This is an optimization exercise on Yosys and OpenROAD, whose aim is small area, a short achievable clock period and few clock cycles, not a production implementation.
The RTL was checked by simulation tests, not by an equivalence proof against the original design.
The series may have gaps, and a smaller design here may also do less where the tests do not look.

Fig. 1: run 1, M1 wires
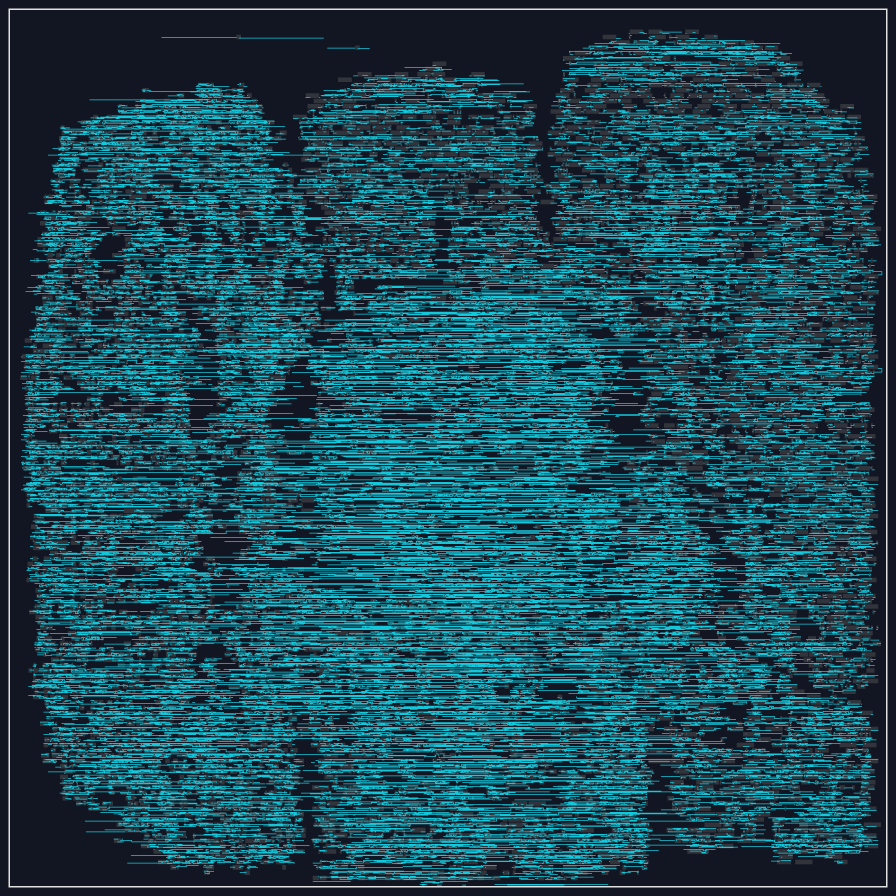
Fig. 2: run 1, M2 wires
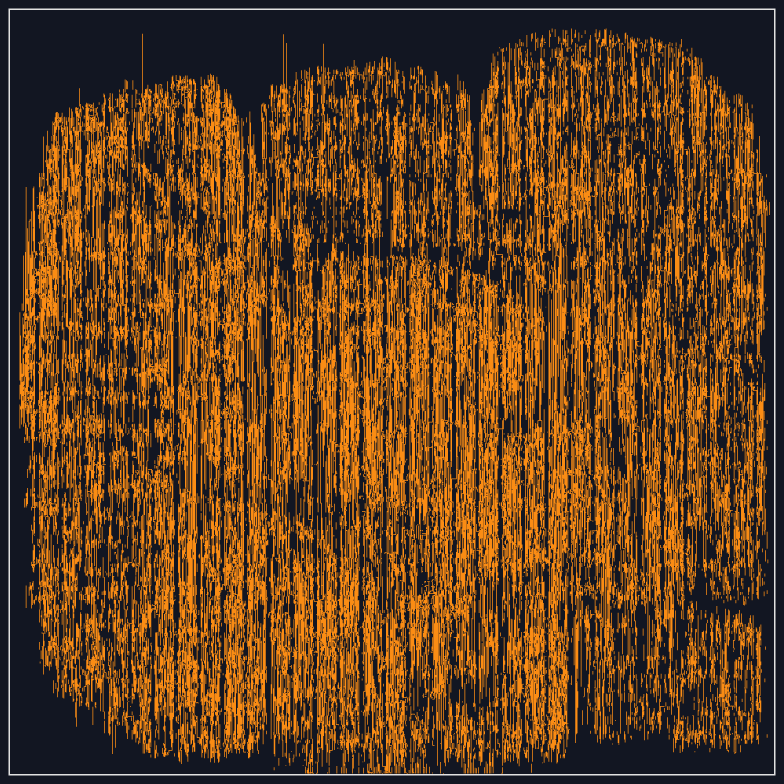
Fig. 3: run 1, met3 routing
Bar = 100 microns.
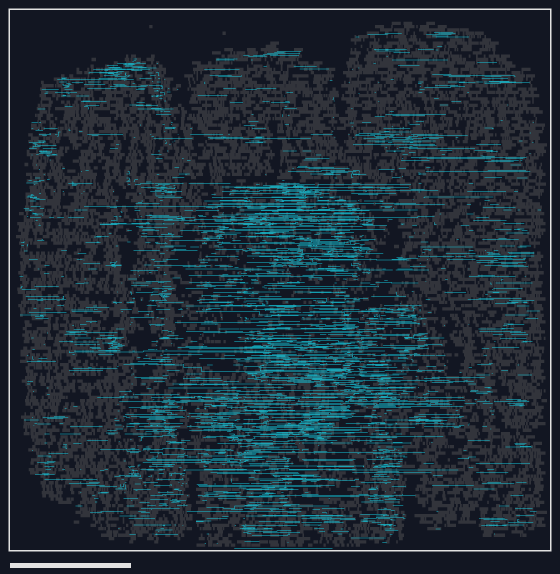
Fig. 4: run 1, metal 4
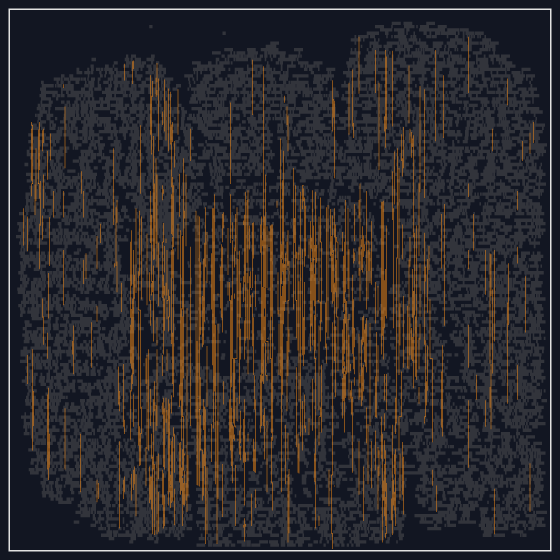
[design/flow/run.sh]
#!/bin/bash
# synth_recipe.tcl (not shown) runs the flow's synth.tcl, then flattens the netlist and writes it again
# the make line also repeats each setting of config.mk as NAME=value (left out here)
make -C /OpenROAD-flow-scripts/flow DESIGN_CONFIG=/design/flow/config.mk WORK_HOME=/design/flow/orfs CLKGATE_MAP_FILE= SYNTH_SCRIPT=/design/flow/synth_recipe.tcl finish
[design/flow/design.v]
`timescale 1ns / 1ps
module register(clk,rst,en,d,q);
	parameter WIDTH = 16;
	input clk;
	input rst;
	input en;
	input [WIDTH-1:0] d;
	output reg [WIDTH-1:0] q;
always @(posedge clk) begin
	if(rst)
		q <= 0;
	else if(en)
		q <= d;
end
endmodule
`timescale 1ns / 1ps
module SignExtend(
	input [8:0] imm,
	output [15:0] sgnimm
    );
assign sgnimm = {{7{imm[8]}},imm};
endmodule
`timescale 1ns / 1ps
module multiplier(
	input [15:0] X,Y,
	output [31:0] SignedResult
   );
	wire [31:0] MR;
	wire [15:0] MX,MY;
	assign MX = X[15]?-X:X;
	assign MY = Y[15]?-Y:Y;
	assign MR = MX*MY;
	assign SignedResult = (X[15]^Y[15])?-MR:MR;
endmodule
`timescale 1ns / 1ps
module divider(
	input [31:0] X,
	input [15:0] Y,
	output [31:0] Q,
	output [15:0] R
	);
	wire [31:0] UQ;
	wire [15:0] UR;
	wire [31:0] MX;
	wire [15:0] MY;
	assign MX = X[31]?-X:X;
	assign MY = Y[15]?-Y:Y;
	assign UQ = (MY == 0) ? 32'hFFFFFFFF : MX/MY;
	assign Q = (X[31]^Y[15])?-UQ:UQ;
	assign UR = (MY == 0) ? MX[15:0] : MX%MY;
	assign R = X[31]?-UR:UR;
endmodule
`timescale 1ns / 1ps
module pow(
	input clk,rst,
	input start,
	output reg ready,
	input [15:0] base,expo,
	output [31:0] result,
	output reg Cflag,Oflag
    );
reg is_idle,is_idle_nxt;
reg [47:0] tmp_res,tmp_res_nxt,tmp_tmp;
reg [15:0] base_reg,base_nxt,expo_reg,expo_nxt;
assign result = tmp_res[31:0];
reg Oflag_nxt;
always @(posedge clk) begin
	if(rst) begin
		is_idle <= 1;
		tmp_res <= 0;
		base_reg <= 0;
		expo_reg <= 0;
		Oflag <= 0;
	end else begin
		is_idle <= is_idle_nxt;
		tmp_res <= tmp_res_nxt;
		base_reg <= base_nxt;
		expo_reg <= expo_nxt;
		Oflag <= Oflag_nxt;
	end
end
always @(*) begin
	is_idle_nxt = is_idle;
	base_nxt = base_reg;
	expo_nxt = expo_reg;
	Oflag_nxt = Oflag;
	tmp_res_nxt = tmp_res;
	Cflag = 0;
	ready = 0;
	tmp_tmp = 0;
	if(is_idle) begin
		ready = 0;
		if(start) begin
			is_idle_nxt = 0;
			base_nxt = base;
			expo_nxt = expo;
			tmp_res_nxt = 1;
			Oflag_nxt = 0;
		end
	end else begin  
		if(expo_reg == 0 || expo_reg[15]) begin
			if((expo_reg == 0 && base_reg == 0) || expo_reg[15])
				Cflag = 1; 
			ready=1;
			is_idle_nxt = 1;
		end else begin
			expo_nxt = expo_reg - 1;
			tmp_tmp = (tmp_res[47]?-tmp_res:tmp_res) * {32'b0,(base_reg[15]?-base_reg:base_reg)};
			tmp_res_nxt = (tmp_res[47] ^ base_reg[15])?-tmp_tmp:tmp_tmp;
			if((tmp_res_nxt&48'hFFFF80000000) != 0 && (tmp_res_nxt&48'hFFFF80000000) != 48'hFFFF80000000)
				Oflag_nxt = 1;
		end
	end
end
endmodule
`timescale 1ns / 1ps
module sqrt(
	input clk,rst,
	input start,
	output reg ready,
	input [31:0] initial_nr,
	output [15:0] result,
	output reg Cflag,Oflag
    );
reg [1:0] state_reg,state_nxt;
reg [63:0] operand,operand_nxt;
reg [15:0] res_tmp,res_tmp_nxt;
reg [7:0] cnt,cnt_nxt;
assign result = res_tmp;
always @(posedge clk) begin
	if(rst) begin
		state_reg <= 0;
		operand <= 0;
		res_tmp <= 0;
		cnt <= 0;
	end else begin
		state_reg <= state_nxt;
		operand <= operand_nxt;
		res_tmp <= res_tmp_nxt;
		cnt <= cnt_nxt;
	end
end
always @(*) begin
	state_nxt = state_reg;
	operand_nxt = operand;
	res_tmp_nxt = res_tmp;
	cnt_nxt = cnt;
	ready = 0;
	Cflag = 0;
	Oflag = 0;
	case(state_reg)
		0: begin
			if(start) begin
				state_nxt = 1;
				operand_nxt = {32'b0,initial_nr};
				res_tmp_nxt = 0;
				cnt_nxt = 16;
			end
		end
		1: begin
			operand_nxt = operand<<2;
			if(cnt == 0 || (cnt == 16 && operand[31])) begin
				if(operand[31])
					Cflag = 1;
				state_nxt = 0;
				Oflag = res_tmp[15];
				ready = 1;
			end else
				state_nxt = 2;
		end
		2: begin
			cnt_nxt = cnt - 1;
			if(operand[63:32] >= {14'b0,res_tmp,2'b01}) begin
				operand_nxt[63:32] = operand[63:32] - {14'b0,res_tmp,2'b01};
				res_tmp_nxt = {res_tmp[14:0],1'b1};
			end else begin
				res_tmp_nxt = {res_tmp[14:0],1'b0};
			end
			state_nxt = 1;
		end
	endcase
end
endmodule
`timescale 1ns / 1ps
module ALU(
	input clk,
	input rst,
	input [15:0] srcA,
	input [15:0] srcB,
	input [15:0] extra_X,
	output [15:0] res,
	output reg [15:0] extra_res,
	input [4:0] opsel,
	output reg ready,
	input Cflag,Oflag,
	output reg [3:0] flag_next
    );
reg [16:0] res_ext;
reg [16:0] shift_aid;
reg [15:0] shift_amount;
wire [16:0] sign_srcA;
assign res = res_ext[15:0];
wire [31:0] mul_result;
wire [31:0] div_result;
wire [15:0] mod_result;
assign sign_srcA = {16{srcA[15]}};
multiplier mul(srcA,srcB,mul_result);
divider    div({extra_X,srcA},srcB,div_result,mod_result);
wire pow_ready,pow_C,pow_O;
wire [31:0] pow_result;
pow p(.clk(clk), .rst(rst), 
	.start(opsel == 14),
	.ready(pow_ready),
	.base(srcA),.expo(srcB),
	.result(pow_result),
	.Cflag(pow_C),
	.Oflag(pow_O));
wire sqrt_ready,sqrt_C,sqrt_O;
wire [15:0] sqrt_result;
sqrt sq(.clk(clk), .rst(rst), 
	.start(opsel == 13),
	.ready(sqrt_ready),
	.initial_nr({extra_X,srcA}),
	.result(sqrt_result),
	.Cflag(sqrt_C),
	.Oflag(sqrt_O));
always @(*) begin
	extra_res = 0;
	res_ext = 0;
	ready = 1;
	flag_next[1] = Cflag;
	flag_next[0] = Oflag;
	flag_next[3] = 0;
	flag_next[2] = 0;
	shift_aid = 0;
	shift_amount = srcB;
	if(opsel[3] == 1)
		shift_amount = srcB & 16'h000f;
	case(opsel)
		0: res_ext = {1'b0,srcB};
		1: begin
			res_ext = srcA + srcB;
			flag_next[1] = res_ext[16];
			flag_next[0] = (srcA[15]&srcB[15]&(~res_ext[15]))|((~srcA[15])&(~srcB[15])&res_ext[15]);
			flag_next[3] = (res_ext == 0);
			flag_next[2] = res_ext[15];
		end
		2: begin
			res_ext = srcA - srcB;
			flag_next[1] = res_ext[16];
			flag_next[0] = (srcA[15]&(~srcB[15])&(~res_ext[15]))|((~srcA[15])&srcB[15]&res_ext[15]);
			flag_next[3] = (res_ext == 0);
			flag_next[2] = res_ext[15];
		end
		3: begin
			res_ext = srcA + 1;
			flag_next[1] = res_ext[16];
			flag_next[0] = (~srcA[15])&res_ext[15];
			flag_next[3] = (res_ext == 0);
			flag_next[2] = res_ext[15];
		end
		4: begin
			res_ext = srcA - 1;
			flag_next[1] = res_ext[16];
			flag_next[0] = srcA[15]&(~res_ext[15]);
			flag_next[3] = (res_ext == 0);
			flag_next[2] = res_ext[15];
		end
		8: begin
			res_ext = {1'b0, srcA & srcB};
			flag_next[3] = (res_ext == 0);
			flag_next[2] = res_ext[15];
		end
		9: begin
			res_ext = {1'b0, srcA | srcB};
			flag_next[3] = (res_ext == 0);
			flag_next[2] = res_ext[15];
		end
		10: begin
			res_ext = {1'b0, srcA ^ srcB};
			flag_next[3] = (res_ext == 0);
			flag_next[2] = res_ext[15];
		end
		11: begin
			res_ext = {1'b0, ~srcA};
			flag_next[3] = (res_ext == 0);
			flag_next[2] = res_ext[15];
		end
		12: begin
			res_ext = {1'b0,-srcA};
			flag_next[3] = (res_ext == 0);
			flag_next[2] = res_ext[15];
		end
		5: begin
			res_ext = {1'b0,mul_result[15:0]};
			extra_res = mul_result[31:16];
			flag_next[3] = (mul_result == 0);
			flag_next[2] = mul_result[31];
			flag_next[0] = (mul_result[31:15] == 0) || (mul_result[31:15] == 17'h1ffff);
			flag_next[1] = (mul_result[31:15] == 0) || (mul_result[31:15] == 17'h1ffff);
		end
		6: begin
			res_ext = {1'b0,div_result[15:0]};
			extra_res = div_result[31:16];
			flag_next[3] = (div_result == 0);
			flag_next[2] = div_result[31];
			flag_next[0] = ({extra_X,srcA} == 32'h80000000) && (srcB  == 16'hffff);
			flag_next[1] = (srcB == 0);
		end
		7: begin
			res_ext = {1'b0,mod_result};
			flag_next[3] = (mod_result == 0);
			flag_next[2] = mod_result[15];
			flag_next[0] = ({extra_X,srcA} == 32'h80000000) && (srcB  == 16'hffff);
			flag_next[1] = (srcB == 0);
		end
		14: begin
			ready = pow_ready;
			res_ext = {1'b0,pow_result[15:0]};
			extra_res = pow_result[31:16];
			flag_next[3] = (pow_result == 0);
			flag_next[2] = pow_result[31];
			flag_next[0] = pow_O;
			flag_next[1] = pow_C;
		end
		13: begin
			ready = sqrt_ready;
			res_ext = {1'b0,sqrt_result};
			flag_next[3] = (sqrt_result == 0);
			flag_next[2] = sqrt_result[15];
			flag_next[0] = sqrt_O;
			flag_next[1] = sqrt_C;
		end
		16, 24: begin
			shift_aid = ({srcA,1'b0}>>shift_amount);
			res_ext = shift_aid[16:1];
			flag_next[3] = (res_ext == 0);
			flag_next[2] = res_ext[15];
			flag_next[0] = (res_ext[15] != srcA[15]);
			flag_next[1] = shift_aid[0];
		end
		17, 25: begin
			shift_aid = ({1'b0,srcA}<<shift_amount);
			res_ext = shift_aid[15:0];
			flag_next[3] = (res_ext == 0);
			flag_next[2] = res_ext[15];
			flag_next[0] = (res_ext[15] != srcA[15]);
			flag_next[1] = shift_aid[16];
		end
		18, 26: begin
			shift_aid = ({srcA,1'b0}>>shift_amount) | (sign_srcA<<(16-shift_amount));
			res_ext = shift_aid[16:1];
			flag_next[3] = (res_ext == 0);
			flag_next[2] = res_ext[15];
			flag_next[0] = (res_ext[15] != srcA[15]);
			flag_next[1] = shift_aid[0];
		end
		19, 27: begin
			shift_aid = ({1'b0,srcA}<<shift_amount) | (sign_srcA>>(16-shift_amount));
			res_ext = shift_aid[15:0];
			flag_next[3] = (res_ext == 0);
			flag_next[2] = res_ext[15];
			flag_next[0] = (res_ext[15] != srcA[15]);
			flag_next[1] = shift_aid[16];
		end
		20, 28: begin
			res_ext = {1'b0,(srcA>>shift_amount)|(srcA<<(16-shift_amount))};
			flag_next[3] = (res_ext == 0);
			flag_next[2] = res_ext[15];
			flag_next[0] = (res_ext[15] != srcA[15]);
			flag_next[1] = res_ext[15];
		end
		21, 29: begin
			res_ext = {1'b0,(srcA<<shift_amount)|(srcA>>(16-shift_amount))};
			flag_next[3] = (res_ext == 0);
			flag_next[2] = res_ext[15];
			flag_next[0] = (res_ext[15] != srcA[15]);
			flag_next[1] = res_ext[0];
		end
		22, 30: begin
			res_ext = ({Cflag,srcA}>>shift_amount) | ({Cflag,srcA}<<(17-shift_amount));
			flag_next[1] = res_ext[16];
			flag_next[3] = (res_ext[15:0] == 0);
			flag_next[2] = res_ext[15];
			flag_next[0] = (res_ext[15] != srcA[15]);
		end
		23, 31: begin
			res_ext = ({Cflag,srcA}<<shift_amount) | ({Cflag,srcA}>>(17-shift_amount));
			flag_next[1] = res_ext[16];
			flag_next[3] = (res_ext[15:0] == 0);
			flag_next[2] = res_ext[15];
			flag_next[0] = (res_ext[15] != srcA[15]);
		end
	endcase
end
endmodule
`timescale 1ns / 1ps
module controlUnit(
	input [15:0] instr,
	output reg branch,
	output reg ret,
	output reg loadPC,
	output reg push,
	output reg op_stack,
	output reg [4:0] opsel,
	output reg [1:0] sel_srcA,
	output reg [1:0] sel_srcB,
	input ready,
	output reg [1:0] data_addr_sel,
	output reg wr_to_data_mem,
	output reg [1:0] mem_data_wr_sel,
	output reg reg_from_mem,
	output reg extra_write_X,
	output reg wr_X,
	output reg wr_Y,
	output reg wr_ACC,
	output reg save_flags,
	input [3:0] flags
);
always @(*) begin
	branch = 0;
	ret = 0;
	loadPC = ready;
	push = 0;
	op_stack = 0;
	opsel = 0;
	sel_srcA = 0;
	sel_srcB = 0;
	data_addr_sel = 0;
	wr_to_data_mem = 0;
	mem_data_wr_sel = 0;
	reg_from_mem = 0;
	extra_write_X = 0;
	wr_X = 0;
	wr_Y = 0;
	wr_ACC = 0;
	save_flags = 0;
	case(instr[15:10])
		0: begin   end
		1: begin
			if(instr[9]) begin  
				push = 1;
				op_stack = 1;
				data_addr_sel = 3;
				mem_data_wr_sel = instr[8:7];
				wr_to_data_mem = ready;
			end else begin  
				push = 0;
				op_stack = 1;
				data_addr_sel = 2;
				reg_from_mem = 1;
				if(instr[8:7] == 0)
					wr_X = ready;
				else if(instr[8:7] == 1)
					wr_Y = ready;
				else
					wr_ACC = ready;
			end
		end
		2: begin
			data_addr_sel = 1;
			reg_from_mem = 1;
			if(instr[9] == 0)
				wr_X = ready;
			else
				wr_Y = ready;
		end
		3: begin
			data_addr_sel = 1;
			if(instr[9] == 0)
				mem_data_wr_sel = 0;
			else
				mem_data_wr_sel = 1;
			wr_to_data_mem = ready;
		end
		4: begin
			data_addr_sel = 0;
			opsel = 1;
			sel_srcB = 3;
			reg_from_mem = 1;
			if(instr[9] == 0) begin
				wr_X = ready;
				sel_srcA = 1;
			end else begin
				wr_Y = ready;
				sel_srcA = 0;
			end
		end
		5: begin
			data_addr_sel = 0;
			opsel = 1;
			sel_srcB = 3;
			if(instr[9] == 0) begin
				mem_data_wr_sel = 0;
				sel_srcA = 1;
			end else begin
				mem_data_wr_sel = 1;
				sel_srcA = 0;
			end
			wr_to_data_mem = ready;
		end
		6: begin
			opsel = 0;
			sel_srcB = 3;
			reg_from_mem = 0;
			if(instr[9] == 0)
				wr_X = ready;
			else
				wr_Y = ready;
		end
		7: begin
			opsel = 0;
			reg_from_mem = 0;
			sel_srcB = instr[7:6];
			if(instr[9:8] == 2'b00) begin
				wr_X = ready;
			end else if (instr[9:8] == 2'b01) begin
				wr_Y = ready;
			end else begin
				wr_ACC = ready;
			end
		end
		8: begin
			opsel = 13;
			sel_srcA = 2;
			reg_from_mem = 0; wr_ACC = ready; save_flags = ready;
		end
		9: begin
			opsel = 14;
			sel_srcA = 2;
			sel_srcB = instr[9:8];
			wr_X = 1;
			extra_write_X = 1;
			reg_from_mem = 0; wr_ACC = ready; save_flags = ready;
		end
		16: branch = 1;
		17: branch = flags[3];
		18: branch = ~flags[3];
		19: branch = (flags[2] != flags[0]);
		20: branch = ((flags[3]==0) && (flags[0] == flags[2]));
		21: branch = ((flags[3]==1) || (flags[0] != flags[2]));
		22: branch = (flags[2] == flags[0]);
		23: branch = flags[1];
		24: branch = flags[0];
		30: begin
			push = 1;
			op_stack = 1;
			data_addr_sel = 3;
			mem_data_wr_sel = 3;
			wr_to_data_mem = ready;
			branch = 1;
		end
		31: begin
			push = 0;
			op_stack = 1;
			data_addr_sel = 2;
			ret = 1;
		end
		32: begin
			opsel = 1;
			if(instr[9] == 0)
				sel_srcA = 0;
			else
				sel_srcA = 1;
			sel_srcB = 3;
			reg_from_mem = 0; wr_ACC = ready; save_flags = ready;
		end
		33: begin
			opsel = 1;
			sel_srcA = 2;
			sel_srcB = 3;
			reg_from_mem = 0; wr_ACC = ready; save_flags = ready;
		end
		34: begin
			opsel = 1;
			sel_srcA = instr[9:8];
			sel_srcB = instr[7:6];
			reg_from_mem = 0; wr_ACC = ready; save_flags = ready;
		end
		36: begin
			opsel = 	2;
			if(instr[9] == 0)
				sel_srcA = 0;
			else
				sel_srcA = 1;
			sel_srcB = 3;
			reg_from_mem = 0; wr_ACC = ready; save_flags = ready;
		end
		37: begin
			opsel = 2;
			sel_srcA = 2;
			sel_srcB = 3;
			reg_from_mem = 0; wr_ACC = ready; save_flags = ready;
		end
		38: begin
			opsel = 2;
			sel_srcA = instr[9:8];
			sel_srcB = instr[7:6];
			reg_from_mem = 0; wr_ACC = ready; save_flags = ready;
		end
		40: begin  
			opsel = {1'b1,instr[4] | instr[1] | instr[0],instr[9:7]};
			sel_srcA = instr[6:5];
			if(instr[4]==1) begin
				sel_srcB = 3;
			end else begin
				sel_srcB = instr[3:2];
			end
			reg_from_mem = 0; wr_ACC = ready; save_flags = ready;
		end
		42: begin
			opsel = 3;
			sel_srcA = instr[9:8];
			if(instr[9:8] == 2'b00)
				wr_X = ready;
			else if(instr[9:8] == 2'b01)
				wr_Y = ready;
			else
				wr_ACC = ready;
			reg_from_mem = 0;
			save_flags = ready;
		end
		43: begin
			opsel = 4;
			sel_srcA = instr[9:8];
			if(instr[9:8] == 2'b00)
				wr_X = ready;
			else if(instr[9:8] == 2'b01)
				wr_Y = ready;
			else
				wr_ACC = ready;
			reg_from_mem = 0;
			save_flags = ready;
		end
		44: begin
			opsel = 5;
			sel_srcA = instr[9:8];
			sel_srcB = instr[7:6];
			wr_X = 1;
			extra_write_X = 1;
			reg_from_mem = 0; wr_ACC = ready; save_flags = ready;
		end
		45: begin
			opsel = 5;
			sel_srcA = 2;  sel_srcB = 3;
			wr_X = 1;
			extra_write_X = 1;
			reg_from_mem = 0; wr_ACC = ready; save_flags = ready;
		end
		46: begin
			opsel = 6;
			sel_srcA = instr[9:8];
			sel_srcB = instr[7:6];
			wr_X = 1;
			extra_write_X = 1;
			reg_from_mem = 0; wr_ACC = ready; save_flags = ready;
		end
		47: begin
			opsel = 6;
			sel_srcA = 2;  sel_srcB = 3;
			wr_X = 1;
			extra_write_X = 1;
			reg_from_mem = 0; wr_ACC = ready; save_flags = ready;
		end
		48: begin
			opsel = 7;
			sel_srcA = instr[9:8];
			sel_srcB = instr[7:6];
			reg_from_mem = 0; wr_ACC = ready; save_flags = ready;
		end
		49: begin
			opsel = 7;
			sel_srcA = 2;  sel_srcB = 3;
			reg_from_mem = 0; wr_ACC = ready; save_flags = ready;
		end
		50: begin
			opsel = 8;
			sel_srcA = instr[9:8];
			sel_srcB = instr[7:6];
			reg_from_mem = 0; wr_ACC = ready; save_flags = ready;
		end
		51: begin
			opsel = 8;
			sel_srcA = 2;  sel_srcB = 3;
			reg_from_mem = 0; wr_ACC = ready; save_flags = ready;
		end
		52: begin
			opsel = 9;
			sel_srcA = instr[9:8];
			sel_srcB = instr[7:6];
			reg_from_mem = 0; wr_ACC = ready; save_flags = ready;
		end
		53: begin
			opsel = 9;
			sel_srcA = 2;  sel_srcB = 3;
			reg_from_mem = 0; wr_ACC = ready; save_flags = ready;
		end
		54: begin
			opsel = 10;
			sel_srcA = instr[9:8];
			sel_srcB = instr[7:6];
			reg_from_mem = 0; wr_ACC = ready; save_flags = ready;
		end
		55: begin
			opsel = 10;
			sel_srcA = 2;  sel_srcB = 3;
			reg_from_mem = 0; wr_ACC = ready; save_flags = ready;
		end
		56: begin
			opsel = 11;
			sel_srcA = instr[9:8];
			reg_from_mem = 0; wr_ACC = ready; save_flags = ready;
		end
		57: begin
			opsel = 12;
			sel_srcA = instr[9:8];
			reg_from_mem = 0; wr_ACC = ready; save_flags = ready;
		end
		58: begin
			opsel = 	2;
			if(instr[9] == 0)
				sel_srcA = 0;
			else
				sel_srcA = 1;
			sel_srcB = 3;
			reg_from_mem = 0; wr_ACC = 0; save_flags = ready;
		end
		59: begin
			opsel = 2;
			sel_srcA = 2;
			sel_srcB = 3;
			reg_from_mem = 0; wr_ACC = 0; save_flags = ready;
		end
		60: begin
			opsel = 2;
			sel_srcA = instr[9:8];
			sel_srcB = instr[7:6];
			reg_from_mem = 0; wr_ACC = 0; save_flags = ready;
		end
		61: begin
			opsel = 	8;
			if(instr[9] == 0)
				sel_srcA = 0;
			else
				sel_srcA = 1;
			sel_srcB = 3;
			reg_from_mem = 0; wr_ACC = 0; save_flags = ready;
		end
		62: begin
			opsel = 8;
			sel_srcA = 2;
			sel_srcB = 3;
			reg_from_mem = 0; wr_ACC = 0; save_flags = ready;
		end
		63: begin
			opsel = 8;
			sel_srcA = instr[9:8];
			sel_srcB = instr[7:6];
			reg_from_mem = 0; wr_ACC = 0; save_flags = ready;
		end
	endcase
end
endmodule
`timescale 1ns / 1ps
module cpu(
	input clk,rst,
	output [9:0] instr_Addr,
	input [15:0] instr,
	output reg [8:0] data_Addr,
	output reg [15:0] write_data,
	input [15:0] read_data,
	output write_enable
    );
wire [15:0] sign_Imm;
wire [8:0] immediate;
assign immediate = instr[8:0];
SignExtend sgex(
	.imm(immediate),
	.sgnimm(sign_Imm)
);
wire [3:0] flag_reg,flag_next;
wire save_flags;
register #(4) FlagReg(clk,rst,save_flags,flag_next,flag_reg);
reg [15:0] srcA,srcB;
wire [15:0] res,extra_res;
reg [8:0] SP_next;
wire [8:0] SP_reg;
wire branch,ret,loadPC,reg_from_mem;
wire push,op_stack,wr_X,wr_Y,wr_ACC,extra_write_X;
wire [1:0] sel_srcA,sel_srcB,data_addr_sel,mem_data_wr_sel;
wire [4:0] opsel;
wire ready;
controlUnit cu(
	.instr(instr),
	.branch(branch),
	.ret(ret),
	.loadPC(loadPC),
	.push(push),
	.op_stack(op_stack),
	.opsel(opsel),
	.sel_srcA(sel_srcA),
	.sel_srcB(sel_srcB),
	.ready(ready),
	.data_addr_sel(data_addr_sel),
	.wr_to_data_mem(write_enable),
	.mem_data_wr_sel(mem_data_wr_sel),
	.reg_from_mem(reg_from_mem),
	.extra_write_X(extra_write_X),
	.wr_X(wr_X),
	.wr_Y(wr_Y),
	.wr_ACC(wr_ACC),
	.save_flags(save_flags),
	.flags(flag_reg)
);
wire [15:0] X_reg,Y_reg,ACC_reg;
reg [15:0] reg_next;
register X  (clk,rst,wr_X, extra_write_X?extra_res:reg_next  ,X_reg);
register Y  (clk,rst,wr_Y,reg_next,Y_reg);
register ACC(clk,rst,wr_ACC,reg_next,ACC_reg);
always @(*) begin
	if(reg_from_mem)
		reg_next = read_data;
	else
		reg_next = res;
end
wire [9:0] PC_reg,PC_reg_plus_1;
reg [9:0] PC_next;
wire [9:0] PC_branch;
assign PC_reg_plus_1 = PC_reg + 1;
register #(10) PC(clk,rst,loadPC,PC_next,PC_reg);
assign instr_Addr = PC_reg;
assign PC_branch = instr[9:0];
always @(*) begin
	PC_next = PC_reg_plus_1;
	if(ret)
		PC_next = read_data[9:0];
	else if(branch)
		PC_next = PC_branch;
end
ALU alu(
	.clk(clk),.rst(rst),
	.srcA(srcA),
	.srcB(srcB),
	.extra_X(X_reg),
	.res(res),
	.extra_res(extra_res),
	.opsel(opsel),
	.ready(ready),
	.Cflag(flag_reg[1]),
	.Oflag(flag_reg[0]),
	.flag_next(flag_next)
);
always @(*) begin
	case(sel_srcA)
		0: srcA = X_reg;
		1: srcA = Y_reg;
		2: srcA = ACC_reg;
		3: srcA = sign_Imm;
	endcase
	case(sel_srcB)
		0: srcB = X_reg;
		1: srcB = Y_reg;
		2: srcB = ACC_reg;
		3: srcB = sign_Imm;
	endcase
end
always @(*) begin
	case(mem_data_wr_sel)
		0: write_data = X_reg;
		1: write_data = Y_reg;
		2: write_data = ACC_reg;
		3: write_data = {6'b0,PC_reg_plus_1};
	endcase
	if(push)
		SP_next = SP_reg - 1;
	else
		SP_next = SP_reg + 1;
	case(data_addr_sel)
		0: data_Addr = res[8:0];
		1: data_Addr = instr[8:0];
		2: data_Addr = SP_reg;
		3: data_Addr = SP_next;
	endcase
end
register #(9) SP (clk,rst,op_stack,SP_next,SP_reg);
endmodule
[design/flow/config.mk]
export PLATFORM = sky130hd
export DESIGN_NAME = cpu
export DESIGN_NICKNAME = cpu
export VERILOG_FILES = /design/flow/design.v
export SDC_FILE = /design/flow/constraint.sdc
export NUM_CORES = 4
export LEC_CHECK = 0
export CAP_MARGIN = 20
export CORE_MARGIN = 2
export CORE_UTILIZATION = 40
export SLEW_MARGIN = 20
[design/flow/constraint.sdc]
create_clock -name core_clock -period 165.0 [get_ports {clk}]
set_input_delay 33.0000 -clock core_clock [delete_from_list [all_inputs] [get_ports {clk}]]
set_output_delay 33.0000 -clock core_clock [all_outputs]
set_load 0.01 [all_outputs]
==> notes.md, run 1 <==
status=timing/DRC/antenna clean; CTS sink cnt=243; Slowest-stage cell, CP=or4b_4; first-pass GRT wire length=~550 mm; Area Growth Syn to Fin=17.4%; commonest cells in the netlist=nand2_1 (1412), nor2_1 (1233), inv_1 (1002); layout cells sized above 1=0.160; vias in the first global route=85300; antenna violations before repair=18; Initial Util=0.403; Distinct cells, synth=approximately 140; final setup TNS=0 ps; Tmin final=about 160000 ps; Async SR Flop Fraction=0; DR WL/cell=26.4 microns; synthesized area=78700 sq um; max reg flops=64; Main synth FF type=dfxtp_1; Setup Skew=about 83 ps; sequential element share of the synthesized area=0.0618; simple-gate share of the synthesized area=0.241; Worst Path Required=132000 ps; Clock Tree Buf Depth=3; Crit Path Class=input pin to output pin; post-DP HPWL=289 mm; 1st-iter DRT viols=8382; CP Depth=548; Hold Crit Depth=2; worst r2r dst=FlagReg.q[3]; DRC viols=0; FF-to-FF Start=X.q[10]; Hold Violations, Final=0; Yosys reg bits=243; hold endpoint=alu.sq.operand[15]; via/cell ratio=6.24; core area=195000 sq um; CTS tree=yes; mux cell area share after synthesis=0.0317; relative slew slack=0.107; Worst R2R Path Depth=548; cts bufs inserted=30; Top Registers=alu.sq.operand: 64 flops, alu.p.tmp_res: 48 flops; post-route ant nets=0; worst-path fanout max=13; setup violators final=0; Hold Startpoint=alu.sq.operand[15]; Largest stage delay, worst path=630 ps; critical path capture point=data_Addr[8]; mean area per synthesized cell=7.21 sq um; H-tree Lvls=1; # IOs=70; gr usage total=0.358; Yosys warnings=9; Synth top area share=0.185; RePlAce Congestion=between 1 and 1.5; Synth Instances=10900; Max Fclk=6.14 MHz; Tcrit/Tclk final=0.986; post-synthesis adder-cell area fraction=0.292; Largest Register=alu.sq.operand; Compound-Gate Fraction of Synth Area=0.235; largest net degree at the start of global routing=86; Worst setup EP type=output pin; Overflow after GRT=0; DIE HEIGHT=448 microns; largest delay contributor family on the critical path=compound AO/OA/AOI/OAI gates; crit path buf inv count=38; RSZ-0062 raised after global routing=yes; worst-margin pin slew=1340 ps; Die X-Extent=448 microns; CP Data Arrival Time=129760 ps; Cell Count, Final, Fillers Out=14100; net count after synthesis=around 12000; Post-synth EDFFs=0; crit start category=input pin; die footprint=around 200000 sq um; setup slack, reg-to-reg=65690 ps; DRT Pass-1 Iters=6; number of port buffers=69; most common cell in the netlist=nand2_1; placed cell count=~14000; Clk pin slew, worst setup/hold paths=around 70 ps; CTS root buf=clkbuf_16; Worst Hold Class=flip-flop to flip-flop
Notes on Fig. 1 above:
The longest straight run is 105 microns. The layer holds 39% of the routed length. The wires run mostly horizontal. The layer carries 146 mm of wire. 12173 nets have wire on it.
Via Count: 88000
M1 GR Usage: 0.448
WL final: 372 mm

Notes on Fig. 2 above:
11108 nets have wire on it. The longest straight run is 146 microns.

Notes on Fig. 3 above:
The layer holds 9.2% of the routed length. The layer carries 34.1 mm of wire. 1326 nets have wire on it. The wires run mostly horizontal.
met3 usage: 0.0733

Notes on Fig. 4 above:
The layer holds 7.3% of the routed length. 430 nets have wire on it. The layer carries 27.2 mm of wire.

[run 1: stage by stage]
step | cell area (sq um) | utilization | setup slack, ps | hold WS, ps
4_1_cts | 88400 | 0.453 | 14.5 | 457
3_3_place_gp | 87100 | 0.446 | 347 | 442
3_5_place_dp | 87100 | 0.446 | -1620 | 447
5_1_grt | 92400 | 0.473 | -2530 | 488
6_report | 92400 | 0.473 | 2240 | 455
2_1_floorplan | 79600 | - | 7.72 | 432
[run 1: timing repair]
item	in CTS	in global routing
setup buffers	11	240
resized for setup	33	487
pin swaps	12	279
setup endpoints to repair	9	9
gates cloned	0	6
hold buffers	0	0
[run 1: cells in the final DEF, fill, tap and decap left out, types with 208 or more instances in the layout]
cell type | Yosys | final
nand2_1 | 1412 | 1384
nor2_1 | 1233 | 1177
inv_1 | 1002 | 989
buf_4 | 7 | 946
fa_1 | 726 | 725
ha_1 | 676 | 653
a21oi_1 | 678 | 620
o21ai_0 | 515 | 469
nor3_1 | 407 | 393
xnor2_1 | 404 | 371
o21a_1 | 275 | 271
dfxtp_1 | 243 | 240
nand3_1 | 226 | 208
[run 1: how the worst max path moves through the flow]
stage	start	end	slack, ps	cells past startpoint
3_3_place_gp	instr[13]	data_Addr[8]	350	540
2_1_floorplan	instr[15]	data_Addr[8]	8	581
[run 1: cell families after synthesis]
logic type               Yosys count
XOR/XNOR                         554
multiplexers                     224
AND/OR/NAND/NOR                 4136
buffers and inverters           1600
adder cells (fa/ha/maj)         1403
flip-flops                       243
AO/OA/AOI/OAI                   2762
[run 1: per-layer routing]
metal / vias to the layer above / track usage / wire length, microns / share of wire
met1: 43100 / 0.448 / 146000 / 0.39
met2: 4592 / 0.569 / 165000 / 0.44
met3: 1289 / 0.0733 / 34100 / 0.092
li1: 39100 / - / - / -
met5: - / 0 / 78 / 0.00021
met4: 12 / 0.211 / 27200 / 0.073
[run 1: final cells by class]
type	count	area, sq um
clock inverters	14	155
diodes	11	27.5
well taps	2624	3280
flip-flops and latches	243	4870
multi-input cells	9079	70800
clock buffers	42	886
repair buffers	1072	8520
fillers	19500	103000
inverters	1030	3870
Fig. 5: run 1, path with the least slack
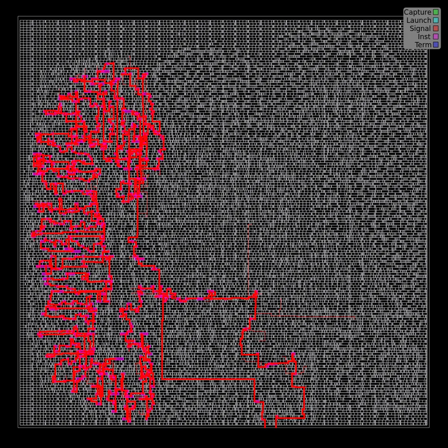

==> run 2: a larger rewrite; changed files in full <==
==> design/flow/design.v <==
`timescale 1ns / 1ps
module cpu(
	input clk,rst,
	output [9:0] instr_Addr,
	input [15:0] instr,
	output reg [8:0] data_Addr,
	output reg [15:0] write_data,
	input [15:0] read_data,
	output write_enable
    );
localparam DS = 8;           
localparam DN = 32/DS;       
localparam SS = 4;           
localparam SN = 16/SS;       
integer i;
reg [9:0]  PC;
reg [15:0] IR;
reg [15:0] X, Y, ACC;
reg [3:0]  FL;               
reg [8:0]  SP;
reg        we_r;
reg        e_mem;            
assign instr_Addr   = PC;
assign write_enable = we_r;
reg        busy;
reg [2:0]  cnt;
reg        ph;               
reg        po;               
reg [16:0] R;
reg [31:0] Aq;
reg [15:0] Q;
wire [5:0]  op  = IR[15:10];
wire [15:0] imm = {{7{IR[8]}}, IR[8:0]};
wire isRI = (op==6'd32) | (op==6'd36) | (op==6'd58) | (op==6'd61);
wire isAI = (op==6'd33) | (op==6'd37) | (op==6'd59) | (op==6'd62) | (op==6'd45) |
            (op==6'd47) | (op==6'd49) | (op==6'd51) | (op==6'd53) | (op==6'd55);
wire isSH = (op==6'd40);
wire isDIV = (op==6'd46) | (op==6'd47) | (op==6'd48) | (op==6'd49);
wire isRAD = (op==6'd8);
wire isPOW = (op==6'd9);
reg [1:0] aS, bS;
always @(*) begin
	if (isRI)                 aS = {1'b0, IR[9]};
	else if (isAI | isRAD | isPOW) aS = 2'd2;
	else if (isSH)            aS = IR[6:5];
	else                      aS = IR[9:8];
	if (isRI | isAI | (op==6'd6)) bS = 2'd3;
	else if (isSH)            bS = IR[4] ? 2'd3 : IR[3:2];
	else if (isPOW)           bS = IR[9:8];
	else                      bS = IR[7:6];
end
reg [15:0] srcA, srcB;
always @(*) begin
	case (aS)
		2'd0: srcA = X;
		2'd1: srcA = Y;
		2'd2: srcA = ACC;
		default: srcA = imm;
	endcase
	case (bS)
		2'd0: srcB = X;
		2'd1: srcB = Y;
		2'd2: srcB = ACC;
		default: srcB = imm;
	endcase
end
reg        a_inv, a_cin, a_zero;
reg [15:0] a_opb;
always @(*) begin
	a_inv = 1'b0; a_cin = 1'b0; a_zero = 1'b0; a_opb = srcB;
	case (op)
		6'd36, 6'd37, 6'd38, 6'd58, 6'd59, 6'd60: begin a_inv = 1'b1; a_cin = 1'b1; end
		6'd42: begin a_opb = 16'd1; end
		6'd43: begin a_opb = 16'd1; a_inv = 1'b1; a_cin = 1'b1; end
		6'd57: begin a_opb = srcA; a_inv = 1'b1; a_cin = 1'b1; a_zero = 1'b1; end
		default: ;
	endcase
end
wire [16:0] sum = {1'b0, (a_zero ? 16'd0 : srcA)} + {a_inv, a_opb ^ {16{a_inv}}} + {16'd0, a_cin};
wire        sh_m = IR[4] | IR[1] | IR[0];
wire [15:0] shift_amount = sh_m ? (srcB & 16'h000f) : srcB;
wire [16:0] sign_srcA = {16{srcA[15]}};
reg  [16:0] shift_aid;
reg  [16:0] sh_res;
reg         sh_c;
always @(*) begin
	shift_aid = 17'd0;
	sh_res = 17'd0;
	sh_c = 1'b0;
	case (IR[9:7])
		3'd0: begin
			shift_aid = ({srcA,1'b0}>>shift_amount);
			sh_res = shift_aid[16:1];
			sh_c = shift_aid[0];
		end
		3'd1: begin
			shift_aid = ({1'b0,srcA}<<shift_amount);
			sh_res = shift_aid[15:0];
			sh_c = shift_aid[16];
		end
		3'd2: begin
			shift_aid = ({srcA,1'b0}>>shift_amount) | (sign_srcA<<(16-shift_amount));
			sh_res = shift_aid[16:1];
			sh_c = shift_aid[0];
		end
		3'd3: begin
			shift_aid = ({1'b0,srcA}<<shift_amount) | (sign_srcA>>(16-shift_amount));
			sh_res = shift_aid[15:0];
			sh_c = shift_aid[16];
		end
		3'd4: begin
			sh_res = {1'b0,(srcA>>shift_amount)|(srcA<<(16-shift_amount))};
			sh_c = sh_res[15];
		end
		3'd5: begin
			sh_res = {1'b0,(srcA<<shift_amount)|(srcA>>(16-shift_amount))};
			sh_c = sh_res[0];
		end
		3'd6: begin
			sh_res = ({FL[1],srcA}>>shift_amount) | ({FL[1],srcA}<<(17-shift_amount));
			sh_c = sh_res[16];
		end
		default: begin
			sh_res = ({FL[1],srcA}<<shift_amount) | ({FL[1],srcA}>>(17-shift_amount));
			sh_c = sh_res[16];
		end
	endcase
end
reg signed [16:0] ma, mb;
always @(*) begin
	if (busy) begin
		ma = ph ? {X[15], X} : {1'b0, ACC};
		mb = {Q[15], Q};
	end else begin
		ma = {srcA[15], srcA};
		mb = isPOW ? {srcA[15], srcA} : {srcB[15], srcB};
	end
end
wire signed [33:0] mp = ma * mb;
wire [31:0] mhi = mp[31:0] + {{15{R[16]}}, R};
wire [31:0] dvd = {X, srcA};
wire [31:0] MX  = X[15] ? -dvd : dvd;
wire [15:0] MY  = srcB[15] ? -srcB : srcB;
reg  [15:0] dr;
reg  [31:0] da;
reg  [17:0] dt;
always @(*) begin
	dr = busy ? R[15:0] : 16'd0;
	da = busy ? Aq : MX;
	for (i = 0; i < DS; i = i + 1) begin
		dt = {1'b0, dr, da[31]} - {2'b0, MY};
		if (!dt[17]) dr = dt[15:0];
		else         dr = {dr[14:0], da[31]};
		da = {da[30:0], ~dt[17]};
	end
end
wire [31:0] quo = (X[15] ^ srcB[15]) ? -da : da;
wire [15:0] rem = X[15] ? -dr : dr;
wire        d_ovf = (dvd == 32'h80000000) && (srcB == 16'hffff);
wire        d_z   = (srcB == 16'd0);
reg  [16:0] sr;
reg  [31:0] sa;
reg  [15:0] sq;
reg  [19:0] st;
always @(*) begin
	sr = busy ? R : 17'd0;
	sa = busy ? Aq : {X, ACC};
	sq = busy ? Q : 16'd0;
	for (i = 0; i < SS; i = i + 1) begin
		st = {1'b0, sr, sa[31:30]} - {2'b0, sq, 2'b01};
		if (!st[19]) sr = st[16:0];
		else         sr = {sr[14:0], sa[31:30]};
		sq = {sq[14:0], ~st[19]};
		sa = {sa[29:0], 2'b00};
	end
end
reg [15:0] X_n, Y_n, ACC_n;
reg [3:0]  FL_n;
reg [8:0]  SP_n;
reg        e_fin;
wire [15:0] logic_and = srcA & srcB;
wire [15:0] logic_or  = srcA | srcB;
wire [15:0] logic_xor = srcA ^ srcB;
wire        pe_neg  = srcB[15];
wire        pe_z    = (srcB == 16'd0);
wire        pe_one  = (srcB == 16'd1);
wire        pe_two  = (srcB == 16'd2);
wire        acc_z   = (ACC == 16'd0);
wire        hi_ovf  = ~((mhi[31:15] == 17'd0) || (mhi[31:15] == 17'h1ffff));
always @(*) begin
	X_n = X; Y_n = Y; ACC_n = ACC; FL_n = FL; SP_n = SP;
	e_fin = 1'b1;
	case (op)
		6'd1: if (IR[9]) SP_n = SP - 9'd1;
		      else begin
			SP_n = SP + 9'd1;
			case (IR[8:7])
				2'd0: X_n = read_data;
				2'd1: Y_n = read_data;
				default: ACC_n = read_data;
			endcase
		      end
		6'd2, 6'd4: if (IR[9]) Y_n = read_data; else X_n = read_data;
		6'd6: if (IR[9]) Y_n = imm; else X_n = imm;
		6'd7: case (IR[9:8])
				2'd0: X_n = srcB;
				2'd1: Y_n = srcB;
				default: ACC_n = srcB;
		      endcase
		6'd30: SP_n = SP - 9'd1;
		6'd31: SP_n = SP + 9'd1;
		6'd32, 6'd33, 6'd34: begin
			ACC_n = sum[15:0];
			FL_n = {sum == 17'd0, sum[15], sum[16],
			        (srcA[15]&srcB[15]&(~sum[15]))|((~srcA[15])&(~srcB[15])&sum[15])};
		end
		6'd36, 6'd37, 6'd38, 6'd58, 6'd59, 6'd60: begin
			if (op[4:3] == 2'b00) ACC_n = sum[15:0];
			FL_n = {sum == 17'd0, sum[15], sum[16],
			        (srcA[15]&(~srcB[15])&(~sum[15]))|((~srcA[15])&srcB[15]&sum[15])};
		end
		6'd42, 6'd43: begin
			case (IR[9:8])
				2'd0: X_n = sum[15:0];
				2'd1: Y_n = sum[15:0];
				default: ACC_n = sum[15:0];
			endcase
			FL_n = {sum == 17'd0, sum[15], sum[16],
			        op[0] ? (srcA[15] & ~sum[15]) : (~srcA[15] & sum[15])};
		end
		6'd40: begin
			ACC_n = sh_res[15:0];
			FL_n = {sh_res[15:0] == 16'd0, sh_res[15], sh_c, sh_res[15] != srcA[15]};
		end
		6'd50, 6'd51, 6'd61, 6'd62, 6'd63: begin
			if (op[4] == 1'b1 && op[3] == 1'b0) ACC_n = logic_and;
			FL_n = {logic_and == 16'd0, logic_and[15], FL[1:0]};
		end
		6'd52, 6'd53: begin
			ACC_n = logic_or;
			FL_n = {logic_or == 16'd0, logic_or[15], FL[1:0]};
		end
		6'd54, 6'd55: begin
			ACC_n = logic_xor;
			FL_n = {logic_xor == 16'd0, logic_xor[15], FL[1:0]};
		end
		6'd56: begin
			ACC_n = ~srcA;
			FL_n = {srcA == 16'hffff, ~srcA[15], FL[1:0]};
		end
		6'd57: begin
			ACC_n = sum[15:0];
			FL_n = {sum[15:0] == 16'd0, sum[15], FL[1:0]};
		end
		6'd44, 6'd45: begin
			X_n = mp[31:16]; ACC_n = mp[15:0];
			FL_n = {mp[31:0] == 32'd0, mp[31],
			        (mp[31:15] == 17'd0) || (mp[31:15] == 17'h1ffff),
			        (mp[31:15] == 17'd0) || (mp[31:15] == 17'h1ffff)};
		end
		6'd46, 6'd47: begin
			e_fin = (DN == 1) || (busy && cnt == DN-1);
			if (e_fin) begin
				X_n = quo[31:16]; ACC_n = quo[15:0];
				FL_n = {quo == 32'd0, quo[31], d_z, d_ovf};
			end
		end
		6'd48, 6'd49: begin
			e_fin = (DN == 1) || (busy && cnt == DN-1);
			if (e_fin) begin
				ACC_n = rem;
				FL_n = {rem == 16'd0, rem[15], d_z, d_ovf};
			end
		end
		6'd8: begin
			e_fin = X[15] || (SN == 1) || (busy && cnt == SN-1);
			if (e_fin) begin
				ACC_n = X[15] ? 16'd0 : sq;
				FL_n = X[15] ? 4'b1010 : {sq == 16'd0, sq[15], 1'b0, sq[15]};
			end
		end
		6'd9: begin
			if (!busy) begin
				if (pe_neg) begin
					X_n = 16'd0; ACC_n = 16'd1; FL_n = 4'b0010;
				end else if (pe_z) begin
					X_n = 16'd0; ACC_n = 16'd1; FL_n = {1'b0, 1'b0, acc_z, 1'b0};
				end else if (pe_one) begin
					X_n = {16{ACC[15]}}; ACC_n = ACC;
					FL_n = {acc_z, ACC[15], acc_z, 1'b0};
				end else begin
					X_n = mp[31:16]; ACC_n = mp[15:0];
					FL_n = {mp[31:0] == 32'd0, mp[31], acc_z, 1'b0};
				end
				e_fin = pe_neg | pe_z | pe_one | pe_two;
			end else if (!ph) begin
				ACC_n = mp[15:0];
				e_fin = 1'b0;
			end else begin
				X_n = mhi[15:0];
				e_fin = (Aq[15:0] == 16'd1);
				if (e_fin) FL_n = {{mhi[15:0], ACC} == 32'd0, mhi[15], Q == 16'd0, po | hi_ovf};
			end
		end
		default: ;
	endcase
end
wire [5:0] iop = instr[15:10];
wire       ret_stall = (iop == 6'd31) & e_mem;
wire       Zn = FL_n[3], Nn = FL_n[2], Cn = FL_n[1], On = FL_n[0];
reg        take;
always @(*) begin
	case (iop)
		6'd16: take = 1'b1;
		6'd17: take = Zn;
		6'd18: take = ~Zn;
		6'd19: take = (Nn != On);
		6'd20: take = ~Zn & (On == Nn);
		6'd21: take = Zn | (On != Nn);
		6'd22: take = (Nn == On);
		6'd23: take = Cn;
		6'd24: take = On;
		6'd30: take = 1'b1;
		default: take = 1'b0;
	endcase
end
wire [9:0]  PC1 = PC + 10'd1;
wire [15:0] st_data = instr[9] ? Y_n : X_n;
wire [8:0]  b_addr = (instr[9] ? X_n[8:0] : Y_n[8:0]) + instr[8:0];
reg  [8:0]  da_n;
reg  [15:0] wd_n;
always @(*) begin
	case (iop)
		6'd1:  da_n = instr[9] ? SP_n - 9'd1 : SP_n;
		6'd2, 6'd3: da_n = instr[8:0];
		6'd4, 6'd5: da_n = b_addr;
		6'd30: da_n = SP_n - 9'd1;
		6'd31: da_n = SP_n + 9'd1;
		default: da_n = SP_n;
	endcase
	if (iop == 6'd30) wd_n = {6'd0, PC1};
	else if (iop == 6'd1)
		case (instr[8:7])
			2'd0: wd_n = X_n;
			2'd1: wd_n = Y_n;
			2'd2: wd_n = ACC_n;
			default: wd_n = {6'd0, PC1};
		endcase
	else wd_n = st_data;
end
wire we_n  = ((iop == 6'd1) & instr[9]) | (iop == 6'd3) | (iop == 6'd5) | (iop == 6'd30);
wire mem_n = (iop == 6'd1) | (iop == 6'd2) | (iop == 6'd3) | (iop == 6'd4) | (iop == 6'd5) | (iop == 6'd30);
always @(posedge clk) begin
	if (rst) begin
		PC <= 10'd0; IR <= 16'd0;
		X <= 16'd0; Y <= 16'd0; ACC <= 16'd0; FL <= 4'd0; SP <= 9'd0;
		we_r <= 1'b0; e_mem <= 1'b0; data_Addr <= 9'd0; write_data <= 16'd0;
		busy <= 1'b0; cnt <= 3'd0; ph <= 1'b0; po <= 1'b0;
	end else begin
		X <= X_n; Y <= Y_n; ACC <= ACC_n; FL <= FL_n; SP <= SP_n;
		if (e_fin) begin
			if (ret_stall) begin
				IR <= 16'd0;
				we_r <= 1'b0;
				e_mem <= 1'b0;
				data_Addr <= SP_n;
			end else begin
				IR <= instr;
				PC <= (iop == 6'd31) ? read_data[9:0] : take ? instr[9:0] : PC1;
				we_r <= we_n;
				e_mem <= mem_n;
				data_Addr <= da_n;
				write_data <= wd_n;
			end
		end
		if (e_fin) begin
			busy <= 1'b0; cnt <= 3'd0; ph <= 1'b0;
		end else begin
			busy <= 1'b1; cnt <= cnt + 3'd1;
		end
		if (isDIV) begin
			R <= {1'b0, dr}; Aq <= da;
		end
		if (isRAD) begin
			R <= sr; Aq <= sa; Q <= sq;
		end
		if (isPOW) begin
			if (!busy) begin
				Q <= ACC; Aq[15:0] <= srcB - 16'd2; po <= 1'b0;
			end else if (!ph) begin
				R <= mp[32:16]; ph <= 1'b1;
			end else begin
				po <= po | hi_ovf; Aq[15:0] <= Aq[15:0] - 16'd1; ph <= 1'b0;
			end
		end
	end
end
endmodule
Fig. 6: run 2, path with the least slack
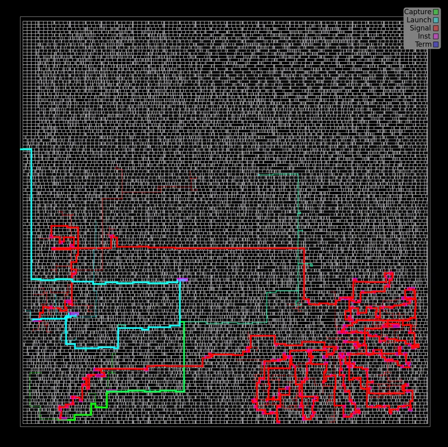
Final Util: 0.436
Cell Count, Final, Fillers Out: 8909
final setup TNS: 0 ps
final setup margin: 121760 ps

==> notes.md, run 2 <==
number of port buffers=69 (unchanged); Async SR Flop Fraction=0 (unchanged); WL met2=117 mm (-29%); wl on met1=114 mm (-22%); CTS tree=yes; CTS root buf=clkbuf_16; relative slew slack=0.0925 (-0.0150); Worst setup EP type=flip-flop; DIE HEIGHT=360 microns (-20%); met3 wire length=40.2 mm (+18%); Die X-Extent=360 microns (-20%); Tmin final=43240 ps (-119520 ps); DRC viols=0 (unchanged); vias in the first global route=55600 (-35%); worst-path fanout max=37 (+24); hold slack final=435 ps (-19.2 ps); max reg flops=32 (-50%); H-tree Lvls=4 (+3); Initial Util=0.403 (about the same); RePlAce Congestion=1.19 (+7.3%); synthesized area=50800 sq um (-35%); Crit Path Class=flip-flop to flip-flop; # IOs=70 (unchanged); Hold Violations, Final=0 (unchanged); most common cell after layout, fill and taps aside=nor2_1; via/cell ratio=6.86 (+9.9%); max_cap viols=0; Yosys reg bits=185 (-24%); Top Registers=Aq: 32 flops, R: 17 flops; Slowest-stage cell, CP=or4_1; most common cell in the netlist=nor2_1; Clock Tree Buf Depth=2 (-1); setup violators final=0 (unchanged); post-route ant nets=0 (unchanged); Largest stage delay, worst path=920 ps (+290 ps); largest net degree at the start of global routing=124 (+44%); 1st-iter DRT viols=9869 (+18%); postcts setup bufs=0 (-11); Worst Hold Class=flip-flop to flip-flop; first-pass GRT wire length=415 mm (-24%); CTS sink cnt=185 (-24%); most frequent cells in the layout=nor2_1 (873), nand2_1 (866), a21oi_1 (657), o21ai_0 (570), inv_1 (515); max layer used=met5; Post-synth EDFFs=65 (+65); antenna violations before repair=34 (+16); Max Fclk=23.1 MHz (+280%); mean area per synthesized cell=6.97 sq um (-3.4%); Setup Skew=23.1 ps (-60.4 ps); Area Growth Syn to Fin=8.08%; net count after synthesis=8013 (-35%); core area=126000 sq um (-36%); Synth Instances=7293 (-33%); Worst Path Required=165380 ps (+33380 ps); layout cells sized above 1=0.0752 (-0.0847); Tcrit/Tclk final=0.262 (-0.724); placed cell count=8863 (-36%); Synth top area share=0.119 (-0.0660); Overflow after GRT=0 (unchanged); cts bufs inserted=17 (-43%); post_cts resized=0 (-100%); Distinct cells, synth=119 (-16%); DR WL/cell=33.3 microns (+26%); die footprint=130000 sq um (-35%); commonest cells in the netlist=nor2_1 (879), nand2_1 (868), a21oi_1 (659); gr usage total=0.439 (+0.0812); CP Data Arrival Time=43630 ps (-86130 ps); worst-margin pin slew=1360 ps (+17.9 ps); status=timing/DRC/antenna clean; CTS hold repair buffers=0 (unchanged); # fillers=13300 (-32%); Main synth FF type=dfxtp_1; DRT Pass-1 Iters=9 (+3); sequential element share of the synthesized area=0.0857 (+0.0239); pre-CTS setup slack=122920 ps (+124540 ps); post-DP HPWL=227 mm (-22%)
Testbench counts for the RTL of run 2, summed over its fixed seeds: cycles 33,786.
Fig. 7: run 2, metal 4
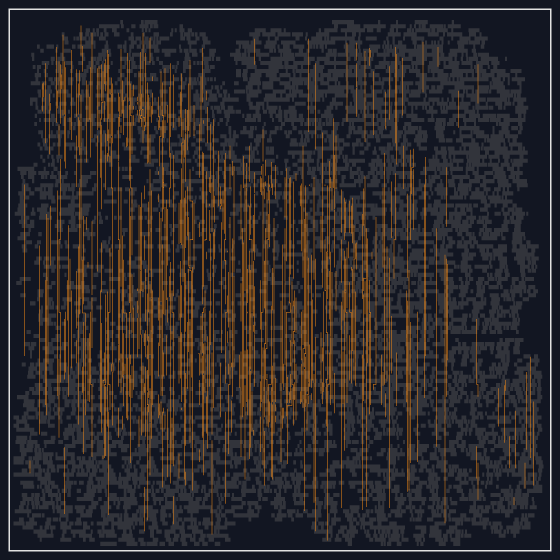
The layer holds 8.4% of the routed length. The wires run mostly vertical.
WL final: 296 mm
Via Count: 61100

## run 2: per-stage QoR
stage	cell area [sq um]	util
after floorplan	50800	-
after detailed placement	54200	0.431
after global placement	54200	0.431
final	54900	0.436
after CTS	54800	0.435
after global routing	54900	0.436
## run 2: layer usage
layer,up-vias,global-route usage
li1,25900,-
met1,29300,0.565
met2,4635,0.614
met3,1227,0.154
met4,38,0.292
met5,-,0.00518
## run 2: area by class of cell
class                           instances  area (sq um)  share of cell area
Clock buffer                           18           429             0.00782
Timing Repair Buffer                  358          2870              0.0523
Multi-Input combinational cell       6129         42900               0.782
Tap cell                             1650          2060              0.0376
Sequential cell                       185          4360              0.0795
Antenna cell                           11          27.5            0.000501
Inverter                              544          2040              0.0372
Clock inverter                         14           154             0.00280
## run 2: final timing paths
| path | from | end | slack [ps] | cells after the start |
|---|---|---|---|---|
| max reg2reg | IR[10] | data_Addr[8] | 121760 | 175 |
| max | IR[10] | data_Addr[8] | 121760 | 175 |
| min reg2reg | cnt[0] | cnt[0] | 440 | 1 |
| min | cnt[0] | cnt[0] | 440 | 1 |
## run 2: cells by family (layout without fill, tap and decap cells)
group | count (synthesis) | after routing | synth area share
other | 0 | 11 | 0
buffers and inverters | 979 | 934 | 0.0732
DFF | 185 | 185 | 0.0857
xor gates and xnor gates | 361 | 361 | 0.0625
muxes | 241 | 241 | 0.0513
and+or+nand+nor | 2531 | 2531 | 0.224
AOI/OAI and AO/OA | 2310 | 2310 | 0.290
adders and majority gates | 686 | 686 | 0.213
## run 2: critical path: cells and delay by family (launching register included)
| family | cells | cell delay (ps) |
|---|---|---|
| adders and majority gates | 11 | 3120 |
| and+or+nand+nor | 36 | 10370 |
| muxes | 7 | 3010 |
| buffers and inverters | 7 | 1830 |
| AOI/OAI and AO/OA | 111 | 23650 |
| xor gates and xnor gates | 3 | 590 |
| DFF | 1 | 510 |
Fig. 8: run 2, M1 wires
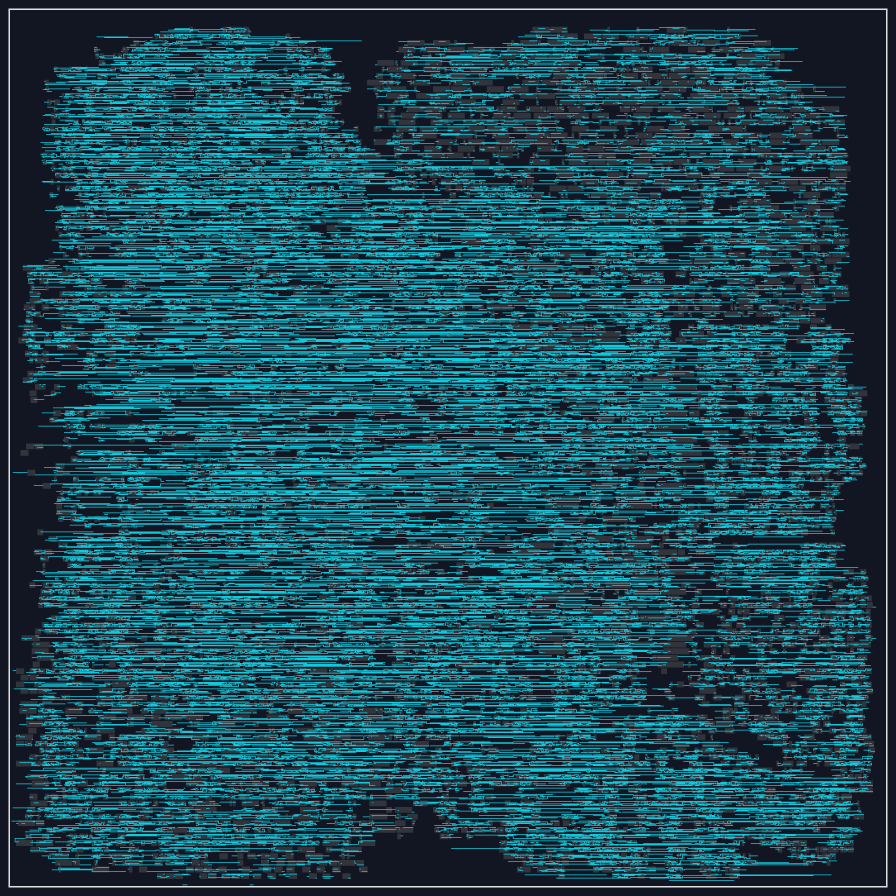

--- run 3 (changed files replaced; the others as in run 2) ---
==> design/flow/design.v <==
`timescale 1ns / 1ps
module cpu(
	input clk,rst,
	output [9:0] instr_Addr,
	input [15:0] instr,
	output reg [8:0] data_Addr,
	output reg [15:0] write_data,
	input [15:0] read_data,
	output write_enable
    );
localparam DS = 4;           
localparam SS = 4;           
localparam SN = 16/SS;       
integer i;
reg [9:0]  PC;
reg [15:0] IR;
reg [15:0] X, Y, ACC;
reg [3:0]  FL;               
reg [8:0]  SP;
reg        we_r;
reg        e_mem;            
reg        kill;             
assign instr_Addr   = PC;
assign write_enable = we_r;
reg        busy;
reg [2:0]  cnt;
reg        ph;               
reg        po;               
reg [16:0] R;
reg [31:0] Aq;
reg [15:0] Q;
wire [5:0]  op  = kill ? 6'd0 : IR[15:10];
wire [15:0] imm = {{7{IR[8]}}, IR[8:0]};
wire isRI = (op==6'd32) | (op==6'd36) | (op==6'd58) | (op==6'd61);
wire isAI = (op==6'd33) | (op==6'd37) | (op==6'd59) | (op==6'd62) | (op==6'd45) |
            (op==6'd47) | (op==6'd49) | (op==6'd51) | (op==6'd53) | (op==6'd55);
wire c_sh  = (op==6'd40);
wire c_pop = (op==6'd1) & ~IR[9];
wire c_psh = (op==6'd1) & IR[9];
wire c_ld  = (op==6'd2) | (op==6'd4);
wire c_mvi = (op==6'd6);
wire c_mvr = (op==6'd7);
wire c_rad = (op==6'd8);
wire c_pow = (op==6'd9);
wire c_jmp = (op==6'd30);
wire c_ret = (op==6'd31);
wire c_add = (op==6'd32) | (op==6'd33) | (op==6'd34);
wire c_sub = (op==6'd36) | (op==6'd37) | (op==6'd38);
wire c_cmp = (op==6'd58) | (op==6'd59) | (op==6'd60);
wire c_inc = (op==6'd42);
wire c_dec = (op==6'd43);
wire c_mul = (op==6'd44) | (op==6'd45);
wire c_div = (op==6'd46) | (op==6'd47);
wire c_mod = (op==6'd48) | (op==6'd49);
wire c_and = (op==6'd50) | (op==6'd51);
wire c_or  = (op==6'd52) | (op==6'd53);
wire c_xor = (op==6'd54) | (op==6'd55);
wire c_not = (op==6'd56);
wire c_neg = (op==6'd57);
wire c_tst = (op==6'd61) | (op==6'd62) | (op==6'd63);
wire isDIV = c_div | c_mod;
reg [1:0] aS, bS;
always @(*) begin
	if (isRI)                 aS = {1'b0, IR[9]};
	else if (isAI | c_rad | c_pow) aS = 2'd2;
	else if (c_sh)            aS = IR[6:5];
	else                      aS = IR[9:8];
	if (isRI | isAI | c_mvi)  bS = 2'd3;
	else if (c_sh)            bS = IR[4] ? 2'd3 : IR[3:2];
	else if (c_pow)           bS = IR[9:8];
	else                      bS = IR[7:6];
end
reg [15:0] srcA, srcB;
always @(*) begin
	case (aS)
		2'd0: srcA = X;
		2'd1: srcA = Y;
		2'd2: srcA = ACC;
		default: srcA = imm;
	endcase
	case (bS)
		2'd0: srcB = X;
		2'd1: srcB = Y;
		2'd2: srcB = ACC;
		default: srcB = imm;
	endcase
end
wire        a_inv = c_sub | c_cmp | c_dec | c_neg;
wire [15:0] a_opa = c_neg ? 16'd0 : srcA;
wire [15:0] a_opb = (c_inc | c_dec) ? 16'd1 : c_neg ? srcA : srcB;
wire [15:0] a_b2  = a_opb ^ {16{a_inv}};
wire [16:0] sum = {1'b0, a_opa} + {a_inv, a_b2} + {16'd0, a_inv};
wire        a_ovf = (srcA[15] == a_b2[15]) & (sum[15] != srcA[15]);
wire [2:0]  sh_md = IR[9:7];
wire        sh_m  = IR[4] | IR[1] | IR[0];
wire [4:0]  sh_n  = sh_m ? {1'b0, srcB[3:0]} : (srcB[15:5] != 11'd0) ? 5'd31 : srcB[4:0];
wire        sh_s  = srcA[15];
wire [4:0]  sh_k  = sh_md[0] ? 5'd17 - sh_n : sh_n;
reg  [33:0] sh_w;
always @(*) begin
	case (sh_md)
		3'd0: sh_w = {17'd0, srcA, 1'b0};
		3'd1: sh_w = {1'b0, srcA, 17'd0};
		3'd2: sh_w = {{17{sh_s}}, srcA, 1'b0};
		3'd3: sh_w = {1'b0, srcA, {17{sh_s}}};
		3'd4: sh_w = {2'b00, srcA, srcA};
		3'd5: sh_w = {1'b0, srcA, srcA, 1'b0};
		default: sh_w = {FL[1], srcA, FL[1], srcA};
	endcase
end
wire [33:0] sh_wk = sh_w >> sh_k;
wire [16:0] sh_o  = sh_wk[16:0];
wire        sh_z  = (sh_n >= 5'd18) | ((sh_n == 5'd17) & ~(sh_md[2] & sh_md[1]));
reg  [15:0] sh_res;
reg         sh_c;
always @(*) begin
	case (sh_md)
		3'd0, 3'd2: begin sh_res = sh_o[16:1]; sh_c = sh_o[0]; end
		3'd4: begin sh_res = sh_o[15:0]; sh_c = sh_o[15]; end
		3'd5: begin sh_res = sh_o[15:0]; sh_c = sh_o[0]; end
		default: begin sh_res = sh_o[15:0]; sh_c = sh_o[16]; end
	endcase
	if (sh_md == 3'd2 && sh_n == 5'd16) sh_res[15] = 1'b0;
	if (sh_z) begin sh_res = 16'd0; sh_c = 1'b0; end
end
wire        pe_neg = srcB[15];
wire        pe_le0 = pe_neg | (srcB == 16'd0);
wire        pe_le1 = pe_le0 | (srcB == 16'd1);
wire        pe_le2 = pe_le1 | (srcB == 16'd2);
reg  [16:0] ma, mb;
reg  [33:0] madd;
always @(*) begin
	if (busy) begin
		ma = ph ? {X[15], X} : {1'b0, ACC};
		mb = {Q[15], Q};
		madd = ph ? {{17{R[16]}}, R} : 34'd0;
	end else begin
		ma = (c_pow & pe_le0) ? 17'd1 : {srcA[15], srcA};
		mb = c_pow ? (pe_le1 ? 17'd1 : {srcA[15], srcA}) : {srcB[15], srcB};
		madd = 34'd0;
	end
end
reg [33:0] ms, mc, mrow, mns, mnc, mp;
reg        mcy;
integer    mi, mj;
always @(*) begin
	ms = madd; mc = 34'd0;
	for (mj = 0; mj < 17; mj = mj + 1) begin
		mrow = 34'd0;
		for (mi = 0; mi < 17; mi = mi + 1) begin
			if ((mi == 16) ^ (mj == 16)) mrow[mi+mj] = ~(ma[mi] & mb[mj]);
			else mrow[mi+mj] = ma[mi] & mb[mj];
		end
		if (mj == 0) begin mrow[17] = 1'b1; mrow[33] = 1'b1; end
		mns = ms ^ mc ^ mrow;
		mnc = ((ms & mc) | (ms & mrow) | (mc & mrow)) << 1;
		ms = mns; mc = mnc;
	end
	mcy = 1'b0;
	for (mi = 0; mi < 34; mi = mi + 1) begin
		mp[mi] = ms[mi] ^ mc[mi] ^ mcy;
		mcy = (ms[mi] & mc[mi]) | (mcy & (ms[mi] ^ mc[mi]));
	end
end
wire m_fit = (mp[31:15] == 17'd0) || (mp[31:15] == 17'h1ffff);
function [31:0] cneg32;          
	input [31:0] x; input s;
	integer k; reg p;
	begin
		p = 1'b0;
		for (k = 0; k < 32; k = k + 1) begin
			cneg32[k] = x[k] ^ (s & p);
			p = p | x[k];
		end
	end
endfunction
function [15:0] cneg16;
	input [15:0] x; input s;
	integer k; reg p;
	begin
		p = 1'b0;
		for (k = 0; k < 16; k = k + 1) begin
			cneg16[k] = x[k] ^ (s & p);
			p = p | x[k];
		end
	end
endfunction
wire [31:0] dvd = {X, srcA};
wire [31:0] MX  = cneg32(dvd, X[15]);
wire [15:0] MY  = cneg16(srcB, srcB[15]);
wire        sk16 = MX[31:16] < MY;
wire        sk24 = (MX[31:24] == 8'd0) && (MX[23:8] < MY);
reg  [15:0] dr;
reg  [31:0] da;
reg  [17:0] dt;
always @(*) begin
	if (busy) begin
		dr = R[15:0]; da = Aq;
	end else if (sk24) begin
		dr = MX[23:8]; da = {MX[7:0], 24'd0};
	end else if (sk16) begin
		dr = MX[31:16]; da = {MX[15:0], 16'd0};
	end else begin
		dr = 16'd0; da = MX;
	end
	for (i = 0; i < DS; i = i + 1) begin
		dt = {1'b0, dr, da[31]} - {2'b0, MY};
		if (!dt[17]) dr = dt[15:0];
		else         dr = {dr[14:0], da[31]};
		da = {da[30:0], ~dt[17]};
	end
end
wire [31:0] quo = cneg32(da, X[15] ^ srcB[15]);
wire [15:0] rem = cneg16(dr, X[15]);
wire        d_ovf = (dvd == 32'h80000000) && (srcB == 16'hffff);
wire        d_z   = (srcB == 16'd0);
wire [2:0]  d_first = sk24 ? 3'd1 : sk16 ? 3'd3 : 3'd7;
reg  [16:0] sr;
reg  [31:0] sa;
reg  [15:0] sq;
reg  [19:0] st;
always @(*) begin
	sr = busy ? R : 17'd0;
	sa = busy ? Aq : {X, ACC};
	sq = busy ? Q : 16'd0;
	for (i = 0; i < SS; i = i + 1) begin
		st = {1'b0, sr, sa[31:30]} - {2'b0, sq, 2'b01};
		if (!st[19]) sr = st[16:0];
		else         sr = {sr[14:0], sa[31:30]};
		sq = {sq[14:0], ~st[19]};
		sa = {sa[29:0], 2'b00};
	end
end
reg e_fin;
always @(*) begin
	if (isDIV)      e_fin = busy && cnt == 3'd0;
	else if (c_rad) e_fin = X[15] || (busy && cnt == SN-1);
	else if (c_pow) e_fin = busy ? (ph && Aq[15:0] == 16'd3) : pe_le2;
	else            e_fin = 1'b1;
end
wire s_sum = c_add | c_sub | c_cmp | c_inc | c_dec | c_neg;
wire s_and = c_and | c_tst;
wire [15:0] alu16 = ({16{s_sum}} & sum[15:0]) |
                    ({16{c_sh}}  & sh_res[15:0]) |
                    ({16{s_and}} & (srcA & srcB)) |
                    ({16{c_or}}  & (srcA | srcB)) |
                    ({16{c_xor}} & (srcA ^ srcB)) |
                    ({16{c_not}} & ~srcA);
wire pow_st = c_pow & ~busy;
wire pow_p0 = c_pow & busy & ~ph;
wire pow_p1 = c_pow & busy & ph;
wire s_mp   = c_mul | pow_st;                    
wire rad_x  = X[15];
wire [15:0] vA = ({16{s_sum | c_sh | s_and | c_or | c_xor | c_not}} & alu16) |
                 ({16{s_mp | pow_p0}} & mp[15:0]) |
                 ({16{c_div}} & quo[15:0]) |
                 ({16{c_mod}} & rem) |
                 ({16{c_rad & ~rad_x}} & sq) |
                 ({16{pow_p1}} & ACC);
wire [15:0] vX = ({16{s_mp}} & mp[31:16]) |
                 ({16{c_div}} & quo[31:16]) |
                 ({16{pow_p1}} & mp[15:0]);
wire is32 = s_mp | c_div | pow_p1;
wire d_x   = IR[9:8] == 2'd0;
wire d_y   = IR[9:8] == 2'd1;
wire d_a   = IR[9];
wire p_x   = IR[8:7] == 2'd0;
wire p_y   = IR[8:7] == 2'd1;
wire wX_rd = (c_pop & p_x) | (c_ld & ~IR[9]);
wire wY_rd = (c_pop & p_y) | (c_ld & IR[9]);
wire wA_rd = c_pop & ~p_x & ~p_y;
wire wX_b  = (c_mvi & ~IR[9]) | (c_mvr & d_x);
wire wY_b  = (c_mvi & IR[9]) | (c_mvr & d_y);
wire wA_b  = c_mvr & d_a;
wire wX_s  = (c_inc | c_dec) & d_x;
wire wY_s  = (c_inc | c_dec) & d_y;
wire wA_v  = ((c_inc | c_dec) & d_a) | c_add | c_sub | c_sh | c_and | c_or | c_xor |
             c_not | c_neg | c_mul | pow_st | pow_p0 | ((c_div | c_mod | c_rad) & e_fin);
wire wX_v  = c_mul | pow_st | pow_p1 | (c_div & e_fin);
wire hX    = ~(wX_rd | wX_b | wX_s | wX_v);
wire hY    = ~(wY_rd | wY_b | wY_s);
wire hA    = ~(wA_rd | wA_b | wA_v);
wire [15:0] X_alt = ({16{wX_b}} & srcB) | ({16{wX_s}} & sum[15:0]) | ({16{wX_v}} & vX) | ({16{hX}} & X);
wire [15:0] Y_alt = ({16{wY_b}} & srcB) | ({16{wY_s}} & sum[15:0]) | ({16{hY}} & Y);
wire [15:0] A_alt = ({16{wA_b}} & srcB) | ({16{wA_v}} & vA) | ({16{hA}} & ACC);
wire [15:0] X_n   = ({16{wX_rd}} & read_data) | ({16{wX_b}} & srcB) | ({16{wX_s}} & sum[15:0]) |
                    ({16{wX_v}} & vX) | ({16{hX}} & X);
wire [15:0] Y_n   = ({16{wY_rd}} & read_data) | ({16{wY_b}} & srcB) | ({16{wY_s}} & sum[15:0]) |
                    ({16{hY}} & Y);
wire [15:0] ACC_n = ({16{wA_rd}} & read_data) | ({16{wA_b}} & srcB) | ({16{wA_v}} & vA) |
                    ({16{hA}} & ACC);
wire f_ar  = c_add | c_sub | c_cmp | c_inc | c_dec;
wire f_lg  = s_and | c_or | c_xor | c_not | c_neg;
wire f_set = f_ar | f_lg | c_sh | c_mul | (isDIV & e_fin) | (c_rad & e_fin) | (c_pow & e_fin);
wire vz16  = (vA == 16'd0);
wire vzx   = (vX == 16'd0);
wire f_Z   = vz16 & (~is32 | vzx) & ~(f_ar & sum[16]);
wire f_N   = is32 ? vX[15] : vA[15];
wire f_C   = (f_ar & sum[16]) | (c_sh & sh_c) | (c_mul & m_fit) | (isDIV & d_z) |
             (c_rad & rad_x) | (pow_st & (pe_neg | (ACC == 16'd0))) | (pow_p1 & (Q == 16'd0)) |
             (f_lg & FL[1]);
wire f_O   = (f_ar & a_ovf) | (c_sh & (sh_res[15] != srcA[15])) | (c_mul & m_fit) |
             (isDIV & d_ovf) | (c_rad & ~rad_x & sq[15]) | (pow_p1 & (po | ~m_fit)) |
             (f_lg & FL[0]);
wire [3:0] FL_n = f_set ? {f_Z, f_N, f_C, f_O} : FL;
wire       sp_dec = c_psh | c_jmp;
wire [8:0] SP_n = SP + {{8{sp_dec}}, sp_dec | c_pop | c_ret};
wire [5:0] iop = instr[15:10];
wire       ret_stall = (iop == 6'd31) & e_mem;
wire       Zn = FL_n[3], Nn = FL_n[2], Cn = FL_n[1], On = FL_n[0];
reg        take;
always @(*) begin
	case (iop)
		6'd16: take = 1'b1;
		6'd17: take = Zn;
		6'd18: take = ~Zn;
		6'd19: take = (Nn != On);
		6'd20: take = ~Zn & (On == Nn);
		6'd21: take = Zn | (On != Nn);
		6'd22: take = (Nn == On);
		6'd23: take = Cn;
		6'd24: take = On;
		6'd30: take = 1'b1;
		default: take = 1'b0;
	endcase
end
wire [9:0]  PC1 = PC + 10'd1;
wire        i_psh = (iop == 6'd1) & instr[9];
wire        i_st  = (iop == 6'd3) | (iop == 6'd5);
wire        rX = i_psh ? (instr[8:7] == 2'd0) : i_st & ~instr[9];
wire        rY = i_psh ? (instr[8:7] == 2'd1) : i_st &  instr[9];
wire        rA = i_psh & (instr[8:7] == 2'd2);
wire        rP = (iop == 6'd30) | (i_psh & (instr[8:7] == 2'd3));
wire        rd_hit = (rX & wX_rd) | (rY & wY_rd) | (rA & wA_rd);
wire [15:0] wd_reg = ({16{rX}} & X_alt) | ({16{rY}} & Y_alt) | ({16{rA}} & A_alt) | ({16{rP}} & {6'd0, PC1});
wire [15:0] wd_n   = rd_hit ? read_data : wd_reg;
wire        b_hit  = instr[9] ? wX_rd : wY_rd;
wire [8:0]  b_reg  = (instr[9] ? X_alt[8:0] : Y_alt[8:0]) + instr[8:0];
wire [8:0]  b_rd   = read_data[8:0] + instr[8:0];
wire [8:0]  b_addr = b_hit ? b_rd : b_reg;
wire [8:0]  sp_m1  = SP_n - 9'd1;
wire [8:0]  sp_p1  = SP_n + 9'd1;
reg  [8:0]  da_n;
always @(*) begin
	case (iop)
		6'd1:  da_n = instr[9] ? sp_m1 : SP_n;
		6'd2, 6'd3: da_n = instr[8:0];
		6'd4, 6'd5: da_n = b_addr;
		6'd30: da_n = sp_m1;
		6'd31: da_n = e_mem ? SP_n : sp_p1;
		default: da_n = SP_n;
	endcase
end
wire we_n  = ((iop == 6'd1) & instr[9]) | (iop == 6'd3) | (iop == 6'd5) | (iop == 6'd30);
wire mem_n = (iop == 6'd1) | (iop == 6'd2) | (iop == 6'd3) | (iop == 6'd4) | (iop == 6'd5) | (iop == 6'd30);
always @(posedge clk) begin
	if (rst) begin
		PC <= 10'd0; IR <= 16'd0;
		X <= 16'd0; Y <= 16'd0; ACC <= 16'd0; FL <= 4'd0; SP <= 9'd0;
		we_r <= 1'b0; e_mem <= 1'b0; kill <= 1'b0; data_Addr <= 9'd0; write_data <= 16'd0;
		busy <= 1'b0; cnt <= 3'd0; ph <= 1'b0; po <= 1'b0;
	end else begin
		X <= X_n; Y <= Y_n; ACC <= ACC_n; FL <= FL_n; SP <= SP_n;
		if (e_fin) begin
			IR <= instr;
			kill <= ret_stall;
			PC <= ret_stall ? PC : (iop == 6'd31) ? read_data[9:0] : take ? instr[9:0] : PC1;
			we_r <= we_n;
			e_mem <= mem_n;
			data_Addr <= da_n;
			write_data <= wd_n;
		end
		if (e_fin) begin
			busy <= 1'b0; cnt <= 3'd0; ph <= 1'b0;
		end else begin
			busy <= 1'b1;
			if (isDIV) cnt <= busy ? cnt - 3'd1 : d_first - 3'd1;
			else       cnt <= cnt + 3'd1;
		end
		if (isDIV) begin
			R <= {1'b0, dr}; Aq <= da;
		end
		if (c_rad) begin
			R <= sr; Aq <= sa; Q <= sq;
		end
		if (c_pow) begin
			if (!busy) begin
				Q <= ACC; Aq[15:0] <= srcB; po <= 1'b0;
			end else if (!ph) begin
				R <= mp[32:16]; ph <= 1'b1;
			end else begin
				po <= po | ~m_fit; Aq[15:0] <= Aq[15:0] - 16'd1; ph <= 1'b0;
			end
		end
	end
end
endmodule
==> design/flow/config.mk <==
export PLATFORM = sky130hd
export DESIGN_NAME = cpu
export DESIGN_NICKNAME = cpu
export VERILOG_FILES = /design/flow/design.v
export SDC_FILE = /design/flow/constraint.sdc
export NUM_CORES = 4
export LEC_CHECK = 0
export ABC_AREA = 1
export CAP_MARGIN = 20
export CORE_MARGIN = 2
export CORE_UTILIZATION = 40
export SLEW_MARGIN = 20
Fig. 9: run 3, M1 wires
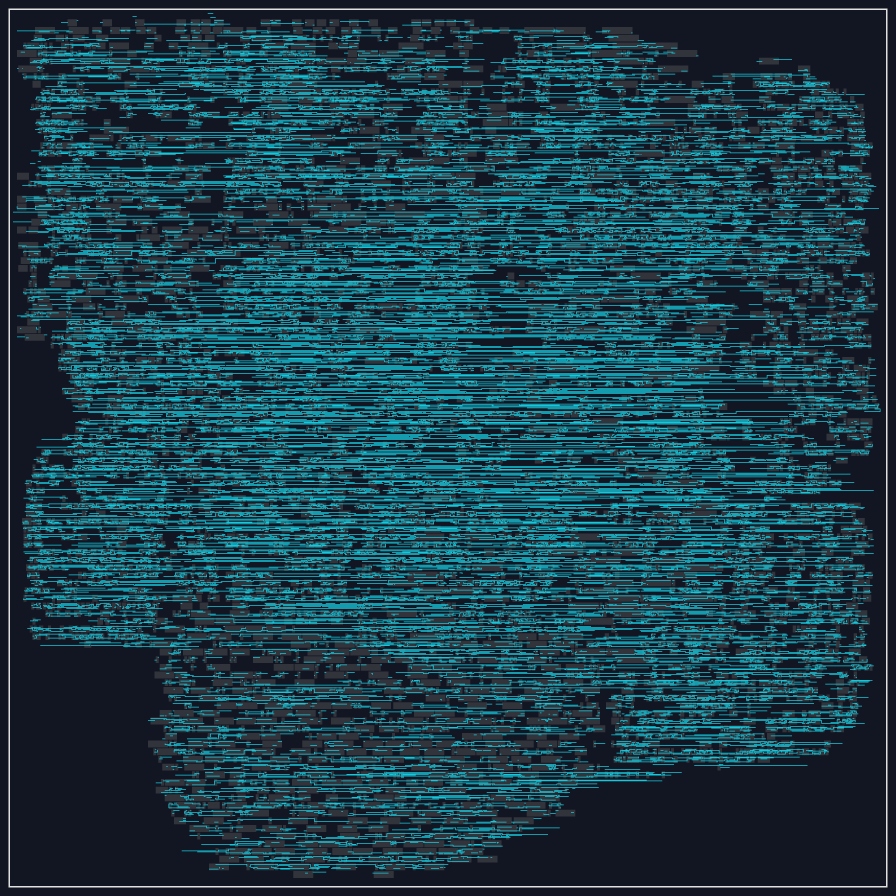
The longest straight run is 115 microns. The layer holds 40% of the routed length.

Fig. 10: run 3, path with the least slack
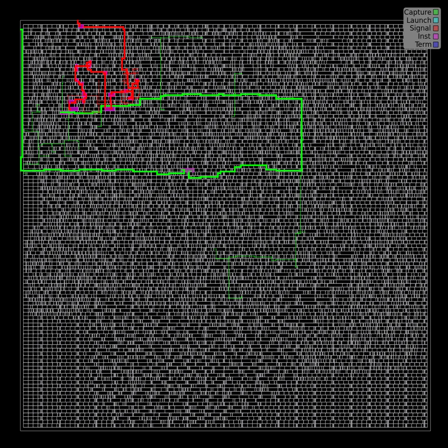
Final Util: 0.433
final setup margin: 127620 ps

==> notes.md, run 3 <==
Setup crit start=instr[9]; Synth area leaders=fa_1 (15%), nand2_1 (13%), ha_1 (9.0%), inv_1 (7.7%), o21ai_0 (7.4%); Max Fclk=26.8 MHz (+16%); Main synth FF type=dfxtp_1; most common cell in the netlist=nand2_1; 1st-iter DRT viols=6481 (-34%); post-route ant nets=0 (unchanged); antenna violations before repair=8 (-76%); cts bufs inserted=17 (unchanged); postcts setup bufs=0 (unchanged); most frequent cells in the layout=nand2_1 (1301), inv_1 (774), o21ai_0 (554), nor2_1 (431), a21oi_1 (318); vias in the first global route=38600 (-31%); Clk pin slew, worst setup/hold paths=80 ps; setup violators final=0 (unchanged); worst-path fanout max=18 (-51%); CTS tree=yes; commonest cells in the netlist=nand2_1 (1301), inv_1 (775), o21ai_0 (556); most common cell after layout, fill and taps aside=nand2_1; worst-margin pin slew=1140 ps (-216 ps); largest net degree at the start of global routing=64 (-48%); Largest stage delay, worst path=900 ps (-20 ps); Crit Path Class=input pin to flip-flop; Synth top area share=0.148 (+0.0289); Async SR Flop Fraction=0 (unchanged); Tcrit/Tclk final=0.227 (-0.0355); Worst Path Required=165420 ps (+40 ps); crit start category=input pin; Yosys warnings=1; Area Growth Syn to Fin=7.39%; layout cells sized above 1=0.0545 (-0.0207); synthesized area=37600 sq um (-26%); CTS hold repair buffers=0 (unchanged); Slowest-stage cell, CP=clkdlybuf4s50_1; DRT Pass-1 Iters=9 (unchanged); Initial Util=0.403 (about the same); Hold Startpoint=write_data[5]; mean area per synthesized cell=6.59 sq um (-5.3%); Post-synth EDFFs=65 (unchanged); largest area contributor in the netlist=fa_1; relative slew slack=0.237 (+0.144); row count=~110; post_cts resized=0 (unchanged); crit path buf inv count=6 (-1); CP Data Arrival Time=37800 ps (-5830 ps); Worst setup EP type=flip-flop; Critical Path Most Common Cell=nor2_1; net count after synthesis=6281 (-22%); post-DP HPWL=142 mm (-37%); first-pass GRT wire length=260 mm (-37%); Via Count=42000 (-31%); die footprint=96400 sq um (-26%); status=timing/DRC/antenna clean; # IOs=70 (unchanged); DR WL/cell=25.8 microns (-22%); Distinct cells, synth=78 (-34%); Die X-Extent=311 microns (-14%); CTS root buf=clkbuf_16; Final #Nets=6240; CTS sink cnt=186 (+0.54%); Top Registers=Aq: 32 flops, R: 17 flops; crit-path cells=clkdlybuf4s50_1, inv_1, o21ai_0, clkinv_1, a22oi_1, ha_1, inv_1, fa_1, o31ai_1, inv_1, nor2_1, nor2_1, nor2_1, nor2_1, nor2_1, o21ai_0, nand2_1, xor2_1, inv_1, nor2_1, o21ai_0, a32o_1; largest delay contributor family on the critical path=buffers and inverters; WL final=179 mm (-40%); H-tree Lvls=4 (unchanged); number of port buffers=69 (unchanged); max_cap viols=0 (unchanged); core area=93200 sq um (-26%); max reg flops=32 (unchanged); Clock Tree Buf Depth=2 (unchanged); gr usage total=0.360 (-0.0788); Yosys reg bits=186 (+0.54%); final setup TNS=0 ps (unchanged); Max Slew Vio Count=0; FF-to-FF Start=IR[10]; DIE HEIGHT=311 microns (-14%); Hold Violations, Final=0 (unchanged); Largest Register=Aq; Tmin final=37380 ps (-5860 ps); sequential element share of the synthesized area=0.116 (+0.0307); RePlAce Congestion=1.14 (-4.1%); RSZ-0062 raised after global routing=no; clock latency on the worst-skew pair=530 ps; DRC viols=0 (unchanged); Setup Skew=23.1 ps (+0.0400 ps); Overflow after GRT=0 (unchanged); via/cell ratio=6.05 (-12%); Worst Hold Class=flip-flop to flip-flop; Synth Instances=5701 (-22%)
run 3: changes by cell type in the layout (fill, tap and decap cells not counted), moves of 116 or more:
| cell | delta |
|---|---|
| a21oi_1 | -339 |
| buf_4 | -172 |
| ha_1 | -116 |
| inv_1 | +259 |
| mux2i_1 | -144 |
| nand2_1 | +435 |
| nand3_1 | +178 |
| nor2_1 | -442 |
| xnor2_1 | -194 |
run 3: path summary, 6_finish.rpt:
check	end	slack, ps	depth (start not counted)
max	data_Addr[8]	127620	22
max reg2reg	data_Addr[8]	138430	156
min	write_data[5]	470	1
min reg2reg	write_data[5]	470	1
run 3: final cells by class:
| class | instances | area [sq um] |
|---|---|---|
| Sequential cell | 186 | 4380 |
| Antenna cell | 7 | 17.5 |
| Clock inverter | 15 | 175 |
| Timing Repair Buffer | 184 | 1550 |
| Inverter | 823 | 3090 |
| Clock buffer | 17 | 425 |
| Fill cell | 10000 | 52800 |
| Tap cell | 1254 | 1570 |
| Multi-Input combinational cell | 4448 | 29200 |
run 3: through the flow:
step | cell area, sq um | util | instances | hold WS [ps] | worst slack (ps)
after detailed placement | 39700 | 0.426 | 6894 | 457 | 127170
after global routing | 40300 | 0.433 | 6927 | 499 | 127160
final | 40400 | 0.433 | 6934 | 472 | 127620
after global placement | 39700 | 0.426 | 6894 | 463 | 127360
after floorplan | 37600 | - | 5701 | 442 | 128970
after CTS | 40300 | 0.433 | 6926 | 474 | 127710
run 3: per-layer routing:
layer  up-vias  global-route usage  part of all wire
met5         -                   0           0.00022
met4         6               0.208             0.069
met3       582              0.0959              0.11
met2      2434               0.533              0.42
met1     20000               0.472              0.40
li1      19000                   -                 -
run 3: kinds of logic after synthesis:
group / synth area share
mux: 0.00453
fa+ha+maj: 0.237
xor+xnor: 0.0468
buf+inv: 0.110
compound gates: 0.221
flops: 0.116
simple gates: 0.264
Fig. 11: run 3, met3 routing
Bar = 100 microns.
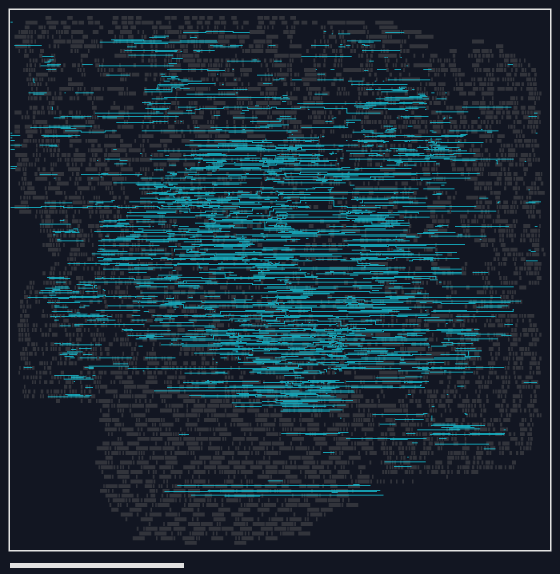

==> run 4: changes to the inputs <==
--- a/design/flow/design.v
+++ b/design/flow/design.v
@@ -28,7 +28,6 @@
 reg        po;               
 reg [16:0] R;
 reg [31:0] Aq;
-reg [15:0] Q;
 wire [5:0]  op  = kill ? 6'd0 : IR[15:10];
 wire [15:0] imm = {{7{IR[8]}}, IR[8:0]};
 wire isRI = (op==6'd32) | (op==6'd36) | (op==6'd58) | (op==6'd61);
@@ -89,7 +88,17 @@
 wire [15:0] a_opa = c_neg ? 16'd0 : srcA;
 wire [15:0] a_opb = (c_inc | c_dec) ? 16'd1 : c_neg ? srcA : srcB;
 wire [15:0] a_b2  = a_opb ^ {16{a_inv}};
-wire [16:0] sum = {1'b0, a_opa} + {a_inv, a_b2} + {16'd0, a_inv};
+reg  [16:0] sum;
+reg         a_cy;
+integer     ai;
+always @(*) begin                
+	a_cy = a_inv;
+	for (ai = 0; ai < 16; ai = ai + 1) begin
+		sum[ai] = a_opa[ai] ^ a_b2[ai] ^ a_cy;
+		a_cy = (a_opa[ai] & a_b2[ai]) | (a_cy & (a_opa[ai] ^ a_b2[ai]));
+	end
+	sum[16] = a_inv ^ a_cy;
+end
 wire        a_ovf = (srcA[15] == a_b2[15]) & (sum[15] != srcA[15]);
 wire [2:0]  sh_md = IR[9:7];
 wire        sh_m  = IR[4] | IR[1] | IR[0];
@@ -127,16 +136,16 @@
 wire        pe_le0 = pe_neg | (srcB == 16'd0);
 wire        pe_le1 = pe_le0 | (srcB == 16'd1);
 wire        pe_le2 = pe_le1 | (srcB == 16'd2);
-reg  [16:0] ma, mb;
+reg  [15:0] ma, mb;
 reg  [33:0] madd;
 always @(*) begin
 	if (busy) begin
-		ma = ph ? {X[15], X} : {1'b0, ACC};
-		mb = {Q[15], Q};
-		madd = ph ? {{17{R[16]}}, R} : 34'd0;
+		ma = ph ? X : ACC;
+		mb = Aq[31:16];
+		madd = ph ? {{17{R[16]}}, R} : (ACC[15] ? {{2{Aq[31]}}, Aq[31:16], 16'd0} : 34'd0);
 	end else begin
-		ma = (c_pow & pe_le0) ? 17'd1 : {srcA[15], srcA};
-		mb = c_pow ? (pe_le1 ? 17'd1 : {srcA[15], srcA}) : {srcB[15], srcB};
+		ma = (c_pow & pe_le0) ? 16'd1 : srcA;
+		mb = c_pow ? (pe_le1 ? 16'd1 : srcA) : srcB;
 		madd = 34'd0;
 	end
 end
@@ -145,13 +154,13 @@
 integer    mi, mj;
 always @(*) begin
 	ms = madd; mc = 34'd0;
-	for (mj = 0; mj < 17; mj = mj + 1) begin
+	for (mj = 0; mj < 16; mj = mj + 1) begin
 		mrow = 34'd0;
-		for (mi = 0; mi < 17; mi = mi + 1) begin
-			if ((mi == 16) ^ (mj == 16)) mrow[mi+mj] = ~(ma[mi] & mb[mj]);
+		for (mi = 0; mi < 16; mi = mi + 1) begin
+			if ((mi == 15) ^ (mj == 15)) mrow[mi+mj] = ~(ma[mi] & mb[mj]);
 			else mrow[mi+mj] = ma[mi] & mb[mj];
 		end
-		if (mj == 0) begin mrow[17] = 1'b1; mrow[33] = 1'b1; end
+		if (mj == 0) begin mrow[16] = 1'b1; mrow[31] = 1'b1; mrow[32] = 1'b1; mrow[33] = 1'b1; end
 		mns = ms ^ mc ^ mrow;
 		mnc = ((ms & mc) | (ms & mrow) | (mc & mrow)) << 1;
 		ms = mns; mc = mnc;
@@ -190,47 +199,54 @@
 wire [15:0] MY  = cneg16(srcB, srcB[15]);
 wire        sk16 = MX[31:16] < MY;
 wire        sk24 = (MX[31:24] == 8'd0) && (MX[23:8] < MY);
-reg  [15:0] dr;
-reg  [31:0] da;
-reg  [17:0] dt;
+reg  [16:0] e_r0, e_r;
+reg  [31:0] e_a0;
+reg  [15:0] e_q;
+reg  [3:0]  e_qd;
+reg  [18:0] e_m, e_d;
+reg  [19:0] e_t;
+reg         e_ge;
+integer     j;
 always @(*) begin
 	if (busy) begin
-		dr = R[15:0]; da = Aq;
+		e_r0 = R; e_a0 = Aq;
+	end else if (c_rad) begin
+		e_r0 = 17'd0; e_a0 = {X, ACC};
 	end else if (sk24) begin
-		dr = MX[23:8]; da = {MX[7:0], 24'd0};
+		e_r0 = {1'b0, MX[23:8]}; e_a0 = {MX[7:0], 24'd0};
 	end else if (sk16) begin
-		dr = MX[31:16]; da = {MX[15:0], 16'd0};
+		e_r0 = {1'b0, MX[31:16]}; e_a0 = {MX[15:0], 16'd0};
 	end else begin
-		dr = 16'd0; da = MX;
+		e_r0 = 17'd0; e_a0 = MX;
 	end
-	for (i = 0; i < DS; i = i + 1) begin
-		dt = {1'b0, dr, da[31]} - {2'b0, MY};
-		if (!dt[17]) dr = dt[15:0];
-		else         dr = {dr[14:0], da[31]};
-		da = {da[30:0], ~dt[17]};
+	e_q = busy ? ACC : 16'd0;
+	e_r = e_r0;
+	e_qd = 4'd0;
+	for (j = 0; j < DS; j = j + 1) begin
+		if (c_rad) begin
+			e_m = {e_r[16:0], e_a0[31-2*j], e_a0[30-2*j]};
+			e_d = {1'b0, e_q, 2'b01};
+		end else begin
+			e_m = {2'b00, e_r[15:0], e_a0[31-j]};
+			e_d = {3'b000, MY};
+		end
+		e_t  = {1'b0, e_m} - {1'b0, e_d};
+		e_ge = ~e_t[19];
+		e_r  = e_ge ? e_t[16:0] : e_m[16:0];
+		e_q  = {e_q[14:0], e_ge};
+		e_qd = {e_qd[2:0], e_ge};
 	end
 end
+wire [31:0] da = {e_a0[27:0], e_qd};
+wire [15:0] dr = e_r[15:0];
+wire [15:0] sq = e_q;
+wire [31:0] sa = {e_a0[23:0], 8'd0};
+wire [16:0] sr = e_r;
 wire [31:0] quo = cneg32(da, X[15] ^ srcB[15]);
 wire [15:0] rem = cneg16(dr, X[15]);
 wire        d_ovf = (dvd == 32'h80000000) && (srcB == 16'hffff);
 wire        d_z   = (srcB == 16'd0);
 wire [2:0]  d_first = sk24 ? 3'd1 : sk16 ? 3'd3 : 3'd7;
-reg  [16:0] sr;
-reg  [31:0] sa;
-reg  [15:0] sq;
-reg  [19:0] st;
-always @(*) begin
-	sr = busy ? R : 17'd0;
-	sa = busy ? Aq : {X, ACC};
-	sq = busy ? Q : 16'd0;
-	for (i = 0; i < SS; i = i + 1) begin
-		st = {1'b0, sr, sa[31:30]} - {2'b0, sq, 2'b01};
-		if (!st[19]) sr = st[16:0];
-		else         sr = {sr[14:0], sa[31:30]};
-		sq = {sq[14:0], ~st[19]};
-		sa = {sa[29:0], 2'b00};
-	end
-end
 reg e_fin;
 always @(*) begin
 	if (isDIV)      e_fin = busy && cnt == 3'd0;
@@ -275,7 +291,7 @@
 wire wX_s  = (c_inc | c_dec) & d_x;
 wire wY_s  = (c_inc | c_dec) & d_y;
 wire wA_v  = ((c_inc | c_dec) & d_a) | c_add | c_sub | c_sh | c_and | c_or | c_xor |
-             c_not | c_neg | c_mul | pow_st | pow_p0 | ((c_div | c_mod | c_rad) & e_fin);
+             c_not | c_neg | c_mul | pow_st | pow_p0 | ((c_div | c_mod) & e_fin) | c_rad;
 wire wX_v  = c_mul | pow_st | pow_p1 | (c_div & e_fin);
 wire hX    = ~(wX_rd | wX_b | wX_s | wX_v);
 wire hY    = ~(wY_rd | wY_b | wY_s);
@@ -283,12 +299,9 @@
 wire [15:0] X_alt = ({16{wX_b}} & srcB) | ({16{wX_s}} & sum[15:0]) | ({16{wX_v}} & vX) | ({16{hX}} & X);
 wire [15:0] Y_alt = ({16{wY_b}} & srcB) | ({16{wY_s}} & sum[15:0]) | ({16{hY}} & Y);
 wire [15:0] A_alt = ({16{wA_b}} & srcB) | ({16{wA_v}} & vA) | ({16{hA}} & ACC);
-wire [15:0] X_n   = ({16{wX_rd}} & read_data) | ({16{wX_b}} & srcB) | ({16{wX_s}} & sum[15:0]) |
-                    ({16{wX_v}} & vX) | ({16{hX}} & X);
-wire [15:0] Y_n   = ({16{wY_rd}} & read_data) | ({16{wY_b}} & srcB) | ({16{wY_s}} & sum[15:0]) |
-                    ({16{hY}} & Y);
-wire [15:0] ACC_n = ({16{wA_rd}} & read_data) | ({16{wA_b}} & srcB) | ({16{wA_v}} & vA) |
-                    ({16{hA}} & ACC);
+wire [15:0] X_n   = X_alt | ({16{wX_rd}} & read_data);
+wire [15:0] Y_n   = Y_alt | ({16{wY_rd}} & read_data);
+wire [15:0] ACC_n = A_alt | ({16{wA_rd}} & read_data);
 wire f_ar  = c_add | c_sub | c_cmp | c_inc | c_dec;
 wire f_lg  = s_and | c_or | c_xor | c_not | c_neg;
 wire f_set = f_ar | f_lg | c_sh | c_mul | (isDIV & e_fin) | (c_rad & e_fin) | (c_pow & e_fin);
@@ -297,7 +310,7 @@
 wire f_Z   = vz16 & (~is32 | vzx) & ~(f_ar & sum[16]);
 wire f_N   = is32 ? vX[15] : vA[15];
 wire f_C   = (f_ar & sum[16]) | (c_sh & sh_c) | (c_mul & m_fit) | (isDIV & d_z) |
-             (c_rad & rad_x) | (pow_st & (pe_neg | (ACC == 16'd0))) | (pow_p1 & (Q == 16'd0)) |
+             (c_rad & rad_x) | (pow_st & (pe_neg | (ACC == 16'd0))) | (pow_p1 & (Aq[31:16] == 16'd0)) |
              (f_lg & FL[1]);
 wire f_O   = (f_ar & a_ovf) | (c_sh & (sh_res[15] != srcA[15])) | (c_mul & m_fit) |
              (isDIV & d_ovf) | (c_rad & ~rad_x & sq[15]) | (pow_p1 & (po | ~m_fit)) |
@@ -334,10 +347,10 @@
 wire        rd_hit = (rX & wX_rd) | (rY & wY_rd) | (rA & wA_rd);
 wire [15:0] wd_reg = ({16{rX}} & X_alt) | ({16{rY}} & Y_alt) | ({16{rA}} & A_alt) | ({16{rP}} & {6'd0, PC1});
 wire [15:0] wd_n   = rd_hit ? read_data : wd_reg;
-wire        b_hit  = instr[9] ? wX_rd : wY_rd;
-wire [8:0]  b_reg  = (instr[9] ? X_alt[8:0] : Y_alt[8:0]) + instr[8:0];
+wire [8:0]  b_x    = X_alt[8:0] + instr[8:0];
+wire [8:0]  b_y    = Y_alt[8:0] + instr[8:0];
 wire [8:0]  b_rd   = read_data[8:0] + instr[8:0];
-wire [8:0]  b_addr = b_hit ? b_rd : b_reg;
+wire [8:0]  b_addr = instr[9] ? (wX_rd ? b_rd : b_x) : (wY_rd ? b_rd : b_y);
 wire [8:0]  sp_m1  = SP_n - 9'd1;
 wire [8:0]  sp_p1  = SP_n + 9'd1;
 reg  [8:0]  da_n;
@@ -381,11 +394,11 @@
 			R <= {1'b0, dr}; Aq <= da;
 		end
 		if (c_rad) begin
-			R <= sr; Aq <= sa; Q <= sq;
+			R <= sr; Aq <= sa;
 		end
 		if (c_pow) begin
 			if (!busy) begin
-				Q <= ACC; Aq[15:0] <= srcB; po <= 1'b0;
+				Aq[31:16] <= ACC; Aq[15:0] <= srcB; po <= 1'b0;
 			end else if (!ph) begin
 				R <= mp[32:16]; ph <= 1'b1;
 			end else begin
Fig. 12: run 4, met3 routing
Bar = 100 microns.
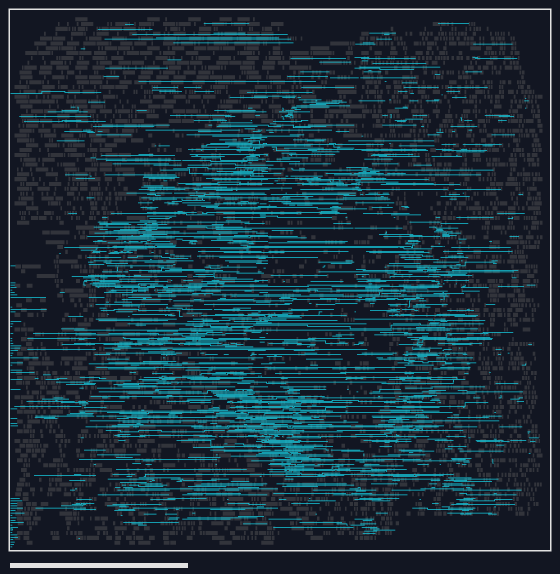
WL final: 194 mm
Via Count: 41700
met3 usage: 0.112

Fig. 13: run 4, M1 wires
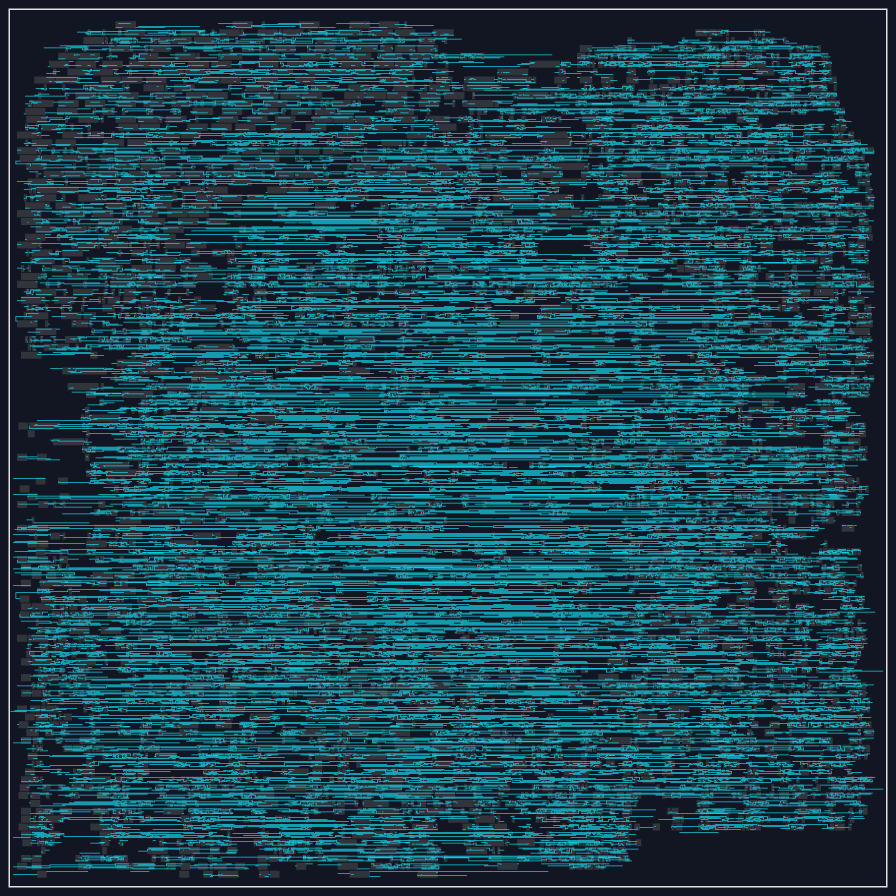
M1 GR Usage: 0.593

==> notes.md, run 4 <==
H-tree Lvls=4 (unchanged); post-DP HPWL=155 mm (+9.3%); Cell Count, Final, Fillers Out=6677 (-3.7%); Top Registers=Aq: 32 flops, R: 17 flops; RSZ-0062 raised after global routing=no; Placed Area=37800 sq um (-4.9%); Slowest-stage cell, CP=nand3_1; Area Growth Syn to Fin=7.40% (about the same); Worst Hold Class=flip-flop to flip-flop; largest delay contributor family on the critical path=buffers and inverters; 1st-iter DRT viols=6498 (+0.26%); max reg flops=32 (unchanged); footprint of the multi-input gates=28000 sq um (-4.1%); DRC viols=0 (unchanged); CTS sink cnt=170 (-8.6%); Tcrit/Tclk final=0.220 (-0.00641); layout cells sized above 1=0.0672 (+0.0127); Initial Util=0.404 (+0.000623); Main synth FF type=dfxtp_1; DIE HEIGHT=303 microns (-2.4%); Synth area leaders=fa_1 (16%), nand2_1 (13%), inv_1 (7.5%), o21ai_0 (7.5%), ha_1 (7.1%); most common cell in the netlist=nand2_1; post-route ant nets=0 (unchanged); commonest cells in the netlist=nand2_1 (1222), inv_1 (716), o21ai_0 (536); status=timing/DRC/antenna clean; Hold Crit Depth=2 (+1); setup slack, reg-to-reg=138920 ps (+490 ps); row count=109 (-2.7%); Worst Path Required=165360 ps (-60 ps); Largest Register=Aq; Tmin final=36320 ps (-1060 ps); DRT Pass-1 Iters=7 (-2); vias in the first global route=37700 (-2.5%); largest area contributor in the netlist=fa_1; gr usage total=0.414 (+0.0539); worst-path fanout max=29 (+11); Yosys warnings=1 (unchanged); Clock Tree Buf Depth=2 (unchanged); GRT met2 Usage=0.579 (+0.0464); via/cell ratio=6.24 (+3.2%); setup violators final=0 (unchanged); final setup TNS=0 ps (unchanged); Hold Violations, Final=0 (unchanged); Max Fclk=27.5 MHz (+2.9%); core area=88500 sq um (-5.0%); Clk pin slew, worst setup/hold paths=80 ps (about the same); clock latency on the worst-skew pair=490 ps (-40 ps); Setup Skew=27.8 ps (+4.67 ps); first-pass GRT wire length=274 mm (+5.2%); CP Depth=9 (-59%); Synth Instances=5543 (-2.8%); # IOs=70 (unchanged); most frequent cells in the layout=nand2_1 (1221), inv_1 (713), o21ai_0 (535), nor2_1 (476), a21oi_1 (341); Worst R2R Path Depth=80 (-49%); Distinct cells, synth=75 (-3.8%); crit-path cells=clkdlybuf4s50_1, inv_1, nor2_1, inv_1, o32ai_4, nand2_1, nand3_1, a21oi_1, a22o_1; Yosys reg bits=170 (-8.6%); relative slew slack=0.153 (-0.0835); Synth top area share=0.156 (+0.00812); DR WL/cell=29.1 microns (+13%); Async SR Flop Fraction=0 (unchanged); most common cell after layout, fill and taps aside=nand2_1; mean area per synthesized cell=6.45 sq um (-2.2%); crit path buf inv count=3 (-3); largest net degree at the start of global routing=80 (+25%); # fillers=9560 (-4.8%); number of port buffers=69 (unchanged); antenna violations before repair=15 (+7); postcts setup bufs=0 (unchanged); CTS hold repair buffers=0 (unchanged); die footprint=91800 sq um (-4.8%); max_cap viols=0 (unchanged); CP Data Arrival Time=36690 ps (-1110 ps); Reg area=3890 sq um (-11%); Die X-Extent=303 microns (-2.4%); fin area=38400 sq um (-4.9%); sequential element share of the synthesized area=0.109 (-0.00748); Final Util=0.434 (+0.000743); Max Slew Vio Count=0 (unchanged); RePlAce Congestion=1.11 (-2.4%); Overflow after GRT=0 (unchanged); Critical Path Most Common Cell=inv_1; GR peak layer=met1; Final #Nets=6010 (-3.7%)
Testbench counts for the RTL of run 4, summed over its fixed seeds: cycles 34,444.
run 4: cells by family (layout without fill, tap and decap cells):
logic type	after synthesis	after routing	synth area share
other cells	0	5	0
mux	23	23	0.00644
compound gates	1391	1391	0.230
flops	170	170	0.109
xor+xnor	149	149	0.0365
buf+inv	1029	993	0.111
simple gates	2299	2299	0.280
fa+ha+maj	482	482	0.227
run 4: path summary, 6_finish.rpt:
kind           startpoint            end
min          data_Addr[1]   data_Addr[1]
max              instr[9]  write_data[6]
min reg2reg  data_Addr[1]   data_Addr[1]
max reg2reg          kill          PC[2]
run 4: metal layers:
| metal | up-vias | routed length (microns) | share of wire |
|---|---|---|---|
| met3 | 435 | 24700 | 0.13 |
| met4 | 14 | 10000 | 0.052 |
| li1 | 18400 | - | - |
| met5 | - | 90 | 0.00046 |
| met1 | 20000 | 82700 | 0.43 |
| met2 | 2857 | 76500 | 0.39 |
run 4: area by class of cell:
class,instances,area share
clock buffer,19,0.0115
multi-input combinational,4344,0.728
sequential,170,0.101
inverter,771,0.0756
clock inverter,13,0.00349
tap,1165,0.0380
timing repair buffer,190,0.0416
antenna,5,0.000326
run 4: tightest hold or removal path: stages (launching register included):
cell and delay [ps]:
dfxtp_1 340, nand2_1 50, o21ai_0 60
run 4: through the flow:
stage          worst slack, ps  hold WS (ps)
6_report                128680           474
5_1_grt                 128440           503
3_5_place_dp            127970           460
4_1_cts                 128490           480
3_3_place_gp            127930           444
2_1_floorplan           129500           451
Fig. 14: run 4, M2 wires
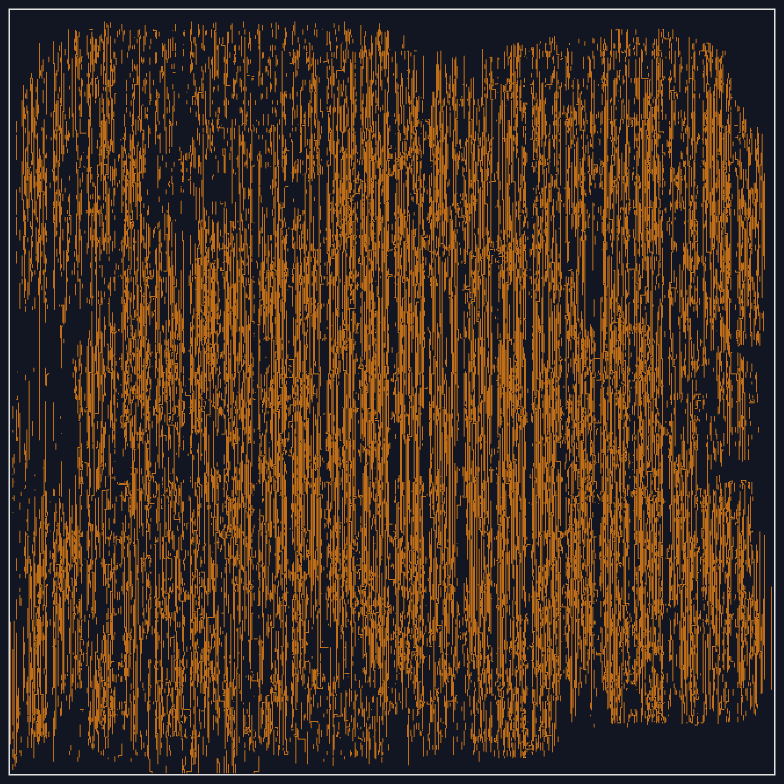

==> run 5: changes to the inputs <==
--- a/design/flow/design.v
+++ b/design/flow/design.v
@@ -338,12 +338,12 @@
 	endcase
 end
 wire [9:0]  PC1 = PC + 10'd1;
-wire        i_psh = (iop == 6'd1) & instr[9];
-wire        i_st  = (iop == 6'd3) | (iop == 6'd5);
-wire        rX = i_psh ? (instr[8:7] == 2'd0) : i_st & ~instr[9];
-wire        rY = i_psh ? (instr[8:7] == 2'd1) : i_st &  instr[9];
-wire        rA = i_psh & (instr[8:7] == 2'd2);
-wire        rP = (iop == 6'd30) | (i_psh & (instr[8:7] == 2'd3));
+wire        i_j   = iop[4];
+wire        i_st  = iop[1] | iop[2];
+wire        rX = ~i_j & (i_st ? ~instr[9] : (instr[8:7] == 2'd0));
+wire        rY = ~i_j & (i_st ?  instr[9] : (instr[8:7] == 2'd1));
+wire        rA = ~i_j & ~i_st & (instr[8:7] == 2'd2);
+wire        rP = i_j | (~i_st & (instr[8:7] == 2'd3));
 wire        rd_hit = (rX & wX_rd) | (rY & wY_rd) | (rA & wA_rd);
 wire [15:0] wd_reg = ({16{rX}} & X_alt) | ({16{rY}} & Y_alt) | ({16{rA}} & A_alt) | ({16{rP}} & {6'd0, PC1});
 wire [15:0] wd_n   = rd_hit ? read_data : wd_reg;
--- a/design/flow/config.mk
+++ b/design/flow/config.mk
@@ -6,7 +6,7 @@
 export NUM_CORES = 4
 export LEC_CHECK = 0
 export ABC_AREA = 1
-export CAP_MARGIN = 20
+export CAP_MARGIN = 30
 export CORE_MARGIN = 2
 export CORE_UTILIZATION = 40
 export SLEW_MARGIN = 20
Fig. 15: run 5, M2 wires
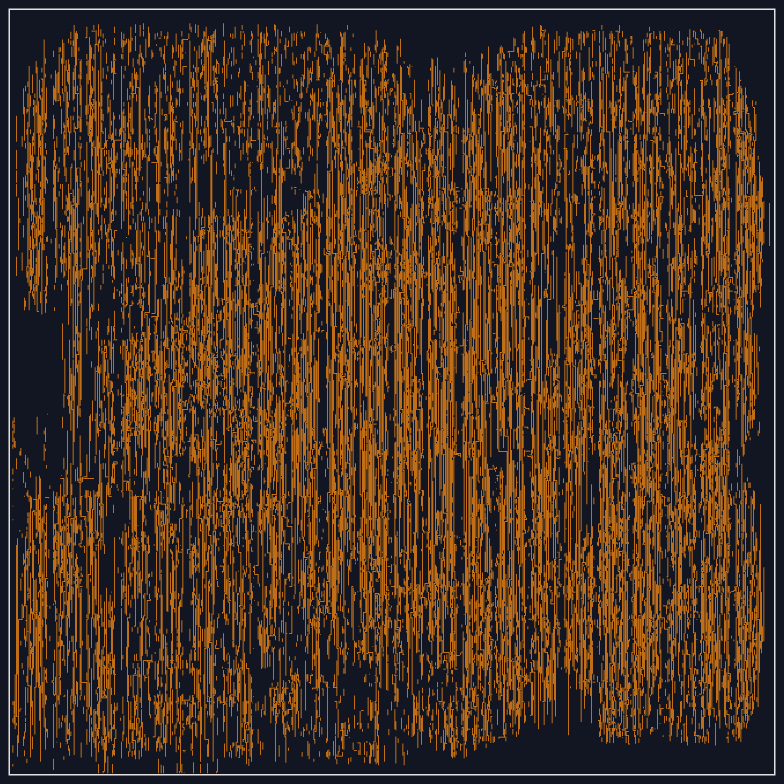
WL final: 195 mm
Via Count: 41600
GRT met2 Usage: 0.573

Fig. 16: run 5, path with the least slack
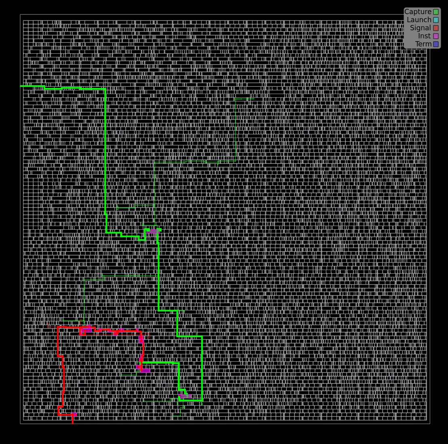
Final Util: 0.435
Cell Count, Final, Fillers Out: 6706
final setup margin: 129120 ps
Tmin final: 35880 ps

==> notes.md, run 5 <==
commonest cells in the netlist=nand2_1 (1300), inv_1 (687), o21ai_0 (529); postcts setup bufs=0 (unchanged); row count=109 (unchanged); Clk pin slew, worst setup/hold paths=80 ps (about the same); H-tree Lvls=4 (unchanged); DRC viols=0 (unchanged); pre-CTS setup slack=128610 ps (+640 ps); Main synth FF type=dfxtp_1; DIE HEIGHT=304 microns (+0.24%); layout cells sized above 1=0.0690 (+0.00182); RSZ-0062 raised after global routing=no; footprint of the multi-input gates=28100 sq um (+0.55%); CP Data Arrival Time=36270 ps (-420 ps); Yosys warnings=1 (unchanged); Area Growth Syn to Fin=7.31% (about the same); max_cap viols=0 (unchanged); Synth Instances=5573 (+0.54%); vias in the first global route=38000 (+0.79%); worst-path fanout max=7 (-76%); Async SR Flop Fraction=0 (unchanged); status=timing/DRC/antenna clean; worst-margin pin slew=1080 ps; first-pass GRT wire length=277 mm (+1.3%); Die X-Extent=304 microns (+0.24%); largest area contributor in the netlist=fa_1; mean area per synthesized cell=6.45 sq um (about the same); Distinct cells, synth=81 (+8.0%); DR WL/cell=29.1 microns (+0.20%); CTS hold repair buffers=0 (unchanged); largest delay contributor family on the critical path=compound AO/OA/AOI/OAI gates; Clock Tree Buf Depth=2 (unchanged); # IOs=70 (unchanged); most common cell in the netlist=nand2_1; crit path buf inv count=2 (-1); Reg area=3900 sq um (about the same); sequential element share of the synthesized area=0.108 (-0.000527); Yosys reg bits=170 (unchanged); relative slew slack=0.276 (+0.122); Slowest-stage cell, CP=clkdlybuf4s50_1; Synth area leaders=fa_1 (15%), nand2_1 (14%), o21ai_0 (7.4%), inv_1 (7.2%), ha_1 (7.1%); Synth top area share=0.155 (-0.000753); RePlAce Congestion=1.12 (+0.82%); most common cell after layout, fill and taps aside=nand2_1; crit-path cells=clkdlybuf4s50_1, inv_1, fa_1, o21ai_0, a21oi_1, o21ai_0, and2_1, nor2_1, nor2_1, nor2_1, xor2_1, xor2_1, nand2_1, a22oi_1, a21oi_1, o31ai_1; Tcrit/Tclk final=0.217 (-0.00269); # fillers=9637 (+0.81%); antenna violations before repair=21 (+6); 1st-iter DRT viols=6332 (-2.6%); setup violators final=0 (unchanged); DRT Pass-1 Iters=9 (+2); via/cell ratio=6.21 (-0.58%); Final #Nets=6039 (+0.48%); Hold Violations, Final=0 (unchanged); most frequent cells in the layout=nand2_1 (1300), inv_1 (686), o21ai_0 (529), nor2_1 (489), a21oi_1 (336); number of port buffers=69 (unchanged); Initial Util=0.405 (+0.00134); Worst Path Required=165390 ps (+30 ps); largest net degree at the start of global routing=56 (-30%); clock latency on the worst-skew pair=480 ps (about the same); core area=88600 sq um (+0.15%); Setup Skew=17.1 ps (-10.7 ps); CTS sink cnt=170 (unchanged); die footprint=92200 sq um (+0.48%); gr usage total=0.412 (-0.00282)
Testbench counts for the RTL of run 5, summed over its fixed seeds: cycles 34,444.
run 5: cell types whose count changed after synthesis, moves of 10 or more:
cell,previous run,this run
nand2_1,1222,1300
inv_1,716,687
nand4_1,64,46
buf_2,27,12
mux2i_1,23,10
nor2_1,482,494
o21bai_1,24,12
a22oi_1,35,45
run 5: kinds of logic (layout without fill, tap and decap cells):
kind of cell / after synthesis / count (layout) / synth area share
compound gates: 1359 / 1359 / 0.223
xor+xnor: 149 / 149 / 0.0363
fa+ha+maj: 482 / 482 / 0.226
buf+inv: 1010 / 973 / 0.112
flops: 170 / 170 / 0.108
mux: 10 / 10 / 0.00279
other cells: 0 / 5 / 0
simple gates: 2393 / 2393 / 0.292
run 5: layout make-up:
class	count	share of cell area
Sequential cell	170	0.101
Clock buffer	18	0.0114
Multi-Input combinational cell	4393	0.729
Antenna cell	5	0.000325
Tap cell	1165	0.0378
Clock inverter	14	0.00406
Timing Repair Buffer	195	0.0431
Inverter	746	0.0731
run 5: path summary, 6_finish.rpt:
check / from / endpoint / slack [ps] / cells past startpoint
setup / recovery: instr[1] / data_Addr[8] / 129120 / 16
hold / removal: data_Addr[2] / data_Addr[2] / 470 / 2
setup reg to reg: kill / PC[7] / 138620 / 127
hold reg to reg: data_Addr[2] / data_Addr[2] / 470 / 2
run 5: per-layer routing:
layer	track usage	vias up	routed length, microns
li1	-	18400	-
met4	0.160	14	8780
met2	0.573	2714	76700
met5	0	-	104
met1	0.589	20100	84000
met3	0.124	418	25700
run 5: per-stage QoR:
step,utilization,hold slack [ps],area [sq um],instances
floorplan,-,453,35900,5573
global route,0.435,501,38500,6701
finish,0.435,475,38600,6706
CTS,0.434,485,38500,6696
global placement,0.427,462,37800,6657
detailed placement,0.427,446,37900,6664

-- port drivers added, routing unchanged --
The flow's constraints put no driver on any port. The routed layouts listed below were extracted and timed again, unchanged, in two steps.
Step 1, drivers: a clkbuf_16 drives clk and a buf_2 each remaining input, both assumed.
Step 2 times the ports against the registers' clock, not the clock port: input delays grow and output delays shrink by t, the midpoint of the rising clock arrivals with the driver on.
Three values: ideal ports, drivers, drivers and shift; two values: the first two.
run	t (ns)	setup WS [ns]	clock arrival spread, ns
run 1	0.694	2.235 / 2.208 / 2.208	0.083 / 0.084
run 2	0.577	121.757 / 121.757 / 121.757	0.023 / 0.023
run 3	0.581	127.618 / 127.655 / 127.075	0.023 / 0.023
run 4	0.542	128.675 / 128.708 / 128.166	0.028 / 0.028
run 5	0.540	129.119 / 129.157 / 128.618	0.018 / 0.017
After both steps setup and hold are still met in every run listed. The setup slack of run 3, which loses most, moves by +0.037 ns with the drivers and by -0.543 ns with both steps.
